From an optimization exercise on the open Yosys and OpenROAD flow, aimed at small area; shortcuts taken in it are not production practice. At most, simulation tests tie the RTL to the original design; equivalence was not proved. Some runs may be left out. An edit can pass the tests and still lose a function that they never use. Function not checked in runs 5 and 6: the RTL went through the layout flow alone.

--- design/flow/run.sh ---
#!/bin/bash
# synth_recipe.tcl (not shown) runs the flow's synth.tcl, then flattens the netlist and writes it again
# the make line also repeats each setting of config.mk as NAME=value (left out here)
make -C /OpenROAD-flow-scripts/flow DESIGN_CONFIG=/design/flow/config.mk WORK_HOME=/design/flow/orfs CLKGATE_MAP_FILE= SYNTH_SCRIPT=/design/flow/synth_recipe.tcl finish
--- design/flow/config.mk ---
export PLATFORM = sky130hd
export DESIGN_NAME = axi_dfm_v1_0
export DESIGN_NICKNAME = axi_dfm_v1_0
export VERILOG_FILES = /design/flow/design.v
export SDC_FILE = /design/flow/constraint.sdc
export NUM_CORES = 4
export LEC_CHECK = 0
export CAP_MARGIN = 20
export CORE_MARGIN = 2
export CORE_UTILIZATION = 40
export PLACE_DENSITY = 0.6
export SLEW_MARGIN = 20
--- design/flow/constraint.sdc ---
create_clock -name core_clock -period 5.0 [get_ports {s_axi_aclk}]
set_input_delay 1.0000 -clock core_clock [delete_from_list [all_inputs] [get_ports {s_axi_aclk}]]
set_output_delay 1.0000 -clock core_clock [all_outputs]
set_load 0.01 [all_outputs]
--- design/flow/design.v ---
module data_syn(
    input logic clk_i,
    input logic rst_n_i,
    input logic data_i,
    output logic data_o
);
logic data_a, data_b;
assign data_o = data_b;
always_ff @(posedge clk_i or negedge rst_n_i)
begin
    if (!rst_n_i) begin
        data_a <= 1'b0;
        data_b <= 1'b0;
    end else begin
        data_a <= data_i;
        data_b <= data_a;
    end
end
endmodule
module edge2en(
    input logic clk_i,
    input logic rst_n_i,
    input logic data_i,
    output logic pos_edge_o,
    output logic neg_edge_o,
    output logic any_edge_o
);
logic data_a, data_b;
assign pos_edge_o = ~data_b & data_a;
assign neg_edge_o = ~data_a & data_b;
assign any_edge_o =  data_a ^ data_b;
always_ff @(posedge clk_i or negedge rst_n_i)
begin
    if (!rst_n_i) begin
        data_a <= 1'b0;
        data_b <= 1'b0;
    end else begin
        data_a <= data_i;
        data_b <= data_a;
    end
end
endmodule
module startup #(
    parameter int W = 32
) (
    input logic clk_i,
    input logic rst_n_i,
    input logic  [4:0] gate_sync_i,
    input logic [W-1:0] gate_shift_i,
    output logic [4:0] gate_en_o
);
logic  [4:0] gate_en;
logic [W-1:0] gate_cnt;
logic        gate_next;
logic        gate_done;
assign gate_en_o = gate_en;
edge2en gate_next_en(
    .clk_i(clk_i),
    .rst_n_i(rst_n_i),
    .data_i(gate_done & (gate_en == gate_sync_i)),
    .pos_edge_o(gate_next)
);
always_ff @(posedge clk_i or negedge rst_n_i)
begin
    if (!rst_n_i) begin
        gate_en   <= 5'b00000;
        gate_cnt  <= {W{1'b0}};
        gate_done <= 1'b0;
    end else begin
        gate_en   <= gate_next ? {gate_en[3:0], (gate_sync_i != 5'b01111)} : gate_en;
        gate_cnt  <= gate_next ? {W{1'b0}} : gate_cnt + 1'b1;
        gate_done <= gate_next ? 1'b0 : (gate_cnt == gate_shift_i) ? 1'b1 : gate_done;
    end
end
endmodule
module measure #(
    parameter int W = 32
) (
    input logic clk_i,
    input logic rst_n_i,
    input logic sig_clk_i,
    input logic        gate_en_i,
    input logic [W-1:0] gate_total_i,
    output logic        reg_wr_en_o,
    output logic [2*W-1:0] reg_wr_data_o,
    output logic gate_sync_o
);
logic sig_clk_s;
logic sig_clk_p;
logic gate_sync;
logic gate_sync_n;
logic        gate_en;
logic [W-1:0] gate_cnt;
logic [W-1:0] sig_clk_cnt;
logic [W-1:0] ref_clk_cnt;
logic        reg_wr_en;
logic [2*W-1:0] reg_wr_data;
assign reg_wr_en_o   = reg_wr_en;
assign reg_wr_data_o = reg_wr_data;
assign gate_sync_o = gate_sync;
data_syn sig_clk_syn(
    .clk_i(clk_i),
    .rst_n_i(rst_n_i),
    .data_i(sig_clk_i),
    .data_o(sig_clk_s)
);
edge2en sig_clk_en(
    .clk_i(clk_i),
    .rst_n_i(rst_n_i),
    .data_i(sig_clk_s),
    .pos_edge_o(sig_clk_p)
);
edge2en gate_sync_en(
    .clk_i(clk_i),
    .rst_n_i(rst_n_i),
    .data_i(gate_sync),
    .neg_edge_o(gate_sync_n)
);
always_ff @(posedge clk_i or negedge rst_n_i)
begin
    if (!rst_n_i) begin
        gate_en  <= 1'b0;
        gate_cnt <= {W{1'b0}};
        gate_sync <= 1'b0;
        sig_clk_cnt <= {W{1'b0}};
        ref_clk_cnt <= {W{1'b0}};
        reg_wr_en   <= 1'b0;
        reg_wr_data <= {(2*W){1'b0}};
    end else begin
        if (gate_sync) begin
            gate_en  <= (gate_cnt == gate_total_i) ? 1'b0 : gate_en;
            gate_cnt <= (gate_cnt == gate_total_i) ? {W{1'b0}} : gate_cnt + 1'b1;
            gate_sync <= (sig_clk_p & ~gate_en) ? 1'b0 : gate_sync;
            sig_clk_cnt <= sig_clk_p ? sig_clk_cnt + 1'b1 : sig_clk_cnt;
            ref_clk_cnt <= ref_clk_cnt + 1'b1;
        end else begin
            gate_en  <= gate_en_i;
            gate_cnt <= {W{1'b0}};
            gate_sync <= (sig_clk_p & gate_en) ? 1'b1 : gate_sync;
            sig_clk_cnt <= reg_wr_en ? {W{1'b0}} : sig_clk_cnt;
            ref_clk_cnt <= reg_wr_en ? {W{1'b0}} : ref_clk_cnt;
        end
        reg_wr_en   <= gate_sync_n;
        reg_wr_data <= gate_sync_n ? {ref_clk_cnt, sig_clk_cnt} : reg_wr_data;
    end
end
endmodule
`timescale 1ns / 1ps
module axi_dfm_v1_0(
    input logic s_axi_aclk,
    input logic s_axi_aresetn,
    input  logic [31:0] s_axi_awaddr,
    input  logic        s_axi_awvalid,
    output logic        s_axi_awready,
    input  logic [31:0] s_axi_wdata,
    input  logic        s_axi_wvalid,
    output logic        s_axi_wready,
    output logic s_axi_bvalid,
    input  logic s_axi_bready,
    input  logic [31:0] s_axi_araddr,
    input  logic        s_axi_arvalid,
    output logic        s_axi_arready,
    output logic [31:0] s_axi_rdata,
    output logic        s_axi_rvalid,
    input  logic        s_axi_rready,
    input  logic signal_in,
    output logic signal_done
);
localparam int W = 16;
logic [4:0] gate_en;
logic [4:0] gate_sync;
logic [W-1:0] gate_shift;
logic [W-1:0] gate_total;
logic     [4:0] raw_wr_en;
logic [2*W-1:0] raw_wr_data[5];
logic           reg_wr_en;
logic [2*W-1:0] reg_wr_data;
logic [2*W-1:0] reg_rd_data;
assign s_axi_awready = s_axi_aresetn && s_axi_awvalid && (!s_axi_bvalid || s_axi_bready);
assign s_axi_wready  = s_axi_aresetn && s_axi_wvalid  && (!s_axi_bvalid || s_axi_bready);
assign s_axi_arready = s_axi_aresetn && s_axi_arvalid && (!s_axi_rvalid || s_axi_rready);
assign signal_done = reg_wr_en;
always_ff @(posedge s_axi_aclk or negedge s_axi_aresetn)
begin
    if (!s_axi_aresetn) begin
        gate_shift <= {W{1'b0}};
        gate_total <= {W{1'b0}};
        reg_rd_data <= {(2*W){1'b0}};
        s_axi_bvalid <= 1'b0;
        s_axi_rvalid <= 1'b0;
        s_axi_rdata <= 32'h0000_0000;
    end else begin
        if (s_axi_awready) begin
            case (s_axi_awaddr[7:0])
                8'h00:
                    gate_shift <= s_axi_wdata[W-1:0];
                8'h04:
                    gate_total <= s_axi_wdata[W-1:0];
                default:
                    reg_rd_data <= reg_wr_data;
            endcase
        end
        if (s_axi_arready) begin
            case (s_axi_araddr[7:0])
                8'h00:
                    s_axi_rdata <= {{(32-W){1'b0}}, gate_shift};
                8'h04:
                    s_axi_rdata <= {{(32-W){1'b0}}, gate_total};
                8'h08:
                    s_axi_rdata <= {{(32-W){1'b0}}, reg_rd_data[W-1:0]};
                8'h0C:
                    s_axi_rdata <= {{(32-W){1'b0}}, reg_rd_data[2*W-1:W]};
                default:
                    s_axi_rdata <= 32'h0000_0000;
            endcase
        end
        s_axi_bvalid <= (s_axi_bvalid & ~s_axi_bready) | s_axi_awready;
        s_axi_rvalid <= (s_axi_rvalid & ~s_axi_rready) | s_axi_arready;
    end
end
startup #(.W(W)) startup(
    .clk_i(s_axi_aclk),
    .rst_n_i(s_axi_aresetn),
    .gate_sync_i(gate_sync),
    .gate_shift_i(gate_shift),
    .gate_en_o(gate_en)
);
genvar i;
generate
    for (i = 0; i < 5; i = i + 1) begin: measure_block
        measure #(.W(W)) measure(
            .clk_i(s_axi_aclk),
            .rst_n_i(s_axi_aresetn),
            .sig_clk_i(signal_in),
            .gate_en_i(gate_en[i]),
            .gate_total_i(gate_total),
            .reg_wr_en_o(raw_wr_en[i]),
            .reg_wr_data_o(raw_wr_data[i]),
            .gate_sync_o(gate_sync[i])
        );
    end
endgenerate
always_ff @(posedge s_axi_aclk or negedge s_axi_aresetn)
begin
    if (!s_axi_aresetn) begin
        reg_wr_en   <= 1'b0;
        reg_wr_data <= {(2*W){1'b0}};
    end else begin
        reg_wr_en <= raw_wr_en[0] | raw_wr_en[1] | raw_wr_en[2] | raw_wr_en[3] | raw_wr_en[4];
        case (raw_wr_en)
            5'b00001:
                reg_wr_data <= raw_wr_data[0];
            5'b00010:
                reg_wr_data <= raw_wr_data[1];
            5'b00100:
                reg_wr_data <= raw_wr_data[2];
            5'b01000:
                reg_wr_data <= raw_wr_data[3];
            5'b10000:
                reg_wr_data <= raw_wr_data[4];
            default:
                reg_wr_data <= reg_wr_data;
        endcase
    end
end
endmodule
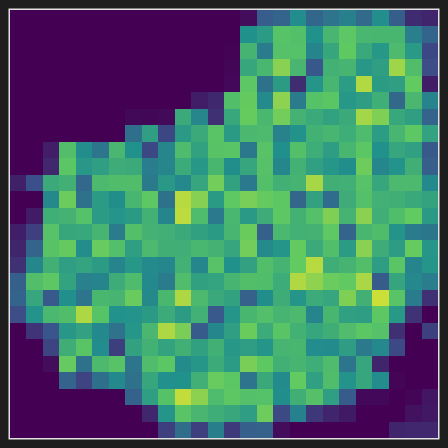
(run_1/density.png)
26 x 26 tiles, from dark purple (low) to yellow (high), 0 to 100% covered.
emptiest ninth of the die = north-west
fullest tile = 92%
mean over tiles = 42%
tiles over 75% full = 7.7%

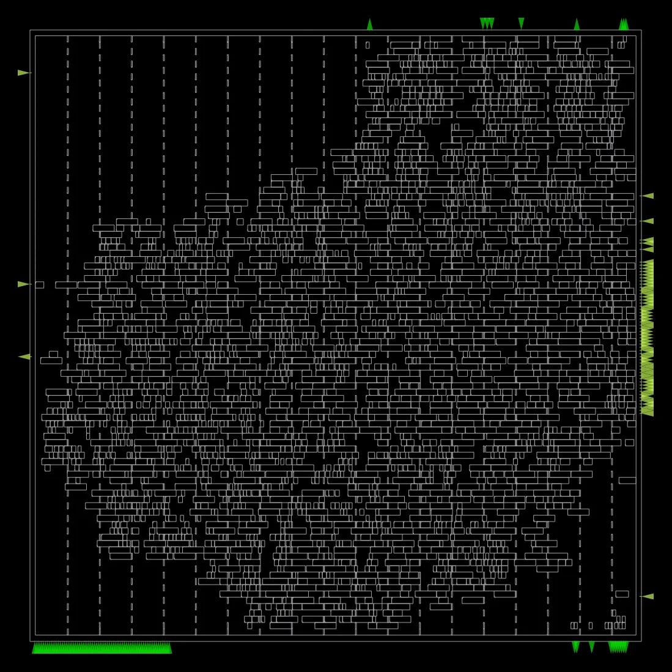
(run_1/final_placement.png)
num sequential: 568
fill count: 6134

==> impl_results.md, run 1 <==
- Clock root buffer: clkbuf_16
- Clk buf depth: 3
- Vias in the first global route: 19131
- Register area share after synthesis: 52.7%
- Fin crit share: 70.6%
- Library cells used by synthesis: 70
- Yosys top cell by area: dfrtp_1
- Hold Vio Cnt, Final: 0
- Worst hold margin: 0.353 ns
- Clock latency (worst-skew pair): 0.65 ns
- DR DRC count: 0
- Largest net degree at the start of global routing: 184
- Final setup TNS: 0 ns
- Vias/cell: 5.59
- Fin Clk Skew: 0.0431 ns
- Drt first pass iters: 5
- Fmax: 283 MHz
- Top cells by count, synth: dfrtp_1, nand2_1, mux2_2
- Mapped Area: 0.0270 sq mm
- Final ANT Viol Nets: 0
- Initial DRC count: 1689
- Most used flip-flop cell after synthesis: dfrtp_1
- Most frequent cell after synthesis: dfrtp_1
- HP Class: register to register
- Status: timing/DRC/antenna clean
- Resized Gates After CTS: 0
- Die area: 0.0695 sq mm
- RSZ-0062 raised after global routing: false
- Fin nets: 2643
- Die width: 264 um
- Max-Cap Viols: 0
- Register bit total from synthesis: 568
- Worst setup SP type: input port
- Core area: 0.0669 sq mm
- Worst-path clk slew: 0.05 ns
- CP arrival: 2.53 ns
- Share of cells above drive strength 1: 14.3%
- Worst-Margin Slew: 1.15 ns
- Initial Utilization: 40.3%
- Post-Place Cell Area: 0.0284 sq mm
- Top Ports: 142
- Cell Rows: 95
- Syn Area/Cell: 10.8 sq um
- First-pass GRT wire length: 109 mm
- Hold-fix buffers, CTS: 0
- Worst hold stages: 0
- TritonCTS clock tree: yes
- Yosys warns: 6
- Die height: 264 um
- Layout area overhead: 12.7%
- Slew margin rel.: 23.2%
- # port buffers: 61
- Final core utilization: 45.4%
- Post-synth EDFFs: 0
- Crit path max fanout: 3
- Post-CTS Setup Bufs: 0
- Htree depth: 2
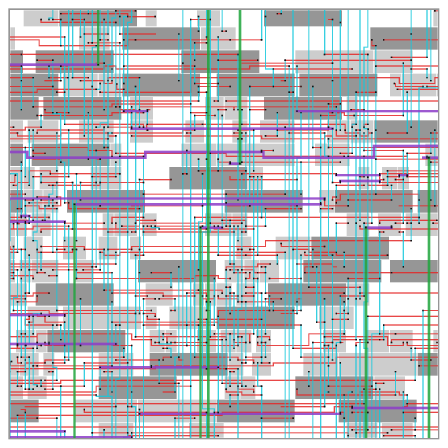
(run_1/zoom.png)
Window x 107 to 157, y 107 to 157 um. Cells in grey, sequential cells in the stronger grey; small squares are vias.
met4 -> green
met2 -> cyan
met3 -> purple
met1 -> red
most frequent = dfrtp_1 (31), mux2_2 (14), o21ai_0 (13)
netlist names of flops here include = measure_block.measure.reg_wr_data (13), measure_block.measure.ref_clk_cnt (11), measure_block.measure.gate_en (2)
sequential cells in the window = 31
cells with their middle in the window = 134

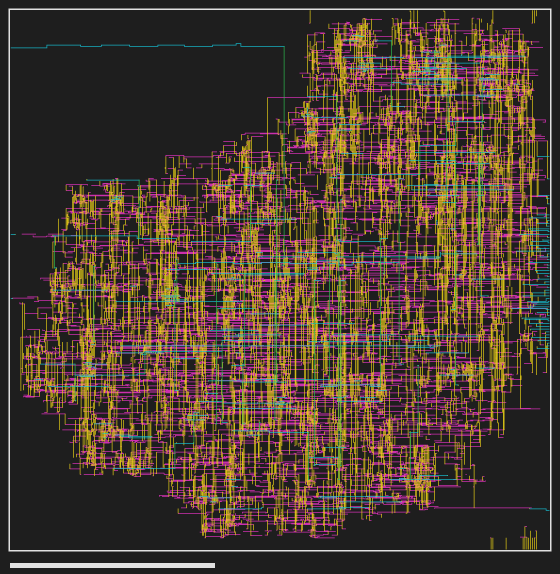
(run_1/metal_stack.png)
The bar under the picture is 100 um long.
met1 -> magenta  # wire length 30.8 mm
met3 -> cyan  # wire length 3390 um
met4 -> green  # wire length 1800 um
met2 -> yellow  # wire length 31.4 mm
drt total wl: 67.4 mm
routed length per instance: 19.6 um
via count: 19199

-- run 1: final timing paths --
kind,startpoint,end,slack (ns)
setup reg to reg,measure_block[1].measure.reg_wr_en,reg_wr_data[1],2.13
hold reg to reg,measure_block[2].measure.sig_clk_syn.data_a,measure_block[2].measure.sig_clk_syn.data_b,0.35
setup / recovery,s_axi_bready,s_axi_awready,1.47
max in group asynchronous,s_axi_aresetn,measure_block[2].measure.gate_cnt[12],2.53
hold / removal,measure_block[2].measure.sig_clk_syn.data_a,measure_block[2].measure.sig_clk_syn.data_b,0.35
min in group asynchronous,s_axi_aresetn,measure_block[0].measure.reg_wr_data[23],0.36
-- run 1: stage by stage --
stage | setup WS, ns | instances
after floorplan | 2.22 | 2512
after global placement | 1.45 | 3327
after detailed placement | 1.38 | 3328
after CTS | 1.43 | 3432
after global routing | 1.32 | 3433
final | 1.47 | 3434
-- run 1: sequential cells by signal (all words and copies together), names as in the netlist, 16 cells and up, named ones only --
signal,flops
s_axi_rdata,16
reg_wr_data,32
gate_shift,16
measure_block.measure.sig_clk_cnt,80
reg_rd_data,32
measure_block.measure.ref_clk_cnt,80
measure_block.measure.reg_wr_data,160
measure_block.measure.gate_cnt,80
gate_total,16
startup.gate_cnt,16
-- run 1: cell usage in the layout, fill, tap and decap left out, drive strengths merged, types with 9 or more instances in the layout --
cell,instances
dfrtp,568
or3,53
nand3,88
mux2i,71
xor2,71
clkinv,12
mux4,16
nand4,82
nor4,47
clkdlybuf4s50,60
xnor2,121
nand2,201
nor2,133
inv,98
a222oi,9
o41ai,12
buf,41
a22o,21
and2,12
a21oi,70
nor3,61
clkbuf,85
mux2,187
o2111ai,10
o31ai,11
and3,75
and4,20
conb,16
o211ai,16
or4,14
a22oi,9
ha,21
nor2b,14
a31oi,10
o21ai,169
-- run 1: layer usage --
metal  wire length (um)  up-vias  GRT usage, %  share of wire [%]
li1                   -     8932             -                  -
met1              30800     9698          27.9                 46
met2              31400      472          31.1                 47
met3               3390       97          2.57                5.0
met4               1800        0          6.04                2.7
met5                  0        -             0                  0
-- run 1: cells by family after synthesis --
group                      synth area share, %
and+or+nand+nor                           15.9
adders and majority gates                0.975
xor gates and xnor gates                  6.24
other                                   0.0139
AOI/OAI and AO/OA                         8.49
muxes                                     11.8
DFF                                       52.7
buffers and inverters                     3.88
-- run 1: worst max-delay path: stages --
cell             delay, ns
clkdlybuf4s50_1       0.45
nand2b_1              0.14
nand3_1               0.21
inv_1                 0.18
clkdlybuf4s50_1       0.55
-- run 1: layout make-up --
cell class	count	area, sq um	share of cell area (%)
clock inverter	19	254	0.836
clock buffer	85	1710	5.62
sequential	568	14200	46.8
timing repair buffer	101	951	3.13
antenna	1	2.50	0.00824
tap	873	1090	3.60
multi-input combinational	1691	11800	38.8
inverter	96	360	1.19
==> run_1/final_clocks.png <==
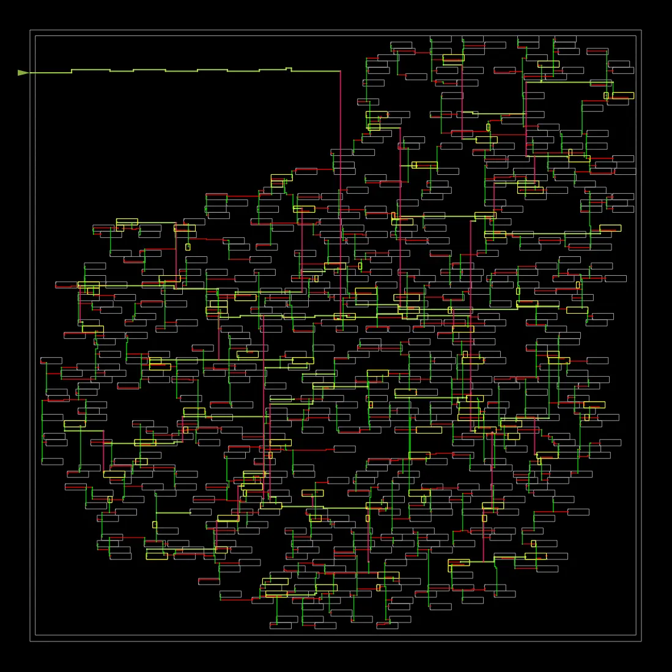

==> run 2: a larger rewrite; changed files in full <==
==> design/flow/design.v <==
module data_syn(
    input logic clk_i,
    input logic rst_n_i,
    input logic data_i,
    output logic pos_edge_o
);
logic [3:0] data;
assign pos_edge_o = data[2] & ~data[3];
always_ff @(posedge clk_i or negedge rst_n_i)
begin
    if (!rst_n_i) begin
        data <= 4'b0000;
    end else begin
        data <= {data[2:0], data_i};
    end
end
endmodule
module edge2en(
    input logic clk_i,
    input logic rst_n_i,
    input logic data_i,
    output logic pos_edge_o
);
logic data_a, data_b;
assign pos_edge_o = ~data_b & data_a;
always_ff @(posedge clk_i or negedge rst_n_i)
begin
    if (!rst_n_i) begin
        data_a <= 1'b0;
        data_b <= 1'b0;
    end else begin
        data_a <= data_i;
        data_b <= data_a;
    end
end
endmodule
module startup #(
    parameter int W = 32
) (
    input logic clk_i,
    input logic rst_n_i,
    input logic  [4:0] gate_sync_i,
    input logic [W-1:0] gate_shift_i,
    output logic [4:0] gate_en_o
);
logic  [4:0] gate_en;
logic [W-1:0] gate_cnt;
logic        gate_next;
logic        gate_done;
assign gate_en_o = gate_en;
edge2en gate_next_en(
    .clk_i(clk_i),
    .rst_n_i(rst_n_i),
    .data_i(gate_done & (gate_en == gate_sync_i)),
    .pos_edge_o(gate_next)
);
always_ff @(posedge clk_i or negedge rst_n_i)
begin
    if (!rst_n_i) begin
        gate_en   <= 5'b00000;
        gate_cnt  <= {W{1'b0}};
        gate_done <= 1'b0;
    end else begin
        gate_en   <= gate_next ? {gate_en[3:0], (gate_sync_i != 5'b01111)} : gate_en;
        gate_cnt  <= gate_next ? {W{1'b0}} : gate_cnt + 1'b1;
        gate_done <= gate_next ? 1'b0 : (gate_cnt == gate_shift_i) ? 1'b1 : gate_done;
    end
end
endmodule
module measure #(
    parameter int W = 32
) (
    input logic clk_i,
    input logic rst_n_i,
    input logic sig_clk_p_i,
    input logic         gate_en_i,
    input logic [W-1:0] gate_total_i,
    output logic           reg_wr_en_o,
    output logic [2*W-1:0] reg_wr_data_o,
    output logic gate_sync_o
);
logic gate_sync;
logic gate_sync_a;
logic gate_sync_b;
logic         gate_en;
logic [W-1:0] gate_cnt;
logic [W-1:0] sig_clk_cnt;
logic [W-1:0] ref_clk_cnt;
logic reg_wr_en;
assign reg_wr_en_o = reg_wr_en;
assign reg_wr_data_o = {ref_clk_cnt, sig_clk_cnt};
assign gate_sync_o = gate_sync;
always_ff @(posedge clk_i or negedge rst_n_i)
begin
    if (!rst_n_i) begin
        gate_en   <= 1'b0;
        gate_sync <= 1'b0;
        gate_sync_a <= 1'b0;
        gate_sync_b <= 1'b0;
        reg_wr_en <= 1'b0;
    end else begin
        if (gate_sync) begin
            gate_en   <= (gate_cnt == gate_total_i) ? 1'b0 : gate_en;
            gate_sync <= ~(sig_clk_p_i & ~gate_en);
        end else begin
            gate_en   <= gate_en_i;
            gate_sync <= sig_clk_p_i & gate_en;
        end
        gate_sync_a <= gate_sync;
        gate_sync_b <= gate_sync_a;
        reg_wr_en <= ~gate_sync_a & gate_sync_b;
    end
end
always_ff @(posedge clk_i)
begin
    if (gate_sync) begin
        gate_cnt    <= gate_cnt + 1'b1;
        sig_clk_cnt <= sig_clk_cnt + sig_clk_p_i;
        ref_clk_cnt <= ref_clk_cnt + 1'b1;
    end else begin
        gate_cnt    <= {W{1'b0}};
        if (!(gate_sync_a || gate_sync_b)) begin
            sig_clk_cnt <= {W{1'b0}};
            ref_clk_cnt <= {W{1'b0}};
        end
    end
end
endmodule
`timescale 1ns / 1ps
module axi_dfm_v1_0(
    input logic s_axi_aclk,
    input logic s_axi_aresetn,
    input  logic [31:0] s_axi_awaddr,
    input  logic        s_axi_awvalid,
    output logic        s_axi_awready,
    input  logic [31:0] s_axi_wdata,
    input  logic        s_axi_wvalid,
    output logic        s_axi_wready,
    output logic s_axi_bvalid,
    input  logic s_axi_bready,
    input  logic [31:0] s_axi_araddr,
    input  logic        s_axi_arvalid,
    output logic        s_axi_arready,
    output logic [31:0] s_axi_rdata,
    output logic        s_axi_rvalid,
    input  logic        s_axi_rready,
    input  logic signal_in,
    output logic signal_done
);
localparam int W = 16;
logic [4:0] gate_en;
logic [4:0] gate_sync;
logic [W-1:0] gate_shift;
logic [W-1:0] gate_total;
logic         sig_clk_p;
logic     [4:0] raw_wr_en;
logic [2*W-1:0] raw_wr_data[5];
logic           reg_wr_en;
logic [2*W-1:0] reg_wr_data;
logic [2*W-1:0] reg_rd_data;
logic  [W-1:0] rdata;
assign s_axi_awready = s_axi_aresetn && s_axi_awvalid && (!s_axi_bvalid || s_axi_bready);
assign s_axi_wready  = s_axi_aresetn && s_axi_wvalid  && (!s_axi_bvalid || s_axi_bready);
assign s_axi_arready = s_axi_aresetn && s_axi_arvalid && (!s_axi_rvalid || s_axi_rready);
assign s_axi_rdata = {{(32-W){1'b0}}, rdata};
assign signal_done = reg_wr_en;
always_ff @(posedge s_axi_aclk or negedge s_axi_aresetn)
begin
    if (!s_axi_aresetn) begin
        gate_shift <= {W{1'b0}};
        gate_total <= {W{1'b0}};
        reg_rd_data <= {(2*W){1'b0}};
        s_axi_bvalid <= 1'b0;
        s_axi_rvalid <= 1'b0;
    end else begin
        if (s_axi_awready) begin
            case (s_axi_awaddr[7:0])
                8'h00:
                    gate_shift <= s_axi_wdata[W-1:0];
                8'h04:
                    gate_total <= s_axi_wdata[W-1:0];
                default:
                    reg_rd_data <= reg_wr_data;
            endcase
        end
        s_axi_bvalid <= (s_axi_bvalid & ~s_axi_bready) | s_axi_awready;
        s_axi_rvalid <= (s_axi_rvalid & ~s_axi_rready) | s_axi_arready;
    end
end
always_ff @(posedge s_axi_aclk)
begin
    if (!s_axi_rvalid || s_axi_rready) begin
        case (s_axi_araddr[7:0])
            8'h00:
                rdata <= gate_shift;
            8'h04:
                rdata <= gate_total;
            8'h08:
                rdata <= reg_rd_data[W-1:0];
            8'h0C:
                rdata <= reg_rd_data[2*W-1:W];
            default:
                rdata <= {W{1'b0}};
        endcase
    end
end
data_syn sig_clk_syn(
    .clk_i(s_axi_aclk),
    .rst_n_i(s_axi_aresetn),
    .data_i(signal_in),
    .pos_edge_o(sig_clk_p)
);
startup #(.W(W)) startup(
    .clk_i(s_axi_aclk),
    .rst_n_i(s_axi_aresetn),
    .gate_sync_i(gate_sync),
    .gate_shift_i(gate_shift),
    .gate_en_o(gate_en)
);
genvar i;
generate
    for (i = 0; i < 5; i = i + 1) begin: measure_block
        measure #(.W(W)) measure(
            .clk_i(s_axi_aclk),
            .rst_n_i(s_axi_aresetn),
            .sig_clk_p_i(sig_clk_p),
            .gate_en_i(gate_en[i]),
            .gate_total_i(gate_total),
            .reg_wr_en_o(raw_wr_en[i]),
            .reg_wr_data_o(raw_wr_data[i]),
            .gate_sync_o(gate_sync[i])
        );
    end
endgenerate
logic [2*W-1:0] wr_data;
always_comb
begin
    wr_data = {(2*W){1'b0}};
    for (int k = 0; k < 5; k = k + 1)
        wr_data = wr_data | (raw_wr_data[k] & {(2*W){raw_wr_en[k]}});
end
logic wr_multi;
assign wr_multi = (raw_wr_en[0] & (|raw_wr_en[4:1])) | (raw_wr_en[1] & (|raw_wr_en[4:2]))
                | (raw_wr_en[2] & (|raw_wr_en[4:3])) | (raw_wr_en[3] & raw_wr_en[4]);
always_ff @(posedge s_axi_aclk or negedge s_axi_aresetn)
begin
    if (!s_axi_aresetn) begin
        reg_wr_en   <= 1'b0;
        reg_wr_data <= {(2*W){1'b0}};
    end else begin
        reg_wr_en <= |raw_wr_en;
        if ((|raw_wr_en) && !wr_multi)
            reg_wr_data <= wr_data;
    end
end
endmodule
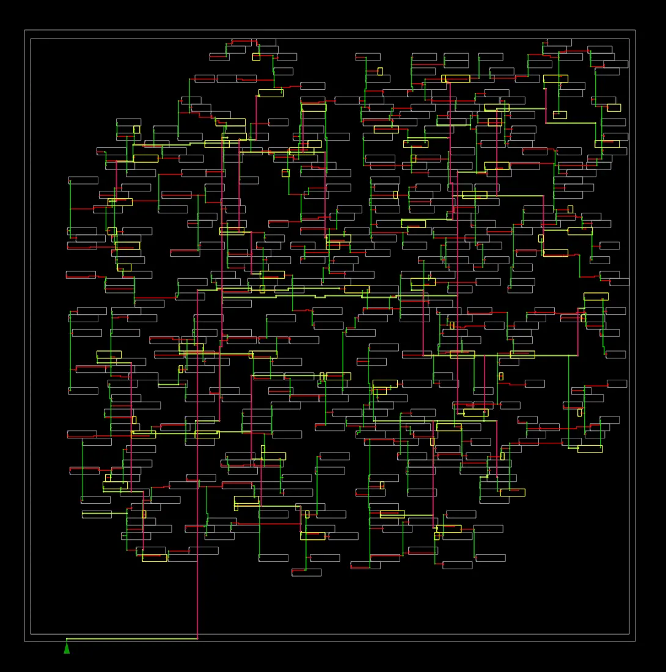
(run_2/final_clocks.png)
CTS Sinks: 408
num sequential: 408

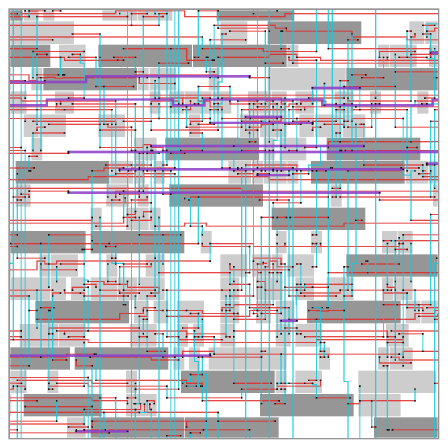
(run_2/zoom.png)
Window x 90 to 140, y 90 to 140 um. Cells in grey, sequential cells in the stronger grey; small squares are vias.

==> impl_results.md, run 2 <==
- Max incr delay on CP: 0.55 ns (about the same)
- Fin crit share: 71.0% (+0.33 points)
- Register area share after synthesis: 52.8% (about the same)
- Hold-fix buffers, CTS: 0 (unchanged)
- Core area: 0.0501 sq mm (-25%)
- Hold Vio Cnt, Final: 0 (unchanged)
- HPWL Detailed: 35.2 mm
- Drt total wl: 50.3 mm (-25%)
- Placed cells: 2484 (-25%)
- Final setup TNS: 0 ns (unchanged)
- Final ANT Viol Nets: 0 (unchanged)
- Final WS setup: 1.45 ns (-0.0164 ns)
- All-Layer GR Usage: 19.0%
- Critical register-to-register path endpoint: measure_block[1].measure.sig_clk_cnt[14]
- Crit path max fanout: 18 (+15)
- Most frequent cell after synthesis: nor2_1
- Fin nets: 1989 (-25%)
- Vias in the first global route: 13669 (-29%)
- CP Class: input port to primary output
- Status: timing/DRC/antenna clean
- Most used flip-flop cell after synthesis: edfxtp_1
- Register bit total from synthesis: 408 (-28%)
- Cell Count, Final, Fillers Out: 2565 (-25%)
- Fill count: 4707 (-23%)
- Die height: 229 um (-13%)
- Slew margin rel.: 40.3% (+17 points)
- Die width: 229 um (-13%)
- Resized Gates After CTS: 0 (unchanged)
- Share of cells above drive strength 1: 11.9% (-2.5 points)
- Clock latency (worst-skew pair): 0.57 ns (-0.08 ns)
- Origin of the worst min-delay path: sig_clk_syn.data[1]
- Synth Instances: 1832
- Pre-CTS setup slack: 1.46 ns (+0.0774 ns)
- Post-synth EDFFs: 176 (+176)
- Worst setup SP type: input port
- Top Ports: 142 (unchanged)
- Drt first pass iters: 5 (unchanged)
- Crit path max-delay family: buffers and inverters
- Critical Path Start: s_axi_rready
- CP bufs+invs: 3 (unchanged)
- Clk buf depth: 3 (unchanged)
- Antenna diode count: 0 (-1)
- Worst-Margin Slew: 0.895 ns (-0.253 ns)
- Top cells by count, synth: nor2_1, edfxtp_1, dfrtp_1
- Mapped Area: 0.0203 sq mm (-25%)
- Gpl congestion: 0.827
- Initial Utilization: 40.5% (+0.18 points)
- Yosys top cell by area: edfxtp_1
- Layout area overhead: 12.7% (about the same)
- Most frequent cell on the critical path: clkdlybuf4s50_1
- Cell Rows: 82 (-14%)
- Via count: 14192 (-26%)
- Asr flop ratio synth: 37.3%
- # port buffers: 61 (unchanged)
- Post-CTS Setup Bufs: 0 (unchanged)
- Cts bufs inserted: 45
- Initial DRC count: 1170 (-31%)
- CP arrival: 2.55 ns (+0.02 ns)
- Setup-failing EPs final: 0
- Fin Clk Skew: 0.0114 ns (-0.0317 ns)
- RSZ-0062 raised after global routing: false
- Critical path cell sequence: clkdlybuf4s50_1, nand2b_1, buf_4, nor2b_1, clkdlybuf4s50_1
- DR DRC count: 0 (unchanged)
- TritonCTS clock tree: yes
- Library cells used by synthesis: 48 (-31%)
- Clock root buffer: clkbuf_16
- Hold EP: sig_clk_syn.data[2]
- Routed length per instance: 19.6 um (about the same)
- First-pass GRT wire length: 78.5 mm (-28%)
- Worst endpoint required time: 4.00 ns
- Fmax: 282 MHz (-0.46%)
- Top Registers: measure_block.measure.gate_cnt x80, measure_block.measure.ref_clk_cnt x80, measure_block.measure.sig_clk_cnt x80
- Max-Cap Viols: 0 (unchanged)
- HP Class: register to register
- Htree depth: 2 (unchanged)
- Worst Reg-to-Reg Cells: 8
- Syn Area/Cell: 11.1 sq um (+2.4%)
- Worst hold stages: 0 (unchanged)
- Top post-synthesis cells by area: edfxtp_1, dfrtp_1, dfxtp_1, mux2_2, xnor2_1
- Most frequent cells in the layout: nor2_1, edfxtp_1, dfrtp_1
- Die area: 0.0525 sq mm (-24%)
- Commonest non-fill, non-tap cell in the layout: nor2_1
- Worst reg2reg setup slack: 2.38 ns (+0.25 ns)
- Worst-path clk slew: 0.05 ns (about the same)
- Largest net degree at the start of global routing: 61 (-67%)
- RR Startpoint: sig_clk_syn.data[2]
- Total grt overflow: 0
- Vias/cell: 5.53 (-1.0%)
- Slowest CP cell: clkdlybuf4s50_1
- Yosys warns: 6 (unchanged)
run 2: cell types whose count changed in the layout (fill, tap and decap cells not counted), moves of 31 or more:
cell      before  now
nand2_1      201  106
edfxtp_1       0  176
dfxtp_1        0   80
mux2i_1       71    3
mux2_2       187  105
inv_1         96   19
and3_1        75   39
nor3_1        60   17
nor2_1       132  177
dfrtp_1      568  152
o21ai_0      169   59
nor4_1        43   12
xor2_1        71  125
run 2: worst max-delay path by stage:
stage / endpoint / slack (ns) / cells past startpoint
after global routing: s_axi_arready / 1.36 / 5
after global placement: s_axi_arready / 1.49 / 5
after floorplan: measure_block[0].measure.ref_clk_cnt[0] / 1.86 / 1
final: s_axi_arready / 1.45 / 5
after detailed placement: s_axi_arready / 1.46 / 5
after CTS: s_axi_arready / 1.45 / 5
run 2: layout make-up:
type	instances	area (sq um)	share of cell area [%]
tap	672	841	3.68
clock buffer	63	1260	5.54
sequential	408	10700	46.8
multi-input combinational	1300	9070	39.7
inverter	21	78.8	0.345
timing repair buffer	83	772	3.38
clock inverter	18	118	0.515
run 2: kinds of logic (layout without fill, tap and decap cells):
kind of cell             Yosys count  after routing  synth area share, %
other                              1             16               0.0185
flip-flops                       408            408                 52.8
XOR/XNOR                         257            257                 11.1
buffers and inverters            139            185                 2.98
AO/OA/AOI/OAI                    205            205                 6.53
AND/OR/NAND/NOR                  672            672                 17.2
adder cells (fa/ha/maj)           26             26                 1.61
multiplexers                     124            124                 7.76
run 2: stage by stage:
stage          hold slack [ns]  utilization [%]  area [sq um]
2_1_floorplan            0.331                -         20300
3_3_place_gp             0.337             42.8         21500
3_5_place_dp             0.337             42.8         21500
4_1_cts                  0.349             45.6         22800
5_1_grt                  0.364             45.6         22800
6_report                 0.350             45.6         22800
run 2: routing by layer:
layer  GRT usage [%]  share of wire (%)  wire length (um)  vias up
li1                -                  -                 -     6709
met1            26.1                 45             22800     7064
met2            30.7                 47             23700      323
met3            2.51                4.3              2170       96
met4            7.33                3.3              1670        0
met5               0                  0                 0        -
==> run_2/final_placement.png <==
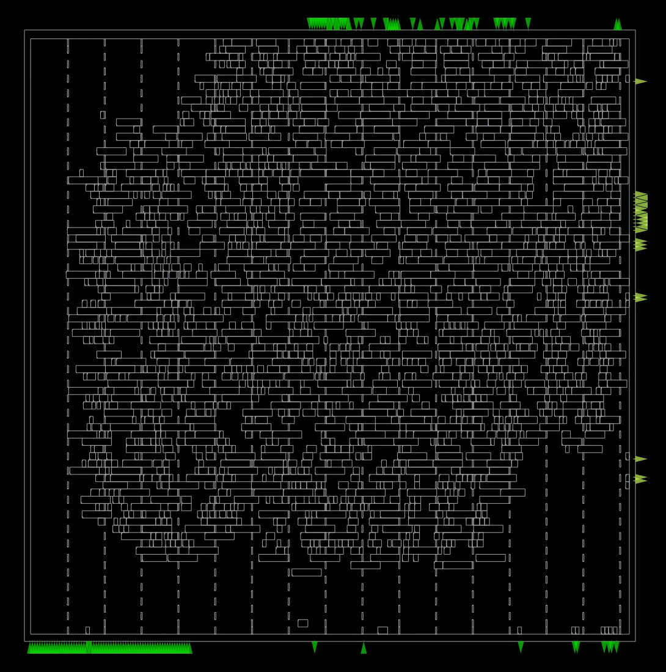

==> run 3: changes to the inputs <==
--- a/design/flow/design.v
+++ b/design/flow/design.v
@@ -113,15 +113,9 @@
 end
+logic cnt_clr;
+assign cnt_clr = ~(gate_sync | gate_sync_a | gate_sync_b);
 always_ff @(posedge clk_i)
 begin
-    if (gate_sync) begin
-        gate_cnt    <= gate_cnt + 1'b1;
-        sig_clk_cnt <= sig_clk_cnt + sig_clk_p_i;
-        ref_clk_cnt <= ref_clk_cnt + 1'b1;
-    end else begin
-        gate_cnt    <= {W{1'b0}};
-        if (!(gate_sync_a || gate_sync_b)) begin
-            sig_clk_cnt <= {W{1'b0}};
-            ref_clk_cnt <= {W{1'b0}};
-        end
-    end
+    gate_cnt    <= gate_sync ? gate_cnt + 1'b1 : {W{1'b0}};
+    sig_clk_cnt <= cnt_clr ? {W{1'b0}} : sig_clk_cnt + (sig_clk_p_i & gate_sync);
+    ref_clk_cnt <= cnt_clr ? {W{1'b0}} : ref_clk_cnt + gate_sync;
 end
@@ -160,2 +154,4 @@
 logic [2*W-1:0] reg_rd_data;
+logic           wr_valid;
+logic           rd_valid;
 logic  [W-1:0] rdata;
@@ -171,3 +167,3 @@
         gate_total <= {W{1'b0}};
-        reg_rd_data <= {(2*W){1'b0}};
+        rd_valid <= 1'b0;
         s_axi_bvalid <= 1'b0;
@@ -182,3 +178,3 @@
                 default:
-                    reg_rd_data <= reg_wr_data;
+                    rd_valid <= wr_valid;
             endcase
@@ -188,2 +184,7 @@
     end
+end
+always_ff @(posedge s_axi_aclk)
+begin
+    if (s_axi_awready && s_axi_awaddr[7:0] != 8'h00 && s_axi_awaddr[7:0] != 8'h04)
+        reg_rd_data <= reg_wr_data;
 end
@@ -198,5 +199,5 @@
             8'h08:
-                rdata <= reg_rd_data[W-1:0];
+                rdata <= rd_valid ? reg_rd_data[W-1:0] : {W{1'b0}};
             8'h0C:
-                rdata <= reg_rd_data[2*W-1:W];
+                rdata <= rd_valid ? reg_rd_data[2*W-1:W] : {W{1'b0}};
             default:
@@ -247,4 +248,4 @@
     if (!s_axi_aresetn) begin
-        reg_wr_en   <= 1'b0;
-        reg_wr_data <= {(2*W){1'b0}};
+        reg_wr_en <= 1'b0;
+        wr_valid  <= 1'b0;
     end else begin
@@ -252,5 +253,10 @@
         if ((|raw_wr_en) && !wr_multi)
-            reg_wr_data <= wr_data;
-    end
-end
-endmodule
+            wr_valid <= 1'b1;
+    end
+end
+always_ff @(posedge s_axi_aclk)
+begin
+    if ((|raw_wr_en) && !wr_multi)
+        reg_wr_data <= wr_data;
+end
+endmodule
--- a/design/flow/config.mk
+++ b/design/flow/config.mk
@@ -10,2 +10,3 @@
 export CORE_UTILIZATION = 40
+export CTS_BUF_LIST = sky130_fd_sc_hd__clkbuf_4
 export PLACE_DENSITY = 0.6
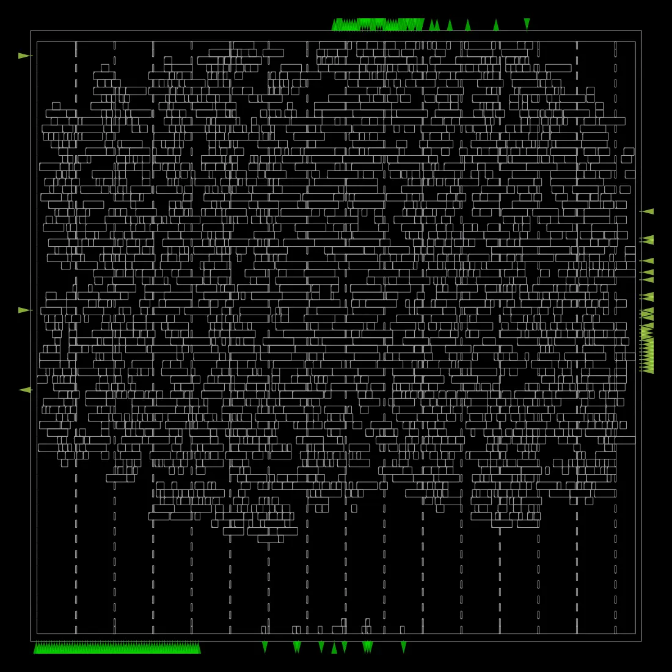
(run_3/final_placement.png)
sequential cell area share: 45.0%
num sequential: 410
TAP cells: 600
fill count: 4357
Cell Rows: 78

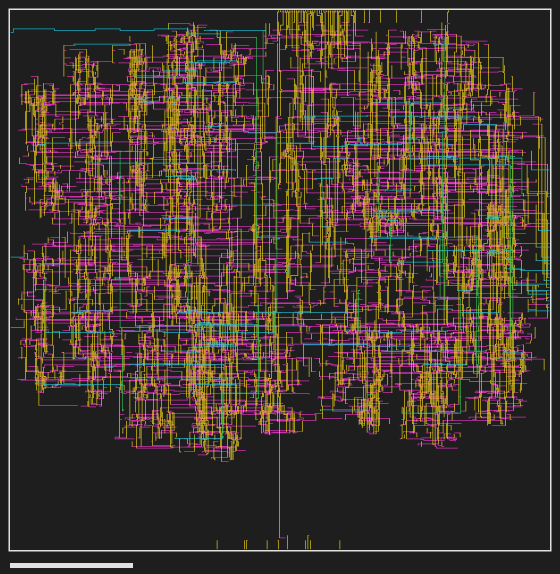
(run_3/metal_stack.png)
The bar under the picture is 50 um long.
met2 -> yellow  # wire length 20.6 mm
met1 -> magenta  # wire length 20.4 mm
met3 -> cyan  # wire length 2650 um
met4 -> green  # wire length 1040 um
routed length per instance: 17.2 um
All-Layer GR Usage: 18.9%
via count: 13923
drt total wl: 44.7 mm

==> impl_results.md, run 3 <==
- Status: timing/DRC/antenna clean
- Worst-path clk slew: 0.06 ns (about the same)
- Most used flip-flop cell after synthesis: dfxtp_1
- # port buffers: 61 (unchanged)
- Synth Instances: 1814 (-0.98%)
- Fin nets: 2045 (+2.8%)
- CP Class: input port to primary output
- Top post-synthesis cells by area: dfxtp_1, edfxtp_1, dfrtp_1, xnor2_1, xor2_1
- Cell Count, Final, Fillers Out: 2596 (+1.2%)
- Hold Vio Cnt, Final: 0 (unchanged)
- Resized Gates After CTS: 0 (unchanged)
- Slew margin rel.: 37.8% (-2.4 points)
- Share of cells above drive strength 1: 13.0% (+1.1 points)
- Crit path max fanout: 18 (unchanged)
- Fin Clk Skew: 0.0490 ns (+0.0376 ns)
- Gpl congestion: 0.830 (+0.40%)
- Cts bufs inserted: 104 (+130%)
- Vias/cell: 5.36 (-3.1%)
- Setup-failing EPs final: 0 (unchanged)
- Htree depth: 3 (+1)
- Final setup TNS: 0 ns (unchanged)
- First-pass GRT wire length: 71.9 mm (-8.4%)
- Placed cells: 2401 (-3.3%)
- Worst Reg-to-Reg Cells: 8 (unchanged)
- Fin crit share: 70.5% (-0.45 points)
- Fmax: 284 MHz (+0.64%)
- Mapped Area: 0.0185 sq mm (-8.9%)
- TritonCTS clock tree: yes
- HP Class: input port to asynchronous set/reset pin
- HPWL Detailed: 31.3 mm (-11%)
- Register bit total from synthesis: 410 (+0.49%)
- Post-CTS Setup Bufs: 0 (unchanged)
- Worst setup SP type: input port
- Final ANT Viol Nets: 0 (unchanged)
- Worst endpoint required time: 4.00 ns (about the same)
- Clk buf depth: 3 (unchanged)
- CTS Sinks: 410 (+0.49%)
- Worst reg2reg setup slack: 2.54 ns (+0.16 ns)
- Die area: 0.0479 sq mm (-8.7%)
- Clock root buffer: clkbuf_4
- Vias in the first global route: 13601 (-0.50%)
- Top cells by count, synth: dfxtp_1, nor2_1, xnor2_1
- Total grt overflow: 0 (unchanged)
- Asr flop ratio synth: 22.0% (-15 points)
- Clock latency (worst-skew pair): 0.80 ns (+0.23 ns)
- CP arrival: 2.53 ns (-0.02 ns)
- Yosys warns: 6 (unchanged)
- Most frequent cell after synthesis: dfxtp_1
- Post-synth EDFFs: 80 (-55%)
- Top Ports: 142 (unchanged)
- Initial DRC count: 998 (-15%)
- Layout area overhead: 14.0%
-- run 3: per-layer routing --
layer | vias to the layer above | global-route usage (%) | part of all wire (%)
li1 | 6715 | - | -
met1 | 6755 | 25.6 | 46
met2 | 367 | 29.8 | 46
met3 | 86 | 4.32 | 5.9
met4 | 0 | 6.55 | 2.3
met5 | - | 0 | 0
-- run 3: logic make-up after synthesis --
group                    after synthesis  synth area share (%)
AND/OR/NAND/NOR                      681                  19.2
AO/OA/AOI/OAI                        232                  8.15
buffers and inverters                136                  3.18
other                                  1                0.0203
multiplexers                          58                  3.43
flip-flops                           410                  51.2
XOR/XNOR                             262                  12.4
adder cells (fa/ha/maj)               34                  2.30
-- run 3: worst max-delay path by stage --
stage,start,depth (start not counted),slack (ns),to
2_1_floorplan,measure_block[3].measure.reg_wr_en,5,1.29,reg_wr_data[0]
3_3_place_gp,s_axi_rready,5,1.45,s_axi_arready
3_5_place_dp,s_axi_awaddr[5],5,1.45,gate_shift[11]
4_1_cts,s_axi_rready,5,1.46,s_axi_arready
5_1_grt,s_axi_rready,5,1.37,s_axi_arready
6_report,s_axi_rready,5,1.47,s_axi_arready
-- run 3: cell type report --
type,instances,area (sq um),area share (%)
diodes,2,5.00,0.0238
clock buffers,170,1280,6.06
clock inverters,23,150,0.713
inverters,29,109,0.517
multi-input cells,1283,8500,40.4
flip-flops and latches,410,9460,45.0
well taps,600,751,3.57
repair buffers,79,791,3.76
-- run 3: critical path: stages --
cell             delay (ns)
clkdlybuf4s50_1        0.45
nand2b_1               0.09
buf_4                  0.26
nor2b_1                0.18
clkdlybuf4s50_1        0.55
-- run 3: metrics by stage --
| stage | hold slack, ns | cell area, sq um | worst slack, ns | util (%) |
|---|---|---|---|---|
| 2_1_floorplan | 0.331 | 18500 | 1.29 | - |
| 3_3_place_gp | 0.337 | 19500 | 1.45 | 43.0 |
| 3_5_place_dp | 0.337 | 19600 | 1.45 | 43.1 |
| 4_1_cts | 0.0608 | 21000 | 1.46 | 46.3 |
| 5_1_grt | 0.0731 | 21000 | 1.37 | 46.3 |
| 6_report | 0.154 | 21000 | 1.47 | 46.3 |
==> run_3/density.png <==
22 x 22 tiles, from dark purple (low) to yellow (high), 0 to 100% covered.
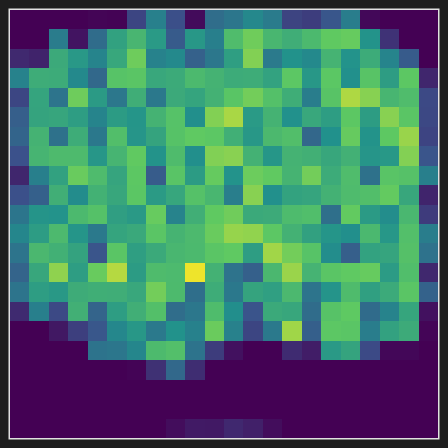

==> run 4: changes to the inputs <==
--- a/design/flow/config.mk
+++ b/design/flow/config.mk
@@ -10,3 +10,2 @@
 export CORE_UTILIZATION = 40
-export CTS_BUF_LIST = sky130_fd_sc_hd__clkbuf_4
 export PLACE_DENSITY = 0.6
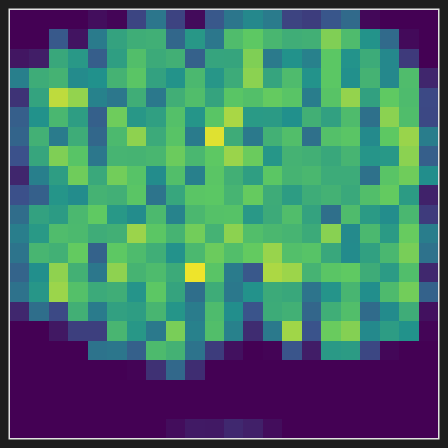
(run_4/density.png)
22 x 22 tiles, from dark purple (low) to yellow (high), 0 to 100% covered.
Initial Utilization: 40.6%
core area: 0.0455 sq mm
final core utilization: 46.6%

==> impl_results.md, run 4 <==
- Fin crit share: 70.3% (-0.19 points)
- Final setup TNS: 0 ns (unchanged)
- Post-synth EDFFs: 80 (unchanged)
- Cts bufs inserted: 43 (-59%)
- Crit path max fanout: 18 (unchanged)
- Fill count: 4306 (-1.2%)
- Routed length per instance: 17.8 um (+3.5%)
- Max incr delay on CP: 0.55 ns (about the same)
- All-Layer GR Usage: 18.5% (-0.45 points)
- Total grt overflow: 0 (unchanged)
- First-pass GRT wire length: 70.7 mm (-1.7%)
- Critical Path Start: s_axi_rready
- Slowest CP cell: clkdlybuf4s50_1
- Max-slew violations: 0
- Vias in the first global route: 13099 (-3.7%)
- Initial DRC count: 1046 (+4.8%)
- Clock latency (worst-skew pair): 0.56 ns (-0.24 ns)
- TritonCTS clock tree: yes
- Gpl congestion: 0.830 (unchanged)
- Top post-synthesis cells by area: dfxtp_1, edfxtp_1, dfrtp_1, xnor2_1, xor2_1
- Clk buf depth: 3 (unchanged)
- Htree depth: 2 (-1)
- Multi-input gate area: 0.00850 sq mm (unchanged)
- Setup-failing EPs final: 0 (unchanged)
- CP Class: input port to primary output
- CP arrival: 2.52 ns (about the same)
- Register bit total from synthesis: 410 (unchanged)
- Fin Clk Skew: 0.0241 ns (-0.0248 ns)
- Yosys warns: 6 (unchanged)
- Final ANT Viol Nets: 0 (unchanged)
- Worst-path clk slew: 0.06 ns (about the same)
- Fin nets: 1984 (-3.0%)
- Asr flop ratio synth: 22.0% (unchanged)
- Hold Vio Cnt, Final: 0 (unchanged)
- Die area: 0.0479 sq mm (unchanged)
- Worst hold margin: 0.349 ns (+0.195 ns)
- Storage element area: 0.00946 sq mm (unchanged)
- Status: timing/DRC/antenna clean
- Antenna diode count: 0 (-2)
- Via count: 13485 (-3.1%)
- Cell Rows: 78 (unchanged)
- CTS Sinks: 410 (unchanged)
- Layout area overhead: 14.9%
- HP Class: register to register
- HPWL Detailed: 31.3 mm (unchanged)
- Worst setup SP type: input port
- Clock root buffer: clkbuf_16
- Top cells by count, synth: dfxtp_1, nor2_1, xnor2_1
- Fmax: 284 MHz (+0.28%)
- Post-CTS Setup Bufs: 0 (unchanged)
- Vias/cell: 5.44 (+1.3%)
- Most used flip-flop cell after synthesis: dfxtp_1
- Share of cells above drive strength 1: 8.29% (-4.7 points)
- Most frequent cell after synthesis: dfxtp_1
- Resized Gates After CTS: 0 (unchanged)
- Synth Instances: 1814 (unchanged)
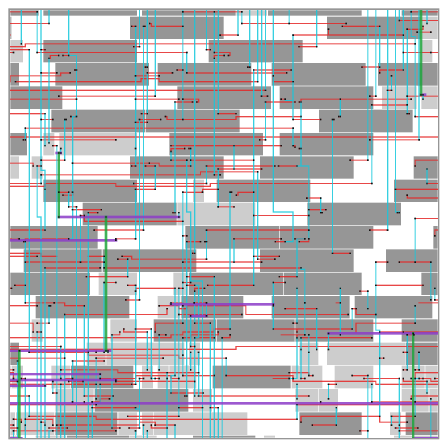
(run_4/zoom.png)
Window x 84 to 134, y 84 to 134 um. Cells in grey, sequential cells in the stronger grey; small squares are vias.

==> run 4: logic make-up after synthesis <==
| logic type | synth area share [%] |
|---|---|
| other cells | 0.0203 |
| compound gates | 8.15 |
| mux | 3.43 |
| fa+ha+maj | 2.30 |
| buf+inv | 3.18 |
| flops | 51.2 |
| simple gates | 19.2 |
| xor+xnor | 12.4 |
==> run 4: worst max-delay path, delay by kind of cell <==
kind / cells / cell delay (ns)
buffers and inverters: 3 / 1.25
and+or+nand+nor: 2 / 0.26
==> run 4: final timing paths <==
check                      slack (ns)  cells after the start                                       to
max                              1.48                      5                            s_axi_arready
min reg2reg                      0.35                      0                      sig_clk_syn.data[2]
min in group asynchronous        0.39                      1                             s_axi_rvalid
max in group asynchronous        3.39                      2       measure_block[2].measure.reg_wr_en
min                              0.35                      0                      sig_clk_syn.data[2]
max reg2reg                      2.53                      8  measure_block[4].measure.sig_clk_cnt[8]
==> run 4: area by class of cell <==
cell class | instances | share of cell area (%)
clock inverter | 24 | 1.75
tap | 600 | 3.54
multi-input combinational | 1283 | 40.1
clock buffer | 56 | 5.79
timing repair buffer | 79 | 3.73
sequential | 410 | 44.6
inverter | 29 | 0.513
==> run 4: stage by stage <==
stage	cells	setup slack, ns	util [%]	cell area [sq um]
global route	2481	1.37	46.6	21200
detailed placement	2401	1.45	43.1	19600
global placement	2398	1.45	43.0	19500
finish	2481	1.48	46.6	21200
CTS	2481	1.46	46.6	21200
floorplan	1829	1.29	-	18500
==> run 4: routing by layer <==
| layer | global-route usage (%) | vias to the layer above | part of all wire (%) |
|---|---|---|---|
| met2 | 29.8 | 298 | 46 |
| met1 | 25.8 | 6596 | 46 |
| li1 | - | 6519 | - |
| met4 | 5.05 | 0 | 2.1 |
| met5 | 0 | - | 0 |
| met3 | 2.99 | 72 | 5.2 |
==> run_4/final_clocks.png <==
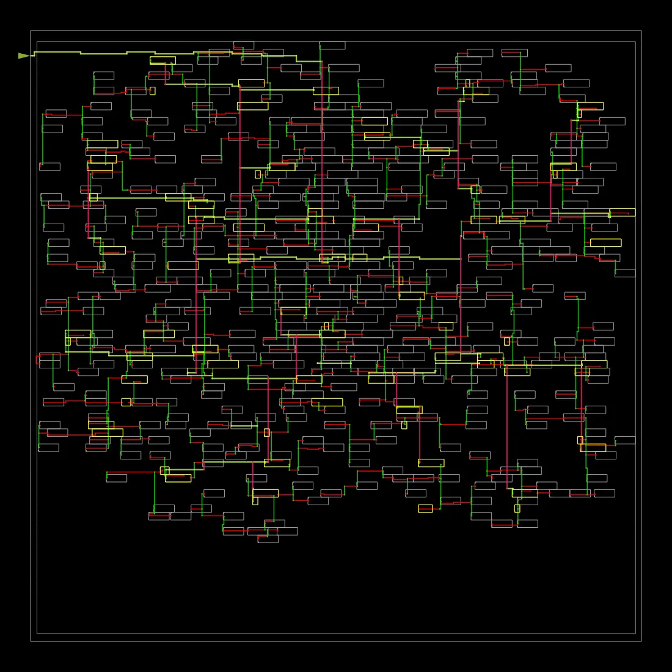

==> run 5: changes to the inputs <==
--- a/design/flow/design.v
+++ b/design/flow/design.v
@@ -82,4 +82,3 @@
 logic gate_sync;
-logic gate_sync_a;
-logic gate_sync_b;
+logic [1:0] close_st;
 logic         gate_en;
@@ -89,2 +88,3 @@
 logic reg_wr_en;
+assign reg_wr_en = close_st[1] & ~close_st[0];
 assign reg_wr_en_o = reg_wr_en;
@@ -97,5 +97,3 @@
         gate_sync <= 1'b0;
-        gate_sync_a <= 1'b0;
-        gate_sync_b <= 1'b0;
-        reg_wr_en <= 1'b0;
+        close_st <= 2'b00;
     end else begin
@@ -108,5 +106,4 @@
         end
-        gate_sync_a <= gate_sync;
-        gate_sync_b <= gate_sync_a;
-        reg_wr_en <= ~gate_sync_a & gate_sync_b;
+        close_st[0] <= gate_sync | (close_st[0] & ~close_st[1]);
+        close_st[1] <= ~gate_sync & close_st[0];
     end
@@ -114,3 +111,3 @@
 logic cnt_clr;
-assign cnt_clr = ~(gate_sync | gate_sync_a | gate_sync_b);
+assign cnt_clr = ~(gate_sync | close_st[0]);
 always_ff @(posedge clk_i)
--- a/design/flow/config.mk
+++ b/design/flow/config.mk
@@ -10,2 +10,4 @@
 export CORE_UTILIZATION = 40
+export CTS_CLUSTER_DIAMETER = 100
+export CTS_CLUSTER_SIZE = 30
 export PLACE_DENSITY = 0.6
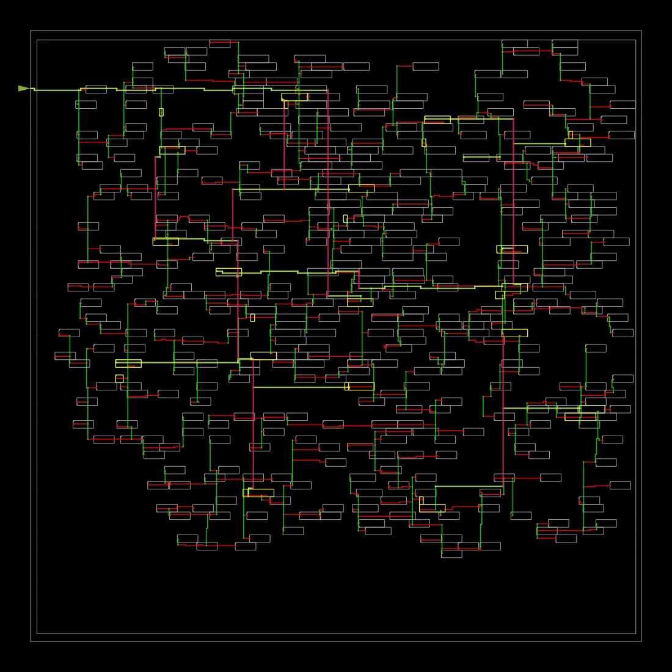
(run_5/final_clocks.png)
clock latency (worst-skew pair): 0.55 ns
CTS Sinks: 405

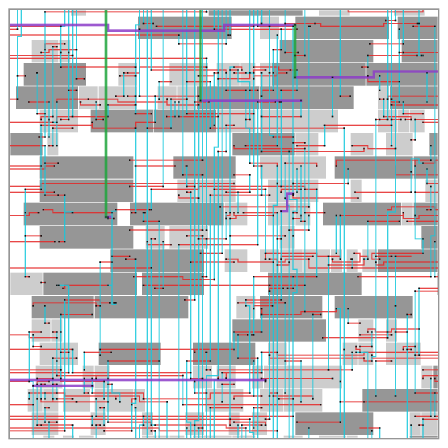
(run_5/zoom.png)
Window x 84 to 134, y 84 to 134 um. Cells in grey, sequential cells in the stronger grey; small squares are vias.

==> impl_results.md, run 5 <==
- Status: timing/DRC/antenna clean
- Crit path max fanout: 18 (unchanged)
- Antenna diode count: 0 (unchanged)
- First-pass GRT wire length: 68.1 mm (-3.7%)
- Crit path max-delay family: buffers and inverters
- Multi-input gate area: 0.00857 sq mm (+0.79%)
- Die area: 0.0476 sq mm (-0.55%)
- Fill count: 4328 (+0.51%)
- Htree depth: 1 (-1)
- Fin Clk Skew: 0.0255 ns (+0.00142 ns)
- Final core utilization: 44.1% (-2.5 points)
- Routed length per instance: 17.4 um (-2.5%)
- Worst setup SP type: input port
- Clk buf depth: 3 (unchanged)
- Resized Gates After CTS: 0 (unchanged)
- HPWL Detailed: 30.7 mm (-2.0%)
- Cts bufs inserted: 17 (-60%)
- Gpl congestion: 0.841 (+1.3%)
- Most used flip-flop cell after synthesis: dfxtp_1
- Fin nets: 1981 (-0.15%)
- Fin crit share: 70.1% (-0.21 points)
- Max incr delay on CP: 0.54 ns (about the same)
- Setup-failing EPs final: 0 (unchanged)
- Post-CTS Setup Bufs: 0 (unchanged)
- Worst-path clk slew: 0.12 ns (+0.06 ns)
- Core area: 0.0454 sq mm (-0.21%)
- Final ANT Viol Nets: 0 (unchanged)
- Slowest CP cell: clkdlybuf4s50_1
- Most frequent cell on the critical path: clkdlybuf4s50_1
- Asr flop ratio synth: 21.0% (-0.96 points)
- Via count: 13207 (-2.1%)
- Post-synth EDFFs: 80 (unchanged)
- Synth Instances: 1831 (+0.94%)
- CP bufs+invs: 3 (unchanged)
- Top post-synthesis cells by area: dfxtp_1, edfxtp_1, dfrtp_1, xnor2_1, xor2_1
- Share of cells above drive strength 1: 5.76% (-2.5 points)
- Total grt overflow: 0 (unchanged)
- Yosys warns: 6 (unchanged)
- Initial Utilization: 40.4% (-0.14 points)
- Clock root buffer: clkbuf_16
- Register bit total from synthesis: 405 (-1.2%)
- Final setup TNS: 0 ns (unchanged)
- CP arrival: 2.50 ns (-0.02 ns)
- Top cells by count, synth: dfxtp_1, nor2_1, xnor2_1
- Top Registers: measure_block.measure.gate_cnt x80, measure_block.measure.ref_clk_cnt x80, measure_block.measure.sig_clk_cnt x80
- Layout area overhead: 9.04%
- Cell Rows: 78 (unchanged)
- Initial DRC count: 883 (-16%)
- All-Layer GR Usage: 17.7% (-0.77 points)
- HP Class: input port to asynchronous set/reset pin
- Vias/cell: 5.38 (-1.1%)
- Most frequent cell after synthesis: dfxtp_1
- Fmax: 285 MHz (+0.31%)
- DR DRC count: 0
- Vias in the first global route: 12461 (-4.9%)
- Hold Vio Cnt, Final: 0 (unchanged)
- Storage element area: 0.00933 sq mm (-1.3%)
- Hold-fix buffers, CTS: 0
- CP Class: input port to primary output
- TritonCTS clock tree: yes
## run 5: cell types whose count changed in the layout (fill, tap and decap cells not counted), moves of 11 or more
cell / delta
a222oi_1: -32
and4_1: +12
nand3_1: +36
clkbuf_16: -28
and2_1: -11
a22oi_1: +32
## run 5: cells by family after synthesis
| logic type | Yosys count | synth area share, % |
|---|---|---|
| flip-flops | 405 | 50.8 |
| XOR/XNOR | 264 | 12.6 |
| AO/OA/AOI/OAI | 231 | 7.65 |
| multiplexers | 59 | 3.50 |
| AND/OR/NAND/NOR | 714 | 20.3 |
| adder cells (fa/ha/maj) | 31 | 2.11 |
| buffers and inverters | 126 | 2.99 |
| other | 1 | 0.0204 |
## run 5: final cells by class
type	instances	share of cell area, %
multi-input cells	1315	42.8
well taps	600	3.75
flip-flops and latches	405	46.6
inverters	28	0.525
repair buffers	79	3.71
clock inverters	5	0.281
clock buffers	25	2.28
## run 5: final timing paths
check                                         start                                  endpoint  slack [ns]  depth (start not counted)
worst min-delay path                  s_axi_aresetn      measure_block[1].measure.close_st[0]        0.34                          1
min in group core_clock         sig_clk_syn.data[1]                       sig_clk_syn.data[2]        0.37                          0
worst max register to register  sig_clk_syn.data[2]  measure_block[4].measure.sig_clk_cnt[15]        2.19                          7
max in group asynchronous             s_axi_aresetn          measure_block[2].measure.gate_en        3.46                          2
worst min register to register  sig_clk_syn.data[1]                       sig_clk_syn.data[2]        0.37                          0
worst max-delay path                   s_axi_rready                             s_axi_arready        1.50                          5
## run 5: routing by layer
layer  part of all wire [%]  global-route usage [%]  vias to the layer above
met2                     48                    30.1                      224
met3                    3.9                    2.45                       34
met5                      0                       0                        -
li1                       -                       -                     6460
met4                    1.4                    2.81                        0
met1                     47                    24.4                     6489
## run 5: worst reg2reg max path: cells and delay by family, from the launching register on
family / cells / cell delay, ns
adders and majority gates: 1 / 0.22
AOI/OAI and AO/OA: 1 / 0.15
DFF: 1 / 0.36
and+or+nand+nor: 5 / 2.02
## run 5: per-stage QoR
step	instance area [sq um]	hold WS, ns	instances	setup slack [ns]
6_report	20000	0.344	2457	1.50
5_1_grt	20000	0.357	2457	1.41
4_1_cts	20000	0.343	2457	1.48
3_5_place_dp	19500	0.337	2427	1.44
3_3_place_gp	19500	0.336	2427	1.46
2_1_floorplan	18400	0.331	1846	1.12
==> run_5/metal_stack.png <==
The bar under the picture is 50 um long.
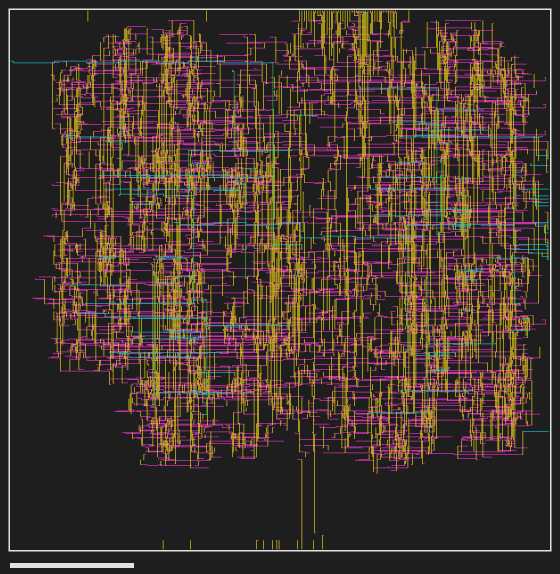

==> run 6: changes to the inputs <==
==> design/flow/flow/run.sh (new file) <==
#!/bin/bash
# Standard ORFS layout with smaller port buffers and a clock tree without dummy loads.
set -euo pipefail
export BUFFER_PORTS_ARGS="-buffer_cell sky130_fd_sc_hd__buf_1"
export CTS_ARGS="-sink_clustering_enable -repair_clock_nets -dont_use_dummy_load -sink_clustering_size 30 -sink_clustering_max_diameter 100"
bash standard.sh finish > flow_make.log 2>&1
==> design/flow/standard.sh (new file) <==
#!/bin/bash
# synth_recipe.tcl (not shown) runs the flow's synth.tcl, then flattens the netlist and writes it again
# the make line also repeats each setting of config.mk as NAME=value (left out here)
make -C /OpenROAD-flow-scripts/flow DESIGN_CONFIG=/design/flow/config.mk WORK_HOME=/design/flow/orfs CLKGATE_MAP_FILE= SYNTH_SCRIPT=/design/flow/synth_recipe.tcl "${@:-finish}"
--- a/design/flow/config.mk
+++ b/design/flow/config.mk
@@ -10,4 +10,2 @@
 export CORE_UTILIZATION = 40
-export CTS_CLUSTER_DIAMETER = 100
-export CTS_CLUSTER_SIZE = 30
 export PLACE_DENSITY = 0.6
removed: design/flow/run.sh
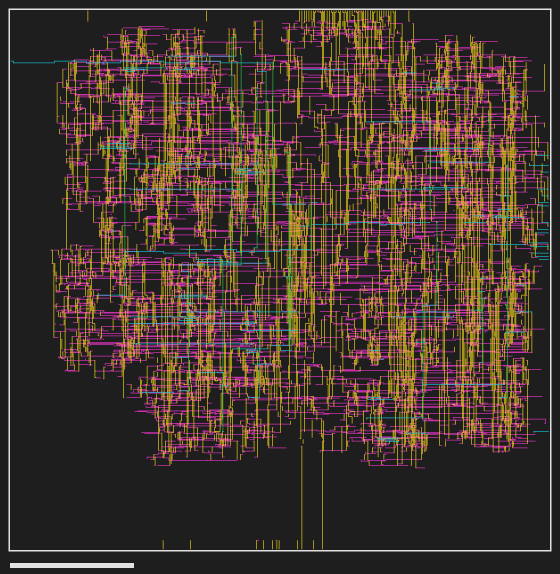
(run_6/metal_stack.png)
The bar under the picture is 50 um long.
met3 -> cyan  # wire length 1440 um
met2 -> yellow  # wire length 20.1 mm
met1 -> magenta  # wire length 20.3 mm
met4 -> green  # wire length 1010 um

==> impl_results.md, run 6 <==
- Max-Cap Viols: 0
- Drt total wl: 42.8 mm
- Syn Area/Cell: 10.0 sq um
- Vias/cell: 5.37 (about the same)
- Crit path max-delay family: buffers and inverters
- CP bufs+invs: 3 (unchanged)
- Fmax: 315 MHz (+10%)
- RSZ-0062 raised after global routing: false
- Resized Gates After CTS: 0 (unchanged)
- CP arrival: 2.18 ns (-0.32 ns)
- HPWL Detailed: 30.4 mm (-1.0%)
- Status: timing/DRC/antenna clean
- Fin crit share: 63.5% (-6.5 points)
- Die area: 0.0476 sq mm (unchanged)
- Top post-synthesis cells by area: dfxtp_1, edfxtp_1, dfrtp_1, xnor2_1, xor2_1
- HP Class: register to register
- TritonCTS clock tree: yes
- Fin nets: 1981 (unchanged)
- Asr flop ratio synth: 21.0% (unchanged)
- Top Ports: 142
- Worst-Margin Slew: 0.888 ns
- Clock root buffer: clkbuf_16
- Core area: 0.0454 sq mm (unchanged)
- Via count: 13141 (-0.50%)
- Post-CTS Setup Bufs: 0 (unchanged)
- Most used flip-flop cell after synthesis: dfxtp_1
- Max incr delay on CP: 0.48 ns (-0.06 ns)
- Share of cells above drive strength 1: 5.59% (-0.18 points)
- Top Registers: measure_block.measure.gate_cnt x80, measure_block.measure.ref_clk_cnt x80, measure_block.measure.sig_clk_cnt x80
- Cell Rows: 78 (unchanged)
- Initial DRC count: 1170 (+33%)
- Multi-input gate area: 0.00857 sq mm (about the same)
- Top cells by count, synth: dfxtp_1, nor2_1, xnor2_1
- Post-synth EDFFs: 80 (unchanged)
- Yosys top cell area share: 26.2%
- Routed length per instance: 17.5 um (+0.90%)
- Crit end category: primary output
- Register area share after synthesis: 50.8%
- Worst endpoint required time: 4.00 ns
- Final core utilization: 43.1% (-1.0 points)
- First-pass GRT wire length: 68.6 mm (+0.75%)
- # port buffers: 61
- Register bit total from synthesis: 405 (unchanged)
- Clock latency (worst-skew pair): 0.55 ns (about the same)
- Library cells used by synthesis: 50
- Worst setup SP type: input port
- Largest net degree at the start of global routing: 53
- All-Layer GR Usage: 18.0% (+0.26 points)
- Yosys warns: 6 (unchanged)
- Hold Vio Cnt, Final: 0 (unchanged)
- Worst-path clk slew: 0.11 ns (about the same)
- Mapped Area: 0.0184 sq mm
- Slew margin rel.: 40.7%
- Crit path max fanout: 38 (+20)
- Final setup TNS: 0 ns (unchanged)
- Post-Place Cell Area: 0.0191 sq mm (-1.9%)
- Max-slew violations: 0
- Htree depth: 1 (unchanged)
- Most frequent cell after synthesis: dfxtp_1
- Vias in the first global route: 12355 (-0.85%)
- Drt first pass iters: 5
- Synth Instances: 1831 (unchanged)
- Antenna violations before repair: 0
- Critical path cell sequence: clkbuf_4, nand3_1, inv_1, buf_1
- Storage element area: 0.00933 sq mm (unchanged)
- Yosys top cell by area: dfxtp_1
- Slowest CP cell: clkbuf_4
- Most frequent cells in the layout: dfxtp_1, nor2_1, xnor2_1
- Total grt overflow: 0 (unchanged)
- CP Class: input port to primary output
- Min cycle time layout: 3.18 ns
- Hold-fix buffers, CTS: 0 (unchanged)
- Finished Cell Area: 0.0196 sq mm (-2.3%)
- Clk buf depth: 3 (unchanged)
- CTS Sinks: 405 (unchanged)
- Fill count: 4374 (+1.1%)
- Initial Utilization: 40.4% (unchanged)
- Die width: 218 um
- Die height: 218 um
- Final ANT Viol Nets: 0 (unchanged)
- Layout area overhead: 6.55%
- Setup-failing EPs final: 0 (unchanged)
- Gpl congestion: 0.825 (-2.0%)
- DR DRC count: 0 (unchanged)
- Commonest non-fill, non-tap cell in the layout: dfxtp_1
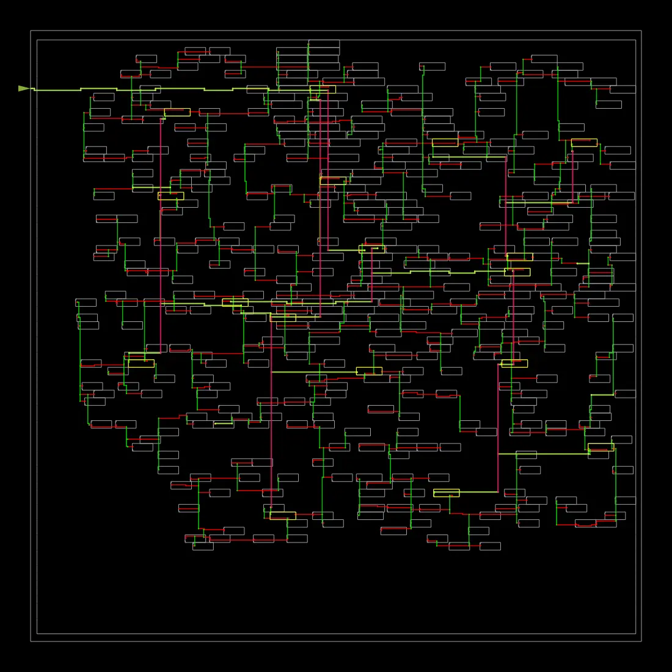
(run_6/final_clocks.png)
Fin Clk Skew: 0.0452 ns
cts bufs inserted: 17

-- run 6: cell counts after synthesis --
No cell type changed its count.
-- run 6: path summary, 6_finish.rpt --
kind	startpoint	endpoint	slack, ns	cells past startpoint
worst max-delay path	s_axi_aresetn	s_axi_awready	1.82	4
worst min-delay path	sig_clk_syn.data[0]	sig_clk_syn.data[1]	0.37	0
worst max register to register	measure_block[3].measure.close_st[0]	reg_wr_data[16]	2.29	6
worst min register to register	sig_clk_syn.data[0]	sig_clk_syn.data[1]	0.37	0
max in group asynchronous	s_axi_aresetn	startup.gate_cnt[3]	3.39	2
min in group asynchronous	s_axi_aresetn	wr_valid	0.48	1
-- run 6: stage by stage --
stage          std cells  hold WS [ns]  setup WS (ns)
6_report            2445         0.373           1.82
2_1_floorplan       1846         0.331           1.12
5_1_grt             2444         0.386           1.68
3_3_place_gp        2427         0.336           1.79
4_1_cts             2444         0.381           1.78
3_5_place_dp        2427         0.354           1.77
-- run 6: cell type report --
class / instances / share of cell area [%]
timing repair buffer: 79 / 1.88
sequential: 405 / 47.7
clock buffer: 17 / 2.18
multi-input combinational: 1315 / 43.8
antenna: 1 / 0.0128
inverter: 28 / 0.537
tap: 600 / 3.84
-- run 6: kinds of logic (layout without fill, tap and decap cells) --
kind of cell	Yosys count	after routing	synth area share (%)
and+or+nand+nor	714	714	20.3
DFF	405	405	50.8
xor gates and xnor gates	264	264	12.6
AOI/OAI and AO/OA	231	231	7.65
buffers and inverters	126	124	2.99
muxes	59	59	3.50
adders and majority gates	31	31	2.11
other	1	17	0.0204
-- run 6: routing by layer --
metal  GRT usage, %  wire length, um  share of wire, %  up-vias
li1               -                -                 -     6448
met1           25.3            20300                47     6411
met2           29.3            20100                47      233
met3           2.09             1440               3.4       49
met4           4.56             1010               2.4        0
met5              0                0                 0        -
==> run_6/final_placement.png <==
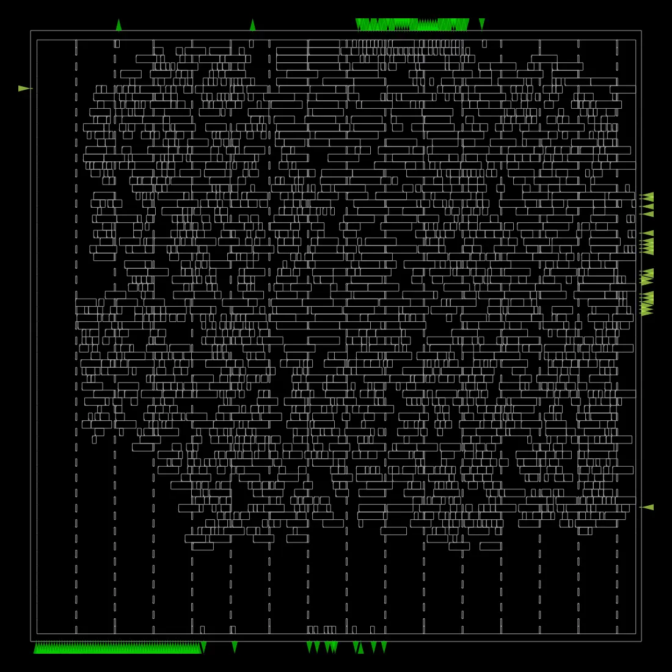

==> run 7: changes to the inputs <==
--- a/design/flow/design.v
+++ b/design/flow/design.v
@@ -56,2 +56,10 @@
 );
+logic [W-1:0] gate_cnt_c;
+assign gate_cnt_c[0] = 1'b1;
+genvar k;
+generate
+    for (k = 1; k < W; k = k + 1) begin: carry
+        assign gate_cnt_c[k] = gate_cnt_c[k-1] & gate_cnt[k-1];
+    end
+endgenerate
 always_ff @(posedge clk_i or negedge rst_n_i)
@@ -64,3 +72,3 @@
         gate_en   <= gate_next ? {gate_en[3:0], (gate_sync_i != 5'b01111)} : gate_en;
-        gate_cnt  <= gate_next ? {W{1'b0}} : gate_cnt + 1'b1;
+        gate_cnt  <= gate_next ? {W{1'b0}} : gate_cnt ^ gate_cnt_c;
         gate_done <= gate_next ? 1'b0 : (gate_cnt == gate_shift_i) ? 1'b1 : gate_done;
@@ -112,7 +120,23 @@
 assign cnt_clr = ~(gate_sync | close_st[0]);
+logic [W-1:0] gate_cnt_c, sig_clk_cnt_c, ref_clk_cnt_c;
+logic [W-1:0] gate_cnt_n, sig_clk_cnt_n, ref_clk_cnt_n;
+assign gate_cnt_c[0]    = 1'b1;
+assign sig_clk_cnt_c[0] = sig_clk_p_i & gate_sync;
+assign ref_clk_cnt_c[0] = gate_sync;
+genvar k;
+generate
+    for (k = 1; k < W; k = k + 1) begin: carry
+        assign gate_cnt_c[k]    = gate_cnt_c[k-1]    & gate_cnt[k-1];
+        assign sig_clk_cnt_c[k] = sig_clk_cnt_c[k-1] & sig_clk_cnt[k-1];
+        assign ref_clk_cnt_c[k] = ref_clk_cnt_c[k-1] & ref_clk_cnt[k-1];
+    end
+endgenerate
+assign gate_cnt_n    = gate_cnt    ^ gate_cnt_c;
+assign sig_clk_cnt_n = sig_clk_cnt ^ sig_clk_cnt_c;
+assign ref_clk_cnt_n = ref_clk_cnt ^ ref_clk_cnt_c;
 always_ff @(posedge clk_i)
 begin
-    gate_cnt    <= gate_sync ? gate_cnt + 1'b1 : {W{1'b0}};
-    sig_clk_cnt <= cnt_clr ? {W{1'b0}} : sig_clk_cnt + (sig_clk_p_i & gate_sync);
-    ref_clk_cnt <= cnt_clr ? {W{1'b0}} : ref_clk_cnt + gate_sync;
+    gate_cnt    <= gate_sync ? gate_cnt_n : {W{1'b0}};
+    sig_clk_cnt <= cnt_clr ? {W{1'b0}} : sig_clk_cnt_n;
+    ref_clk_cnt <= cnt_clr ? {W{1'b0}} : ref_clk_cnt_n;
 end
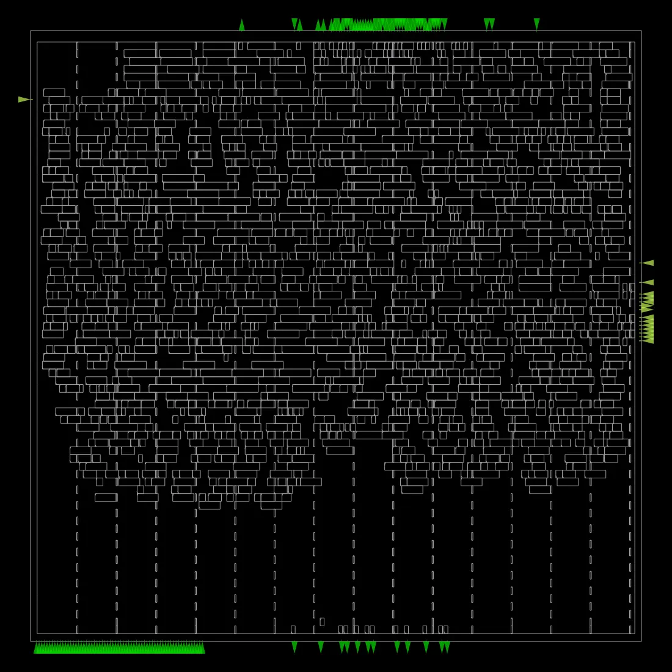
(run_7/final_placement.png)
sequential cell area share: 49.6%
num sequential: 405
Cell Count, Final, Fillers Out: 2055
Cell Rows: 76
TAP cells: 585

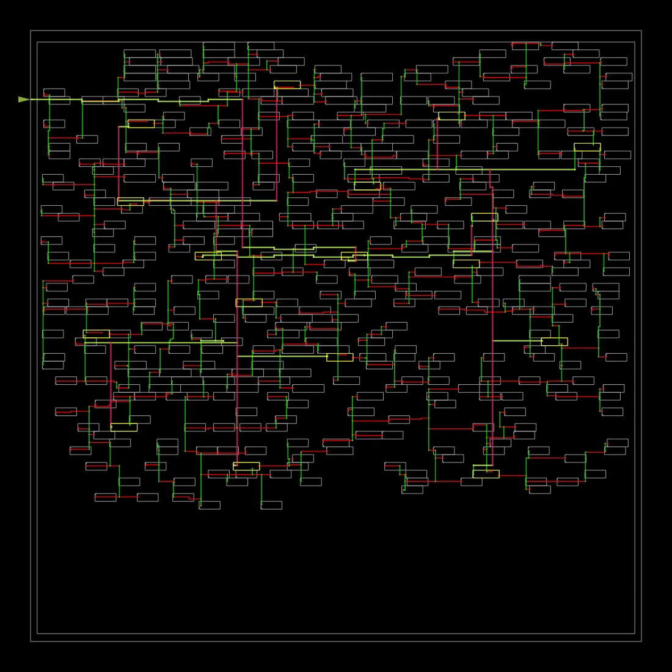
(run_7/final_clocks.png)
Fin Clk Skew: 0.0352 ns
# clk buffers: 17

==> impl_results.md, run 7 <==
- Critical path cell sequence: and2_1, ha_1, ha_1, ha_1, ha_1, ha_1, ha_1, ha_1, ha_1, ha_1, ha_1, ha_1, ha_1, ha_1, ha_1, ha_1, xnor2_1, nor2_1
- Antenna violations before repair: 0 (unchanged)
- Clk buf depth: 3 (unchanged)
- Syn Area/Cell: 12.2 sq um (+21%)
- Initial Utilization: 40.7% (+0.20 points)
- # port buffers: 61 (unchanged)
- Yosys top cell by area: dfxtp_1
- Drt first pass iters: 5 (unchanged)
- Top Ports: 142 (unchanged)
- Cts bufs inserted: 17 (unchanged)
- Hold Vio Cnt, Final: 0 (unchanged)
- Largest net degree at the start of global routing: 82 (+55%)
- Worst-path clk slew: 0.12 ns (about the same)
- Most used flip-flop cell after synthesis: dfxtp_1
- Layout area overhead: 7.14%
- Die height: 213 um (-2.2%)
- Top cells by count, synth: dfxtp_1, ha_1, nor2b_1
- Fmax: 247 MHz (-22%)
- Hold-fix buffers, CTS: 0 (unchanged)
- Die width: 213 um (-2.2%)
- CP Class: register to register
- DR DRC count: 0 (unchanged)
- Vias/cell: 4.92 (-8.5%)
- Final ANT Viol Nets: 0 (unchanged)
- Final setup TNS: 0 ns (unchanged)
- Commonest non-fill, non-tap cell in the layout: dfxtp_1
- Worst-Margin Slew: 1.04 ns (+0.156 ns)
- Resized Gates After CTS: 0 (unchanged)
- HPWL Detailed: 25.1 mm (-17%)
- Status: timing/DRC/antenna clean
- Max-slew violations: 0 (unchanged)
- Register bit total from synthesis: 405 (unchanged)
- Htree depth: 1 (unchanged)
- Most frequent cell after synthesis: dfxtp_1
- Max-Cap Viols: 0 (unchanged)
- CTS Sinks: 405 (unchanged)
- Slew margin rel.: 30.2% (-11 points)
- Fin nets: 1815 (-8.4%)
- TritonCTS clock tree: yes
- Clock latency (worst-skew pair): 0.55 ns (about the same)
- Critical register-to-register path endpoint: measure_block[0].measure.sig_clk_cnt[15]
- Post-synth EDFFs: 80 (unchanged)
- Fin crit share: 81.0% (+17 points)
- Drt total wl: 36.3 mm (-15%)
- Worst endpoint required time: 5.43 ns (+1.43 ns)
- Synth Instances: 1444 (-21%)
- Die area: 0.0456 sq mm (-4.3%)
- Top post-synthesis cells by area: dfxtp_1, ha_1, edfxtp_1, dfrtp_1, nor2b_1
- Min cycle time layout: 4.05 ns (+0.871 ns)
- Worst setup SP type: register
- Crit end category: register
- Max incr delay on CP: 0.66 ns (+0.18 ns)
- Yosys top cell area share: 27.4% (+1.2 points)
- Most frequent cells in the layout: dfxtp_1, ha_1, nor2b_1
- Antenna diode count: 0 (-1)
- Clock root buffer: clkbuf_16
- Mapped Area: 0.0175 sq mm (-4.4%)
- HP Class: input port to asynchronous set/reset pin
- Initial DRC count: 469 (-60%)
- Final core utilization: 43.6% (+0.45 points)
- Most frequent cell on the critical path: ha_1
- Share of cells above drive strength 1: 6.53% (+0.94 points)
- Core area: 0.0432 sq mm (-4.9%)
- Via count: 10103 (-23%)
- Crit path max fanout: 20 (-47%)
- First-pass GRT wire length: 57.4 mm (-16%)
- Library cells used by synthesis: 40 (-20%)
- Asr flop ratio synth: 21.0% (unchanged)
- Vias in the first global route: 10175 (-18%)
- Yosys warns: 6 (unchanged)
- CP arrival: 4.48 ns (+2.30 ns)
- Setup-failing EPs final: 0 (unchanged)
- Worst reg2reg setup slack: 0.95 ns (-1.34 ns)
- Post-CTS Setup Bufs: 0 (unchanged)
- All-Layer GR Usage: 16.4% (-1.6 points)
- Fill count: 4146 (-5.2%)
- Routed length per instance: 17.7 um (+0.83%)
- Gpl congestion: 0.777 (-5.8%)
- Slowest CP cell: dfrtp_1
- Register area share after synthesis: 53.2% (+2.3 points)
- Total grt overflow: 0 (unchanged)
- Worst Reg-to-Reg Cells: 18 (+12)
- Top Registers: measure_block.measure.gate_cnt x80, measure_block.measure.ref_clk_cnt x80, measure_block.measure.sig_clk_cnt x80
- RSZ-0062 raised after global routing: false
[run 7: cell types whose count changed in the layout (fill, tap and decap cells not counted), sizes merged, moves of 51 or more]
cell,change
nor2,-153
ha,+208
o21ai,-51
nor2b,+129
and2,+67
xor2,-106
nand4,-64
a21oi,-58
nand3,-84
nand2,-52
or3,-54
[run 7: metal layers]
metal | up-vias | share of wire, % | global-route usage (%)
li1 | 4996 | - | -
met1 | 4960 | 48 | 22.7
met2 | 104 | 47 | 27.7
met3 | 43 | 2.8 | 2.14
met4 | 0 | 1.9 | 2.87
met5 | - | 0 | 0
[run 7: worst max-delay path by stage]
stage | start | end | slack, ns | cells past startpoint
final | register | measure_block[0].measure.sig_clk_cnt[15] | 0.95 | 18
after global placement | sig_clk_syn.data[2] | measure_block[2].measure.sig_clk_cnt[14] | 0.82 | 18
after CTS | sig_clk_syn.data[2] | measure_block[2].measure.sig_clk_cnt[14] | 0.80 | 18
after detailed placement | sig_clk_syn.data[2] | measure_block[2].measure.sig_clk_cnt[14] | 0.81 | 18
after floorplan | measure_block[2].measure.close_st[0] | reg_wr_data[0] | 1.12 | 5
after global routing | sig_clk_syn.data[2] | measure_block[2].measure.sig_clk_cnt[15] | 0.75 | 19
[run 7: through the flow]
step | cell area [sq um] | worst slack, ns | instances | hold slack (ns)
2_1_floorplan | 17600 | 1.12 | 1459 | 0.331
5_1_grt | 18800 | 0.752 | 2055 | 0.262
4_1_cts | 18800 | 0.804 | 2055 | 0.256
3_3_place_gp | 18400 | 0.823 | 2038 | 0.338
3_5_place_dp | 18400 | 0.808 | 2038 | 0.336
6_report | 18800 | 0.952 | 2055 | 0.277
[run 7: cells by family after synthesis]
kind of cell    synth area share [%]
xor+xnor                        5.64
buf+inv                         2.57
mux                             3.41
flops                           53.2
compound gates                  4.65
fa+ha+maj                       17.0
simple gates                    13.5
other cells                   0.0214
[run 7: layout make-up]
| cell class | count | area [sq um] | share of cell area (%) |
|---|---|---|---|
| clock buffer | 17 | 425 | 2.26 |
| inverter | 13 | 48.8 | 0.260 |
| multi-input combinational | 954 | 7880 | 41.9 |
| sequential | 405 | 9330 | 49.6 |
| tap | 585 | 732 | 3.89 |
| timing repair buffer | 81 | 387 | 2.06 |
[run 7: worst max-delay path, delay by kind of cell (launching register included)]
| family | cells | cell delay [ns] |
|---|---|---|
| adders and majority gates | 15 | 2.84 |
| xor gates and xnor gates | 1 | 0.14 |
| DFF | 1 | 0.66 |
| and+or+nand+nor | 2 | 0.32 |
==> run_7/zoom.png <==
Window x 82 to 132, y 82 to 132 um. Cells in grey, sequential cells in the stronger grey; small squares are vias.
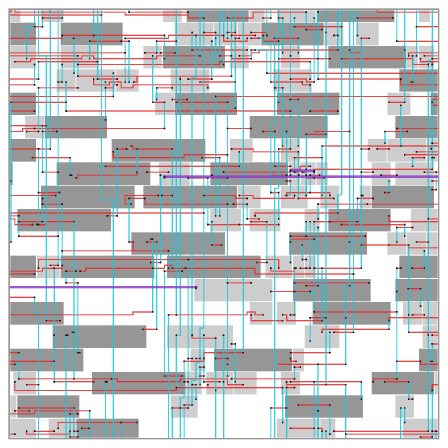

==> run 8: changes to the inputs <==
==> design/flow/run.sh (new file) <==
#!/bin/bash
# synth_recipe.tcl (not shown) runs the flow's synth.tcl, then flattens the netlist and writes it again
# the make line also repeats each setting of config.mk as NAME=value (left out here)
make -C /OpenROAD-flow-scripts/flow DESIGN_CONFIG=/design/flow/config.mk WORK_HOME=/design/flow/orfs CLKGATE_MAP_FILE= SYNTH_SCRIPT=/design/flow/synth_recipe.tcl finish
--- a/design/flow/config.mk
+++ b/design/flow/config.mk
@@ -10,2 +10,4 @@
 export CORE_UTILIZATION = 40
+export CTS_CLUSTER_DIAMETER = 100
+export CTS_CLUSTER_SIZE = 30
 export PLACE_DENSITY = 0.6
removed: design/flow/flow/run.sh
removed: design/flow/standard.sh
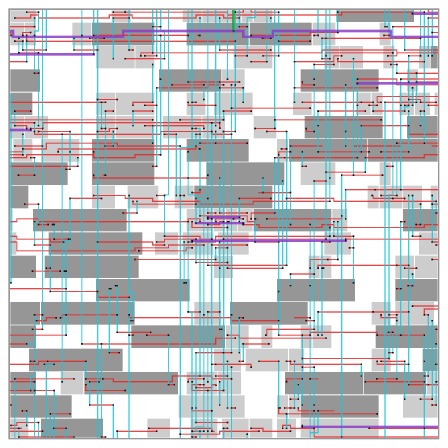
(run_8/zoom.png)
Window x 82 to 132, y 82 to 132 um. Cells in grey, sequential cells in the stronger grey; small squares are vias.
met4 -> green
met1 -> red
met2 -> cyan
met3 -> purple
most frequent = dfxtp_1 (14), ha_1 (12), dfrtp_1 (12)
cells with their middle in the window = 122
netlist names of flops here include = measure_block.measure.sig_clk_cnt (10), measure_block.measure.close_st (7), reg_rd_data (6)
sequential cells in the window = 34

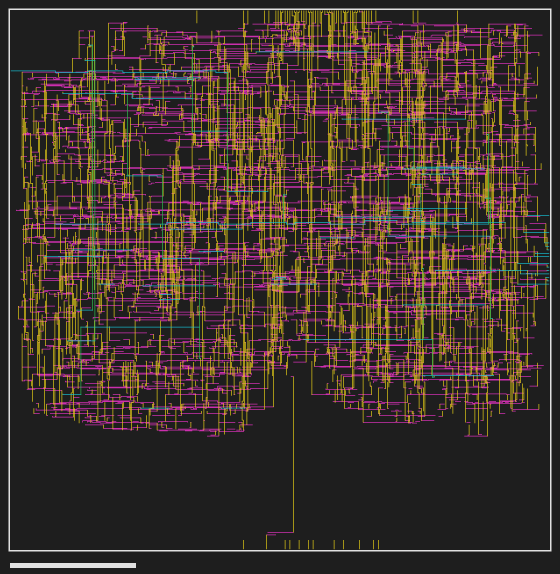
(run_8/metal_stack.png)
The bar under the picture is 50 um long.
met1 -> magenta  # wire length 17100 um
met4 -> green  # wire length 648 um
met2 -> yellow  # wire length 17300 um
met3 -> cyan  # wire length 1220 um
routed length per instance: 17.5 um
via count: 10048
All-Layer GR Usage: 16.2%

==> impl_results.md, run 8 <==
- Yosys warns: 6 (unchanged)
- # port buffers: 61 (unchanged)
- CP Class: register to register
- Crit end category: register
- Worst endpoint required time: 5.43 ns (about the same)
- HPWL Detailed: 25.8 mm (+2.7%)
- Share of cells above drive strength 1: 6.67% (+0.14 points)
- Most frequent cells in the layout: dfxtp_1, ha_1, nor2b_1
- Max-Cap Viols: 0 (unchanged)
- TritonCTS clock tree: yes
- Cell Rows: 76 (unchanged)
- Crit path max fanout: 20 (unchanged)
- Cell Count, Final, Fillers Out: 2070 (+0.73%)
- Worst setup SP type: register
- Die width: 213 um (unchanged)
- Grt met1 use: 22.1% (-0.62 points)
- Final setup TNS: 0 ns (unchanged)
- Yosys top cell area share: 27.4% (unchanged)
- Layout area overhead: 9.70%
- Status: timing/DRC/antenna clean
- Worst-path clk slew: 0.12 ns (about the same)
- Antenna violations before repair: 0 (unchanged)
- Core area: 0.0432 sq mm (unchanged)
- Fin nets: 1817 (+0.11%)
- Asr flop ratio synth: 21.0% (unchanged)
- Fill count: 4035 (-2.7%)
- Max-slew violations: 0 (unchanged)
- Top Ports: 142 (unchanged)
- Hold-fix buffers, CTS: 0 (unchanged)
- Cts bufs inserted: 17 (unchanged)
- Post-CTS Setup Bufs: 0 (unchanged)
- Top cells by count, synth: dfxtp_1, ha_1, nor2b_1
- Drt first pass iters: 5 (unchanged)
- Vias in the first global route: 10127 (-0.47%)
- Clock latency (worst-skew pair): 0.54 ns (about the same)
- Clock root buffer: clkbuf_16
- GRT met3 Usage: 1.98% (-0.16 points)
- Initial DRC count: 490 (+4.5%)
- Register bit total from synthesis: 405 (unchanged)
- Fin Clk Skew: 0.0196 ns (-0.0157 ns)
- First-pass GRT wire length: 56.8 mm (-1.0%)
- Most Crowded Layer GR: met2
- Htree depth: 1 (unchanged)
- Yosys top cell by area: dfxtp_1
- Drt total wl: 36.3 mm (about the same)
- Post-synth EDFFs: 80 (unchanged)
- Commonest non-fill, non-tap cell in the layout: dfxtp_1
- Die area: 0.0456 sq mm (unchanged)
- Vias/cell: 4.85 (-1.3%)
- Final ANT Viol Nets: 0 (unchanged)
- Top post-synthesis cells by area: dfxtp_1, ha_1, edfxtp_1, dfrtp_1, nor2b_1
- Worst-Margin Slew: 0.945 ns (-0.0989 ns)
- Initial Utilization: 40.7% (unchanged)
- Library cells used by synthesis: 40 (unchanged)
- Syn Area/Cell: 12.2 sq um (unchanged)
- Fin crit share: 82.0% (+1.0 points)
- CP arrival: 4.53 ns (+0.05 ns)
- Antenna diode count: 0 (unchanged)
- Fmax: 244 MHz (-1.3%)
- CTS Sinks: 405 (unchanged)
- Synth Instances: 1444 (unchanged)
- DR DRC count: 0 (unchanged)
- Largest net degree at the start of global routing: 52 (-37%)
- RSZ-0062 raised after global routing: false
- GRT met2 Usage: 27.9% (+0.18 points)
- Most used flip-flop cell after synthesis: dfxtp_1
- HP Class: register to register
- Most frequent cell after synthesis: dfxtp_1
- Placed cells: 2040 (+0.098%)
- Hold Vio Cnt, Final: 0 (unchanged)
- Mapped Area: 0.0175 sq mm (unchanged)
- Total grt overflow: 0 (unchanged)
- Setup-failing EPs final: 0 (unchanged)
- Resized Gates After CTS: 0 (unchanged)
- Register area share after synthesis: 53.2% (unchanged)
- Min cycle time layout: 4.10 ns (+0.0518 ns)
- Slew margin rel.: 36.8% (+6.6 points)
- Clk buf depth: 3 (unchanged)
- Top Registers: measure_block.measure.gate_cnt x80, measure_block.measure.ref_clk_cnt x80, measure_block.measure.sig_clk_cnt x80
[run 8: stage by stage]
step,instance area (sq um),util [%],setup slack (ns)
detailed placement,18800,43.5,0.884
finish,19300,44.6,0.900
global route,19300,44.6,0.650
global placement,18800,43.5,0.905
floorplan,17600,-,1.12
CTS,19300,44.6,0.886
[run 8: critical path: stages (launching register included)]
cell	delay [ns]
dfrtp_1	0.65
and2_1	0.27
ha_1	0.18
ha_1	0.20
ha_1	0.20
ha_1	0.23
ha_1	0.21
ha_1	0.18
ha_1	0.18
ha_1	0.18
ha_1	0.18
ha_1	0.19
ha_1	0.19
ha_1	0.18
ha_1	0.18
ha_1	0.18
ha_1	0.27
nor2b_1	0.13
[run 8: kinds of logic after synthesis]
family          Yosys count  share of synthesized area (%)
buf+inv                 100                           2.57
simple gates            414                           13.5
xor+xnor                113                           5.64
fa+ha+maj               239                           17.0
mux                      55                           3.41
flops                   405                           53.2
other cells               1                         0.0214
compound gates          117                           4.65
[run 8: path summary, 6_finish.rpt]
check	slack (ns)	end	depth (start not counted)	from
max in group asynchronous	3.52	measure_block[4].measure.close_st[0]	2	s_axi_aresetn
setup / recovery	0.90	measure_block[0].measure.sig_clk_cnt[14]	17	register
min in group asynchronous	0.43	s_axi_bvalid	1	s_axi_aresetn
hold reg to reg	0.37	sig_clk_syn.data[1]	0	sig_clk_syn.data[0]
setup reg to reg	0.90	measure_block[0].measure.sig_clk_cnt[14]	17	register
hold / removal	0.37	sig_clk_syn.data[1]	0	sig_clk_syn.data[0]
[run 8: per-layer routing]
layer  part of all wire, %  wire [um]
met4                   1.8        647
met5                     0          0
met3                   3.3       1220
met2                    48      17300
met1                    47      17100
[run 8: layout make-up]
class                           count  area, sq um  area share, %
Clock inverter                      2         25.0          0.130
Inverter                           13         48.8          0.253
Timing Repair Buffer               83          773           4.02
Sequential cell                   405         9330           48.5
Tap cell                          585          732           3.80
Clock buffer                       28          467           2.42
Multi-Input combinational cell    954         7870           40.9
==> run_8/final_clocks.png <==
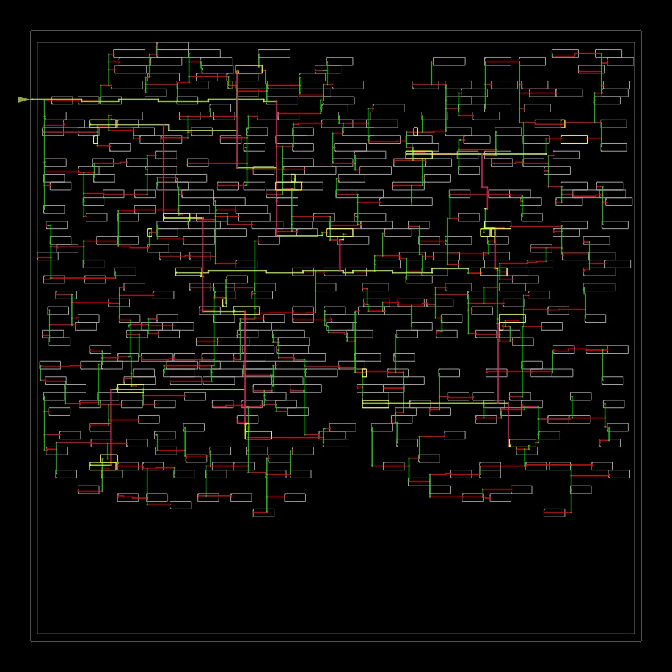

==> run 9: changes to the inputs <==
==> design/flow/flow/run.sh (new file) <==
#!/bin/bash
# Standard ORFS layout, except: an area-oriented ABC mapping script in synthesis
# (registers are mapped before ABC runs, so they are the standard synthesis's),
# smaller port buffers, and a clock tree without dummy loads.
set -euo pipefail
F=$(pwd)/flow
export MY_ABC_SCRIPT=$F/area.script
export BUFFER_PORTS_ARGS="-buffer_cell sky130_fd_sc_hd__buf_1"
export CTS_ARGS="-sink_clustering_enable -repair_clock_nets -dont_use_dummy_load $(cat $F/cts_args.txt)"
bash standard.sh SYNTH_SCRIPT=$F/my_synth.tcl finish > flow_make.log 2>&1
==> design/flow/flow/area.script (new file) <==
&get -n
&st
&dch -f
&nf -a
&put
==> design/flow/flow/cts_args.txt (new file) <==
-buf_list sky130_fd_sc_hd__clkbuf_8 -sink_clustering_size 18 -sink_clustering_max_diameter 60
==> design/flow/flow/my_synth.tcl (new file) <==
proc synth {args} { yosys synth -nofsm -noshare {*}$args }
set fh [open $::env(SCRIPTS_DIR)/synth.tcl]
set body [read $fh]
close $fh
set old {log_cmd abc {*}$abc_args}
set new {set abc_args [lreplace $abc_args 1 1 $::env(MY_ABC_SCRIPT)]; log_cmd abc {*}$abc_args}
if {[string first $old $body] < 0} { error "abc call not found" }
set body [string map [list $old $new] $body]
eval $body
# left out here: clear keep_hierarchy, flatten, clean up, hide names made inside functions, write 1_2_yosys.v
==> design/flow/standard.sh (new file) <==
#!/bin/bash
# synth_recipe.tcl (not shown) runs the flow's synth.tcl, then flattens the netlist and writes it again
# the make line also repeats each setting of config.mk as NAME=value (left out here)
make -C /OpenROAD-flow-scripts/flow DESIGN_CONFIG=/design/flow/config.mk WORK_HOME=/design/flow/orfs CLKGATE_MAP_FILE= SYNTH_SCRIPT=/design/flow/synth_recipe.tcl "${@:-finish}"
--- a/design/flow/config.mk
+++ b/design/flow/config.mk
@@ -10,4 +10,2 @@
 export CORE_UTILIZATION = 40
-export CTS_CLUSTER_DIAMETER = 100
-export CTS_CLUSTER_SIZE = 30
 export PLACE_DENSITY = 0.6
removed: design/flow/run.sh
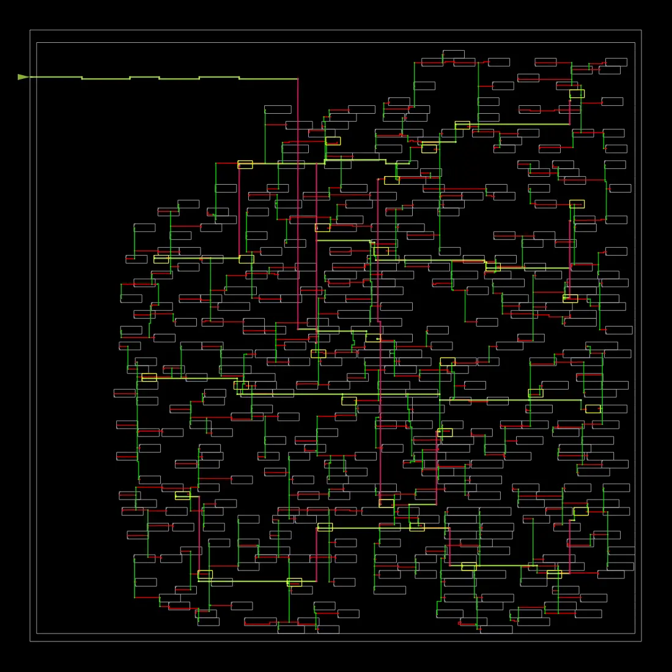
(run_9/final_clocks.png)
clock latency (worst-skew pair): 0.64 ns
# clk buffers: 31

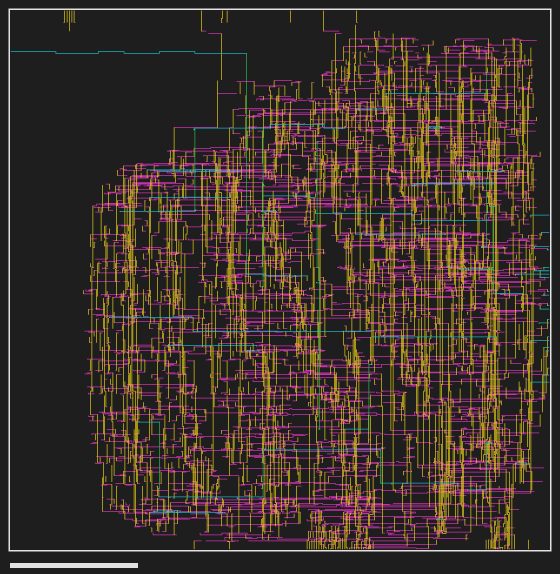
(run_9/metal_stack.png)
The bar under the picture is 50 um long.
met3 -> cyan  # wire length 1040 um
met4 -> green  # wire length 462 um
met1 -> magenta  # wire length 15500 um
met2 -> yellow  # wire length 16300 um

==> impl_results.md, run 9 <==
- Status: timing/DRC/antenna clean
- Cts bufs inserted: 31 (+14)
- RR Startpoint: sig_clk_syn.data[2]
- Critical Path Start: sig_clk_syn.data[2]
- Critical path cell sequence: nor2b_1, and2_0, ha_1, ha_1, ha_1, ha_1, ha_1, ha_1, ha_1, ha_1, ha_1, ha_1, ha_1, ha_1, ha_1, ha_1, ha_1, nor2b_1
- Top post-synthesis cells by area: dfxtp_1, ha_1, edfxtp_1, dfrtp_1, nor2b_1
- Layout area overhead: 8.48%
- Top Ports: 142 (unchanged)
- Drt total wl: 33.3 mm (-8.4%)
- Clock root buffer: clkbuf_8
- HPWL Detailed: 23.3 mm (-9.7%)
- Synth Instances: 1340 (-7.2%)
- Drt first pass iters: 5 (unchanged)
- Pre-CTS setup slack: 0.947 ns (+0.0628 ns)
- Asr flop ratio synth: 21.0% (unchanged)
- Most used flip-flop cell after synthesis: dfxtp_1
- All-Layer GR Usage: 15.4% (-0.78 points)
- # port buffers: 61 (unchanged)
- Die width: 211 um (-1.1%)
- Top Registers: measure_block.measure.gate_cnt x80, measure_block.measure.ref_clk_cnt x80, measure_block.measure.sig_clk_cnt x80
- Final WS setup: 1.04 ns (+0.141 ns)
- CTS Sinks: 405 (unchanged)
- Clk buf depth: 3 (unchanged)
- Final core utilization: 44.1% (-0.45 points)
- Worst endpoint required time: 5.52 ns (+0.09 ns)
- Resized Gates After CTS: 0 (unchanged)
- Initial Utilization: 40.7% (+0.047 points)
- Fin nets: 1795 (-1.2%)
- Slowest CP cell: dfrtp_1
- RSZ-0062 raised after global routing: false
- Yosys top cell by area: dfxtp_1
- Routed length per instance: 16.7 um (-4.7%)
- Hold-fix buffers, CTS: 0 (unchanged)
- Worst-Margin Slew: 1.05 ns (+0.108 ns)
- HP Class: input port to asynchronous set/reset pin
- Setup-failing EPs final: 0 (unchanged)
- Core area: 0.0421 sq mm (-2.4%)
- Crit end category: register
- Die area: 0.0445 sq mm (-2.2%)
- Final setup TNS: 0 ns (unchanged)
- Yosys warns: 6 (unchanged)
- Most frequent cell on the critical path: ha_1
- Worst setup SP type: register
- Min cycle time layout: 3.96 ns (-0.141 ns)
- First-pass GRT wire length: 54.1 mm (-4.9%)
- Crit path max fanout: 15 (-25%)
- Register bit total from synthesis: 405 (unchanged)
- Most frequent cells in the layout: dfxtp_1, ha_1, nor2b_1
- Antenna diode count: 0 (unchanged)
- Vias/cell: 5.00 (+3.0%)
- Hold Vio Cnt, Final: 0 (unchanged)
- Max incr delay on CP: 0.38 ns (-0.27 ns)
- Register area share after synthesis: 54.4% (+1.2 points)
- Most frequent cell after synthesis: dfxtp_1
- Vias in the first global route: 10360 (+2.3%)
- Syn Area/Cell: 12.8 sq um (+5.3%)
- Cell Rows: 75 (-1.3%)
- Max-Cap Viols: 0 (unchanged)
- Post-CTS Setup Bufs: 0 (unchanged)
- Top cells by count, synth: dfxtp_1, ha_1, nor2b_1
- Antenna violations before repair: 0 (unchanged)
- CP arrival: 4.48 ns (-0.05 ns)
- Total grt overflow: 0 (unchanged)
- Max-slew violations: 0 (unchanged)
- Share of cells above drive strength 1: 4.34% (-2.3 points)
- Final ANT Viol Nets: 0 (unchanged)
- Worst-path clk slew: 0.10 ns (-0.02 ns)
- Post-synth EDFFs: 80 (unchanged)
- Fin Clk Skew: 0.0741 ns (+0.0546 ns)
- Slew margin rel.: 29.6% (-7.2 points)
- Via count: 9949 (-0.99%)
- Largest net degree at the start of global routing: 63 (+21%)
- Mapped Area: 0.0171 sq mm (-2.3%)
- DR DRC count: 0 (unchanged)
- Library cells used by synthesis: 36 (-10%)
- Commonest non-fill, non-tap cell in the layout: dfxtp_1
[run 9: final timing paths]
kind                                                            endpoint  slack (ns)  cells after the start
worst min register to register                       sig_clk_syn.data[2]        0.31                      0
worst max-delay path            measure_block[4].measure.sig_clk_cnt[14]        1.04                     18
max in group asynchronous                            sig_clk_syn.data[0]        3.42                      2
worst min-delay path                measure_block[2].measure.close_st[0]        0.31                      1
min in group core_clock                              sig_clk_syn.data[2]        0.31                      0
worst max register to register  measure_block[4].measure.sig_clk_cnt[14]        1.04                     18
[run 9: cell families after synthesis]
| family | count (synthesis) | share of synthesized area (%) |
|---|---|---|
| compound gates | 106 | 5.15 |
| fa+ha+maj | 241 | 17.6 |
| xor+xnor | 111 | 5.67 |
| mux | 42 | 2.76 |
| other cells | 1 | 0.0219 |
| buf+inv | 26 | 0.919 |
| simple gates | 408 | 13.5 |
| flops | 405 | 54.4 |
[run 9: worst max-delay path: cells and delay by family (launching register included)]
family	cells	cell delay, ns
DFF	1	0.38
and+or+nand+nor	3	0.66
adders and majority gates	15	2.86
[run 9: cell type report]
type                            count  area, sq um
Clock buffer                       31          427
Fill cell                        3948        23500
Inverter                           10         37.5
Multi-Input combinational cell    924         7750
Sequential cell                   405         9330
Tap cell                          539          674
Timing Repair Buffer               80          375
[run 9: per-stage QoR]
step | cells | instance area, sq um
5_1_grt | 1989 | 18600
2_1_floorplan | 1355 | 17200
6_report | 1989 | 18600
3_3_place_gp | 1958 | 18200
3_5_place_dp | 1958 | 18200
4_1_cts | 1989 | 18600
[run 9: per-layer routing]
layer  vias to the layer above  wire length (um)  global-route usage, %
li1                       4967                 -                      -
met2                       107             16300                   27.5
met4                         0               461                   3.64
met3                        28              1040                   2.07
met5                         -                 0                      0
met1                      4847             15500                   19.8
==> run_9/density.png <==
21 x 21 tiles, from dark purple (low) to yellow (high), 0 to 100% covered.
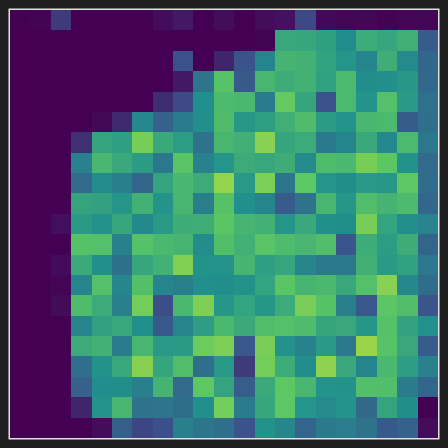

==> run 10: changes to the inputs <==
==> design/flow/flow/cts_args.txt (replaced) <==
-sink_clustering_size 30 -sink_clustering_max_diameter 100
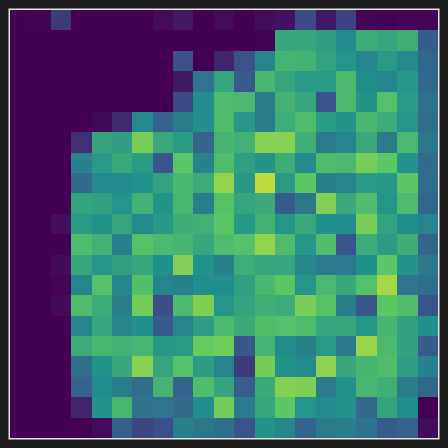
(run_10/density.png)
21 x 21 tiles, from dark purple (low) to yellow (high), 0 to 100% covered.
core area: 0.0421 sq mm
final core utilization: 44.1%
Initial Utilization: 40.7%

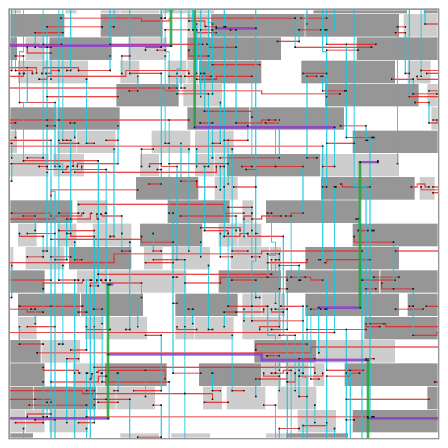
(run_10/zoom.png)
Window x 81 to 131, y 81 to 131 um. Cells in grey, sequential cells in the stronger grey; small squares are vias.
met4 -> green
met3 -> purple
met2 -> cyan
met1 -> red
netlist names of flops here include = measure_block.measure.sig_clk_cnt (22), reg_rd_data (11), reg_wr_data (9)
sequential cells in the window = 42
cells with their middle in the window = 101
most frequent = dfxtp_1 (22), ha_1 (20), edfxtp_1 (20)

==> impl_results.md, run 10 <==
- Status: timing/DRC/antenna clean
- Yosys warns: 6 (unchanged)
- Routed length per instance: 16.7 um (-0.23%)
- Gpl congestion: 0.740
- Drt first pass iters: 5 (unchanged)
- Pre-CTS setup slack: 0.947 ns (unchanged)
- Slew margin rel.: 29.7% (+0.090 points)
- HP Class: register to register
- Top Registers: measure_block.measure.gate_cnt x80, measure_block.measure.ref_clk_cnt x80, measure_block.measure.sig_clk_cnt x80
- Via count: 9890 (-0.59%)
- Worst-Margin Slew: 1.05 ns (-0.00135 ns)
- Vias in the first global route: 10195 (-1.6%)
- Storage element area: 0.00933 sq mm (unchanged)
- Worst-path clk slew: 0.11 ns (about the same)
- Most frequent cell after synthesis: dfxtp_1
- Cts bufs inserted: 17 (-45%)
- Crit path max fanout: 15 (unchanged)
- Htree depth: 1
- Die width: 211 um (unchanged)
- Syn Area/Cell: 12.8 sq um (unchanged)
- Fin nets: 1781 (-0.78%)
- Final setup TNS: 0 ns (unchanged)
- Min cycle time layout: 3.98 ns (+0.0224 ns)
- Die area: 0.0445 sq mm (unchanged)
- Share of cells above drive strength 1: 3.41% (-0.93 points)
- Post-CTS Setup Bufs: 0 (unchanged)
- Fin Clk Skew: 0.0378 ns (-0.0364 ns)
- Final ANT Viol Nets: 0 (unchanged)
- Top cells by count, synth: dfxtp_1, ha_1, nor2b_1
- All-Layer GR Usage: 15.2% (-0.25 points)
- Antenna violations before repair: 0 (unchanged)
- HPWL Detailed: 23.3 mm (unchanged)
- Register bit total from synthesis: 405 (unchanged)
- Cell Rows: 75 (unchanged)
- CP Class: register to register
- First-pass GRT wire length: 53.3 mm (-1.4%)
- Max-slew violations: 0 (unchanged)
- CTS Sinks: 405 (unchanged)
- Asr flop ratio synth: 21.0% (unchanged)
- Most used flip-flop cell after synthesis: dfxtp_1
- Register area share after synthesis: 54.4% (unchanged)
- Final WS setup: 1.02 ns (-0.0224 ns)
- Multi-input gate area: 0.00775 sq mm (unchanged)
- Fill count: 3925 (-0.58%)
- # port buffers: 61 (unchanged)
- Layout area overhead: 8.47% (about the same)
- Fin crit share: 79.6%
- Clock latency (worst-skew pair): 0.53 ns (-0.11 ns)
- Total grt overflow: 0 (unchanged)
- RSZ-0062 raised after global routing: false
- Drt total wl: 33.0 mm (-0.93%)
- Largest net degree at the start of global routing: 63 (unchanged)
- Max incr delay on CP: 0.38 ns (about the same)
- Resized Gates After CTS: 0 (unchanged)
- Mapped Area: 0.0171 sq mm (unchanged)
- Setup-failing EPs final: 0 (unchanged)
- CP arrival: 4.39 ns (-0.09 ns)
- Synth Instances: 1340 (unchanged)
- Post-synth EDFFs: 80 (unchanged)
- Max-Cap Viols: 0 (unchanged)
- Yosys top cell by area: dfxtp_1
- Worst reg2reg setup slack: 1.02 ns (-0.02 ns)
- Slowest CP cell: dfrtp_1
- TritonCTS clock tree: yes
- Antenna diode count: 0 (unchanged)
- Clk buf depth: 3 (unchanged)
- DR DRC count: 0 (unchanged)
- Top Ports: 142 (unchanged)
- Commonest non-fill, non-tap cell in the layout: dfxtp_1
- Critical path cell sequence: nor2b_1, and2_0, ha_1, ha_1, ha_1, ha_1, ha_1, ha_1, ha_1, ha_1, ha_1, ha_1, ha_1, ha_1, ha_1, ha_1, ha_1, nor2b_1
- Crit end category: register
- Most frequent cell on the critical path: ha_1
- Clock root buffer: clkbuf_16
- Vias/cell: 5.01 (+0.11%)
- Hold Vio Cnt, Final: 0 (unchanged)
- Hold-fix buffers, CTS: 0 (unchanged)
- Top post-synthesis cells by area: dfxtp_1, ha_1, edfxtp_1, dfrtp_1, nor2b_1
- Most frequent cells in the layout: dfxtp_1, ha_1, nor2b_1
- Worst endpoint required time: 5.41 ns (-0.11 ns)
- Worst setup SP type: register
- Library cells used by synthesis: 36 (unchanged)
## run 10: changes by cell type in the layout (fill, tap and decap cells not counted), sizes merged
cell | previous run | this run
clkbuf | 32 | 18
## run 10: worst paths after layout
kind,startpoint,end,cells past startpoint
setup / recovery,sig_clk_syn.data[2],measure_block[4].measure.sig_clk_cnt[14],18
min in group asynchronous,s_axi_aresetn,reg_wr_en,1
hold / removal,sig_clk_syn.data[0],sig_clk_syn.data[1],0
setup reg to reg,sig_clk_syn.data[2],measure_block[4].measure.sig_clk_cnt[14],18
max in group asynchronous,s_axi_aresetn,startup.gate_en[1],2
hold reg to reg,sig_clk_syn.data[0],sig_clk_syn.data[1],0
## run 10: worst max-delay path, delay by kind of cell, from the launching register on
kind          cells  cell delay, ns
fa+ha+maj        15            2.84
flops             1            0.38
simple gates      3            0.66
## run 10: through the flow
step | area [sq um] | hold WS, ns | cells | util [%]
2_1_floorplan | 17200 | 0.331 | 1355 | -
3_3_place_gp | 18200 | 0.333 | 1958 | 43.1
3_5_place_dp | 18200 | 0.336 | 1958 | 43.1
4_1_cts | 18600 | 0.363 | 1975 | 44.1
5_1_grt | 18600 | 0.374 | 1975 | 44.1
6_report | 18600 | 0.361 | 1975 | 44.1
## run 10: area by class of cell
cell class | instances | share of cell area, %
Sequential cell | 405 | 50.2
Multi-Input combinational cell | 924 | 41.7
Tap cell | 539 | 3.63
Clock buffer | 17 | 2.29
Timing Repair Buffer | 80 | 2.02
Inverter | 10 | 0.202
## run 10: cells by family (layout without fill, tap and decap cells)
kind of cell,count (synthesis),count (layout),share of synthesized area (%)
XOR/XNOR,111,111,5.67
flip-flops,405,405,54.4
AO/OA/AOI/OAI,106,106,5.15
buffers and inverters,26,107,0.919
other,1,16,0.0219
multiplexers,42,42,2.76
AND/OR/NAND/NOR,408,408,13.5
adder cells (fa/ha/maj),241,241,17.6
## run 10: metal layers
layer | track usage [%] | vias to the layer above | part of all wire [%]
li1 | - | 4951 | -
met1 | 19.8 | 4808 | 47
met2 | 27.2 | 101 | 49
met3 | 1.96 | 30 | 3.2
met4 | 2.57 | 0 | 1.1
met5 | 0 | - | 0

==> layout pictures side by side <==
Metal layers overlaid.
The bar under the picture is 50 um long.
image #1
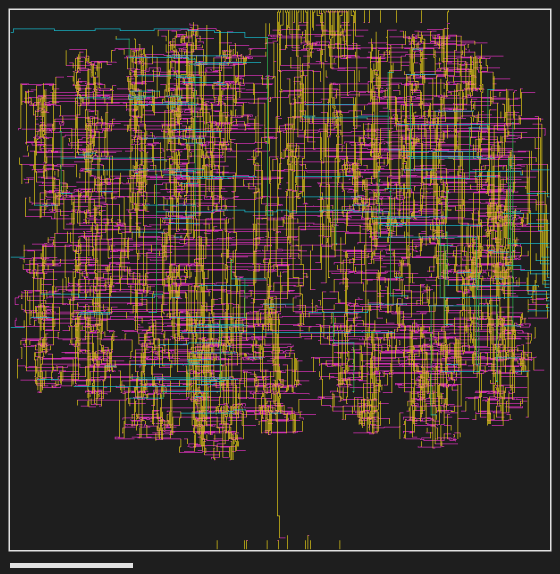
image #2
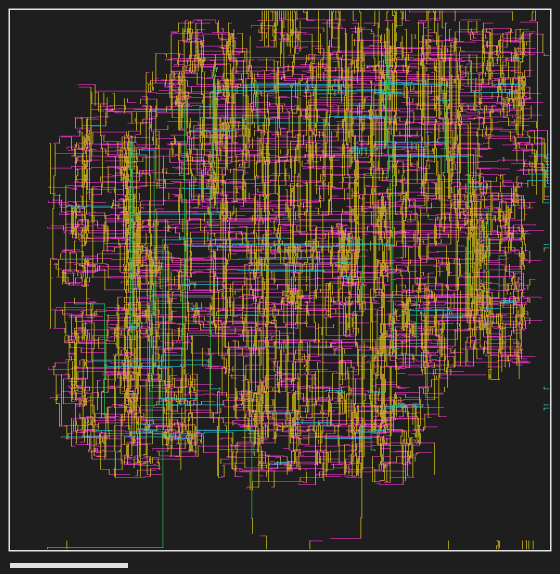
image #3
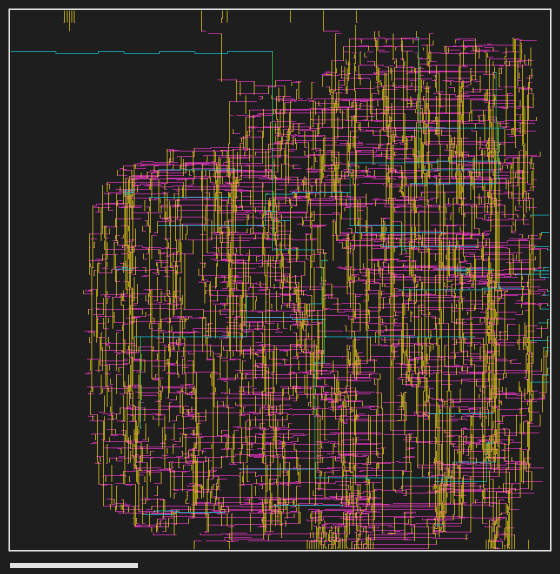
Image #3 comes from run 10.
Image #2 comes from run 2.
Image #1 comes from run 4.


==> gallery <==
Floorplan with the power grid.
panel A
The bar under the picture is 50 um long. Pins as bars on the die edge.
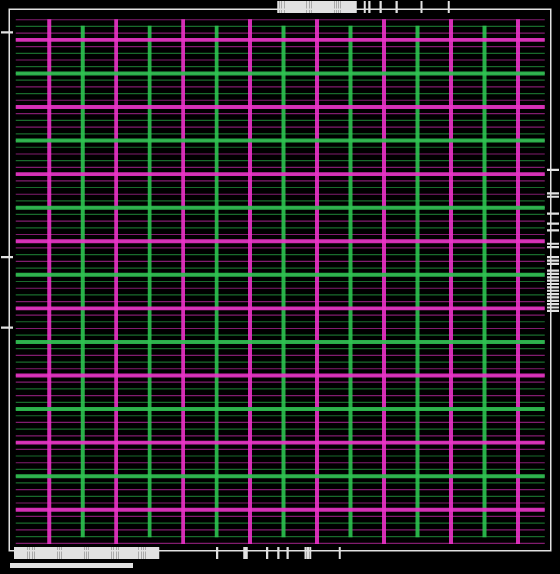
panel B
The bar under the picture is 50 um long. Pins as bars on the die edge.
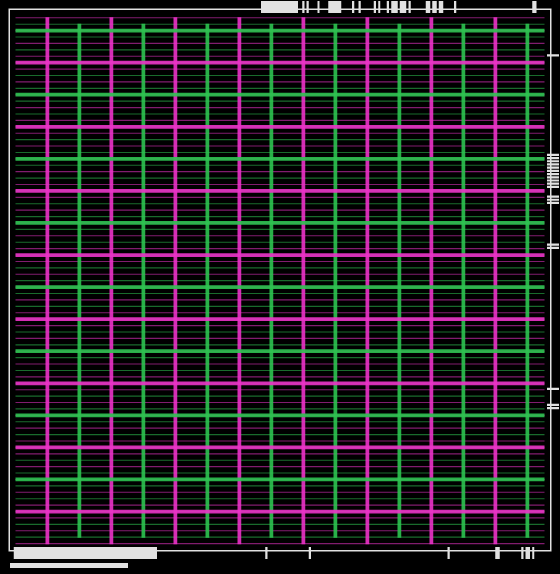
panel C
The bar under the picture is 50 um long. Pins as bars on the die edge.
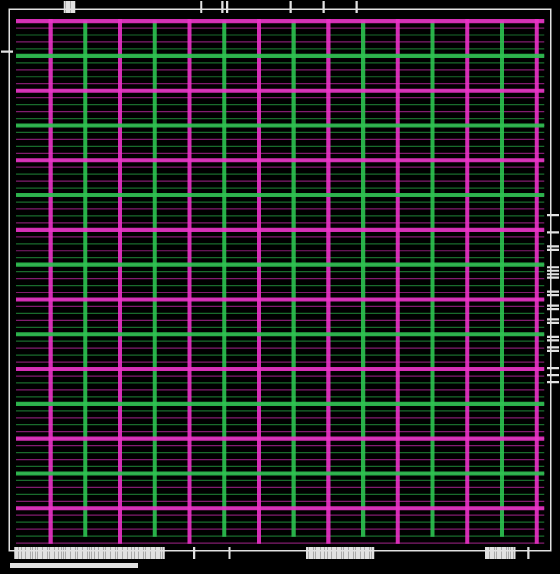
panel D
The bar under the picture is 100 um long. Pins as bars on the die edge.
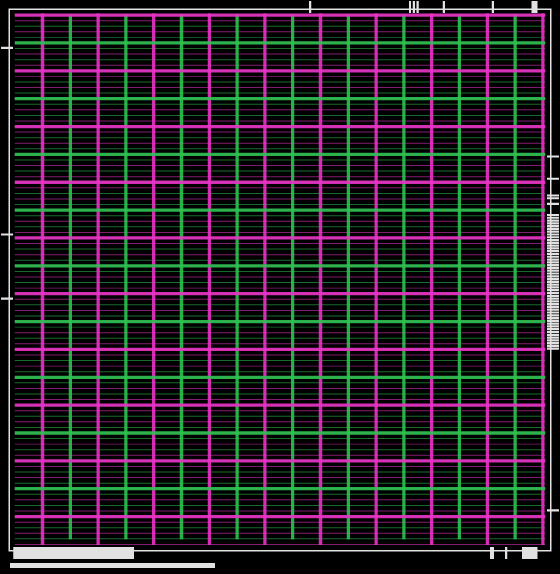
panel A -> run 4
panel C -> run 9
panel B -> run 2
panel D -> run 1
The one with the largest die is panel D.

[what the ideal ports hide]
The results above use ideal ports. As a check the final layouts listed here were re-extracted and re-timed, cells and wires unchanged.
Step 1, drivers: a clkbuf_16 drives s_axi_aclk and a buf_2 each remaining input, both assumed.
Step 2 adds t to the input delays and takes it off the output delays; t is the mean of the earliest and latest rising clock arrival at the registers after step 1. Input paths then give back, and output paths get back, about the clock's delay inside the block.
a / b / c = no drivers / after step 1 / after step 2; a / b = the first two.
run	shift t [ns]	setup WS [ns]	worst register clock-pin slew, ns	worst data-port slew with drivers (ns)
run 1	0.682	1.469 / 1.429 / 1.407	0.06 / 0.06	0.05
run 2	0.621	1.452 / 1.422 / 1.422	0.07 / 0.07	0.06
run 3	0.829	1.475 / 1.451 / 1.409	0.08 / 0.08	0.07
run 4	0.597	1.484 / 1.460 / 1.429	0.07 / 0.07	0.07
run 5	0.596	1.495 / 1.467 / 1.432	0.12 / 0.12	0.08
run 6	0.578	1.823 / 1.798 / 1.753	0.12 / 0.12	0.04
run 7	0.581	0.952 / 0.952 / 0.952	0.12 / 0.12	0.07
run 8	0.583	0.900 / 0.900 / 0.900	0.12 / 0.12	0.05
run 9	0.649	1.041 / 1.041 / 1.041	0.11 / 0.11	0.05
run 10	0.557	1.019 / 1.019 / 1.019	0.12 / 0.12	0.05
After both steps every run listed still meets setup and hold. The setup slack of run 6, which loses most, moves by -0.025 ns with the drivers and by -0.070 ns with both steps.
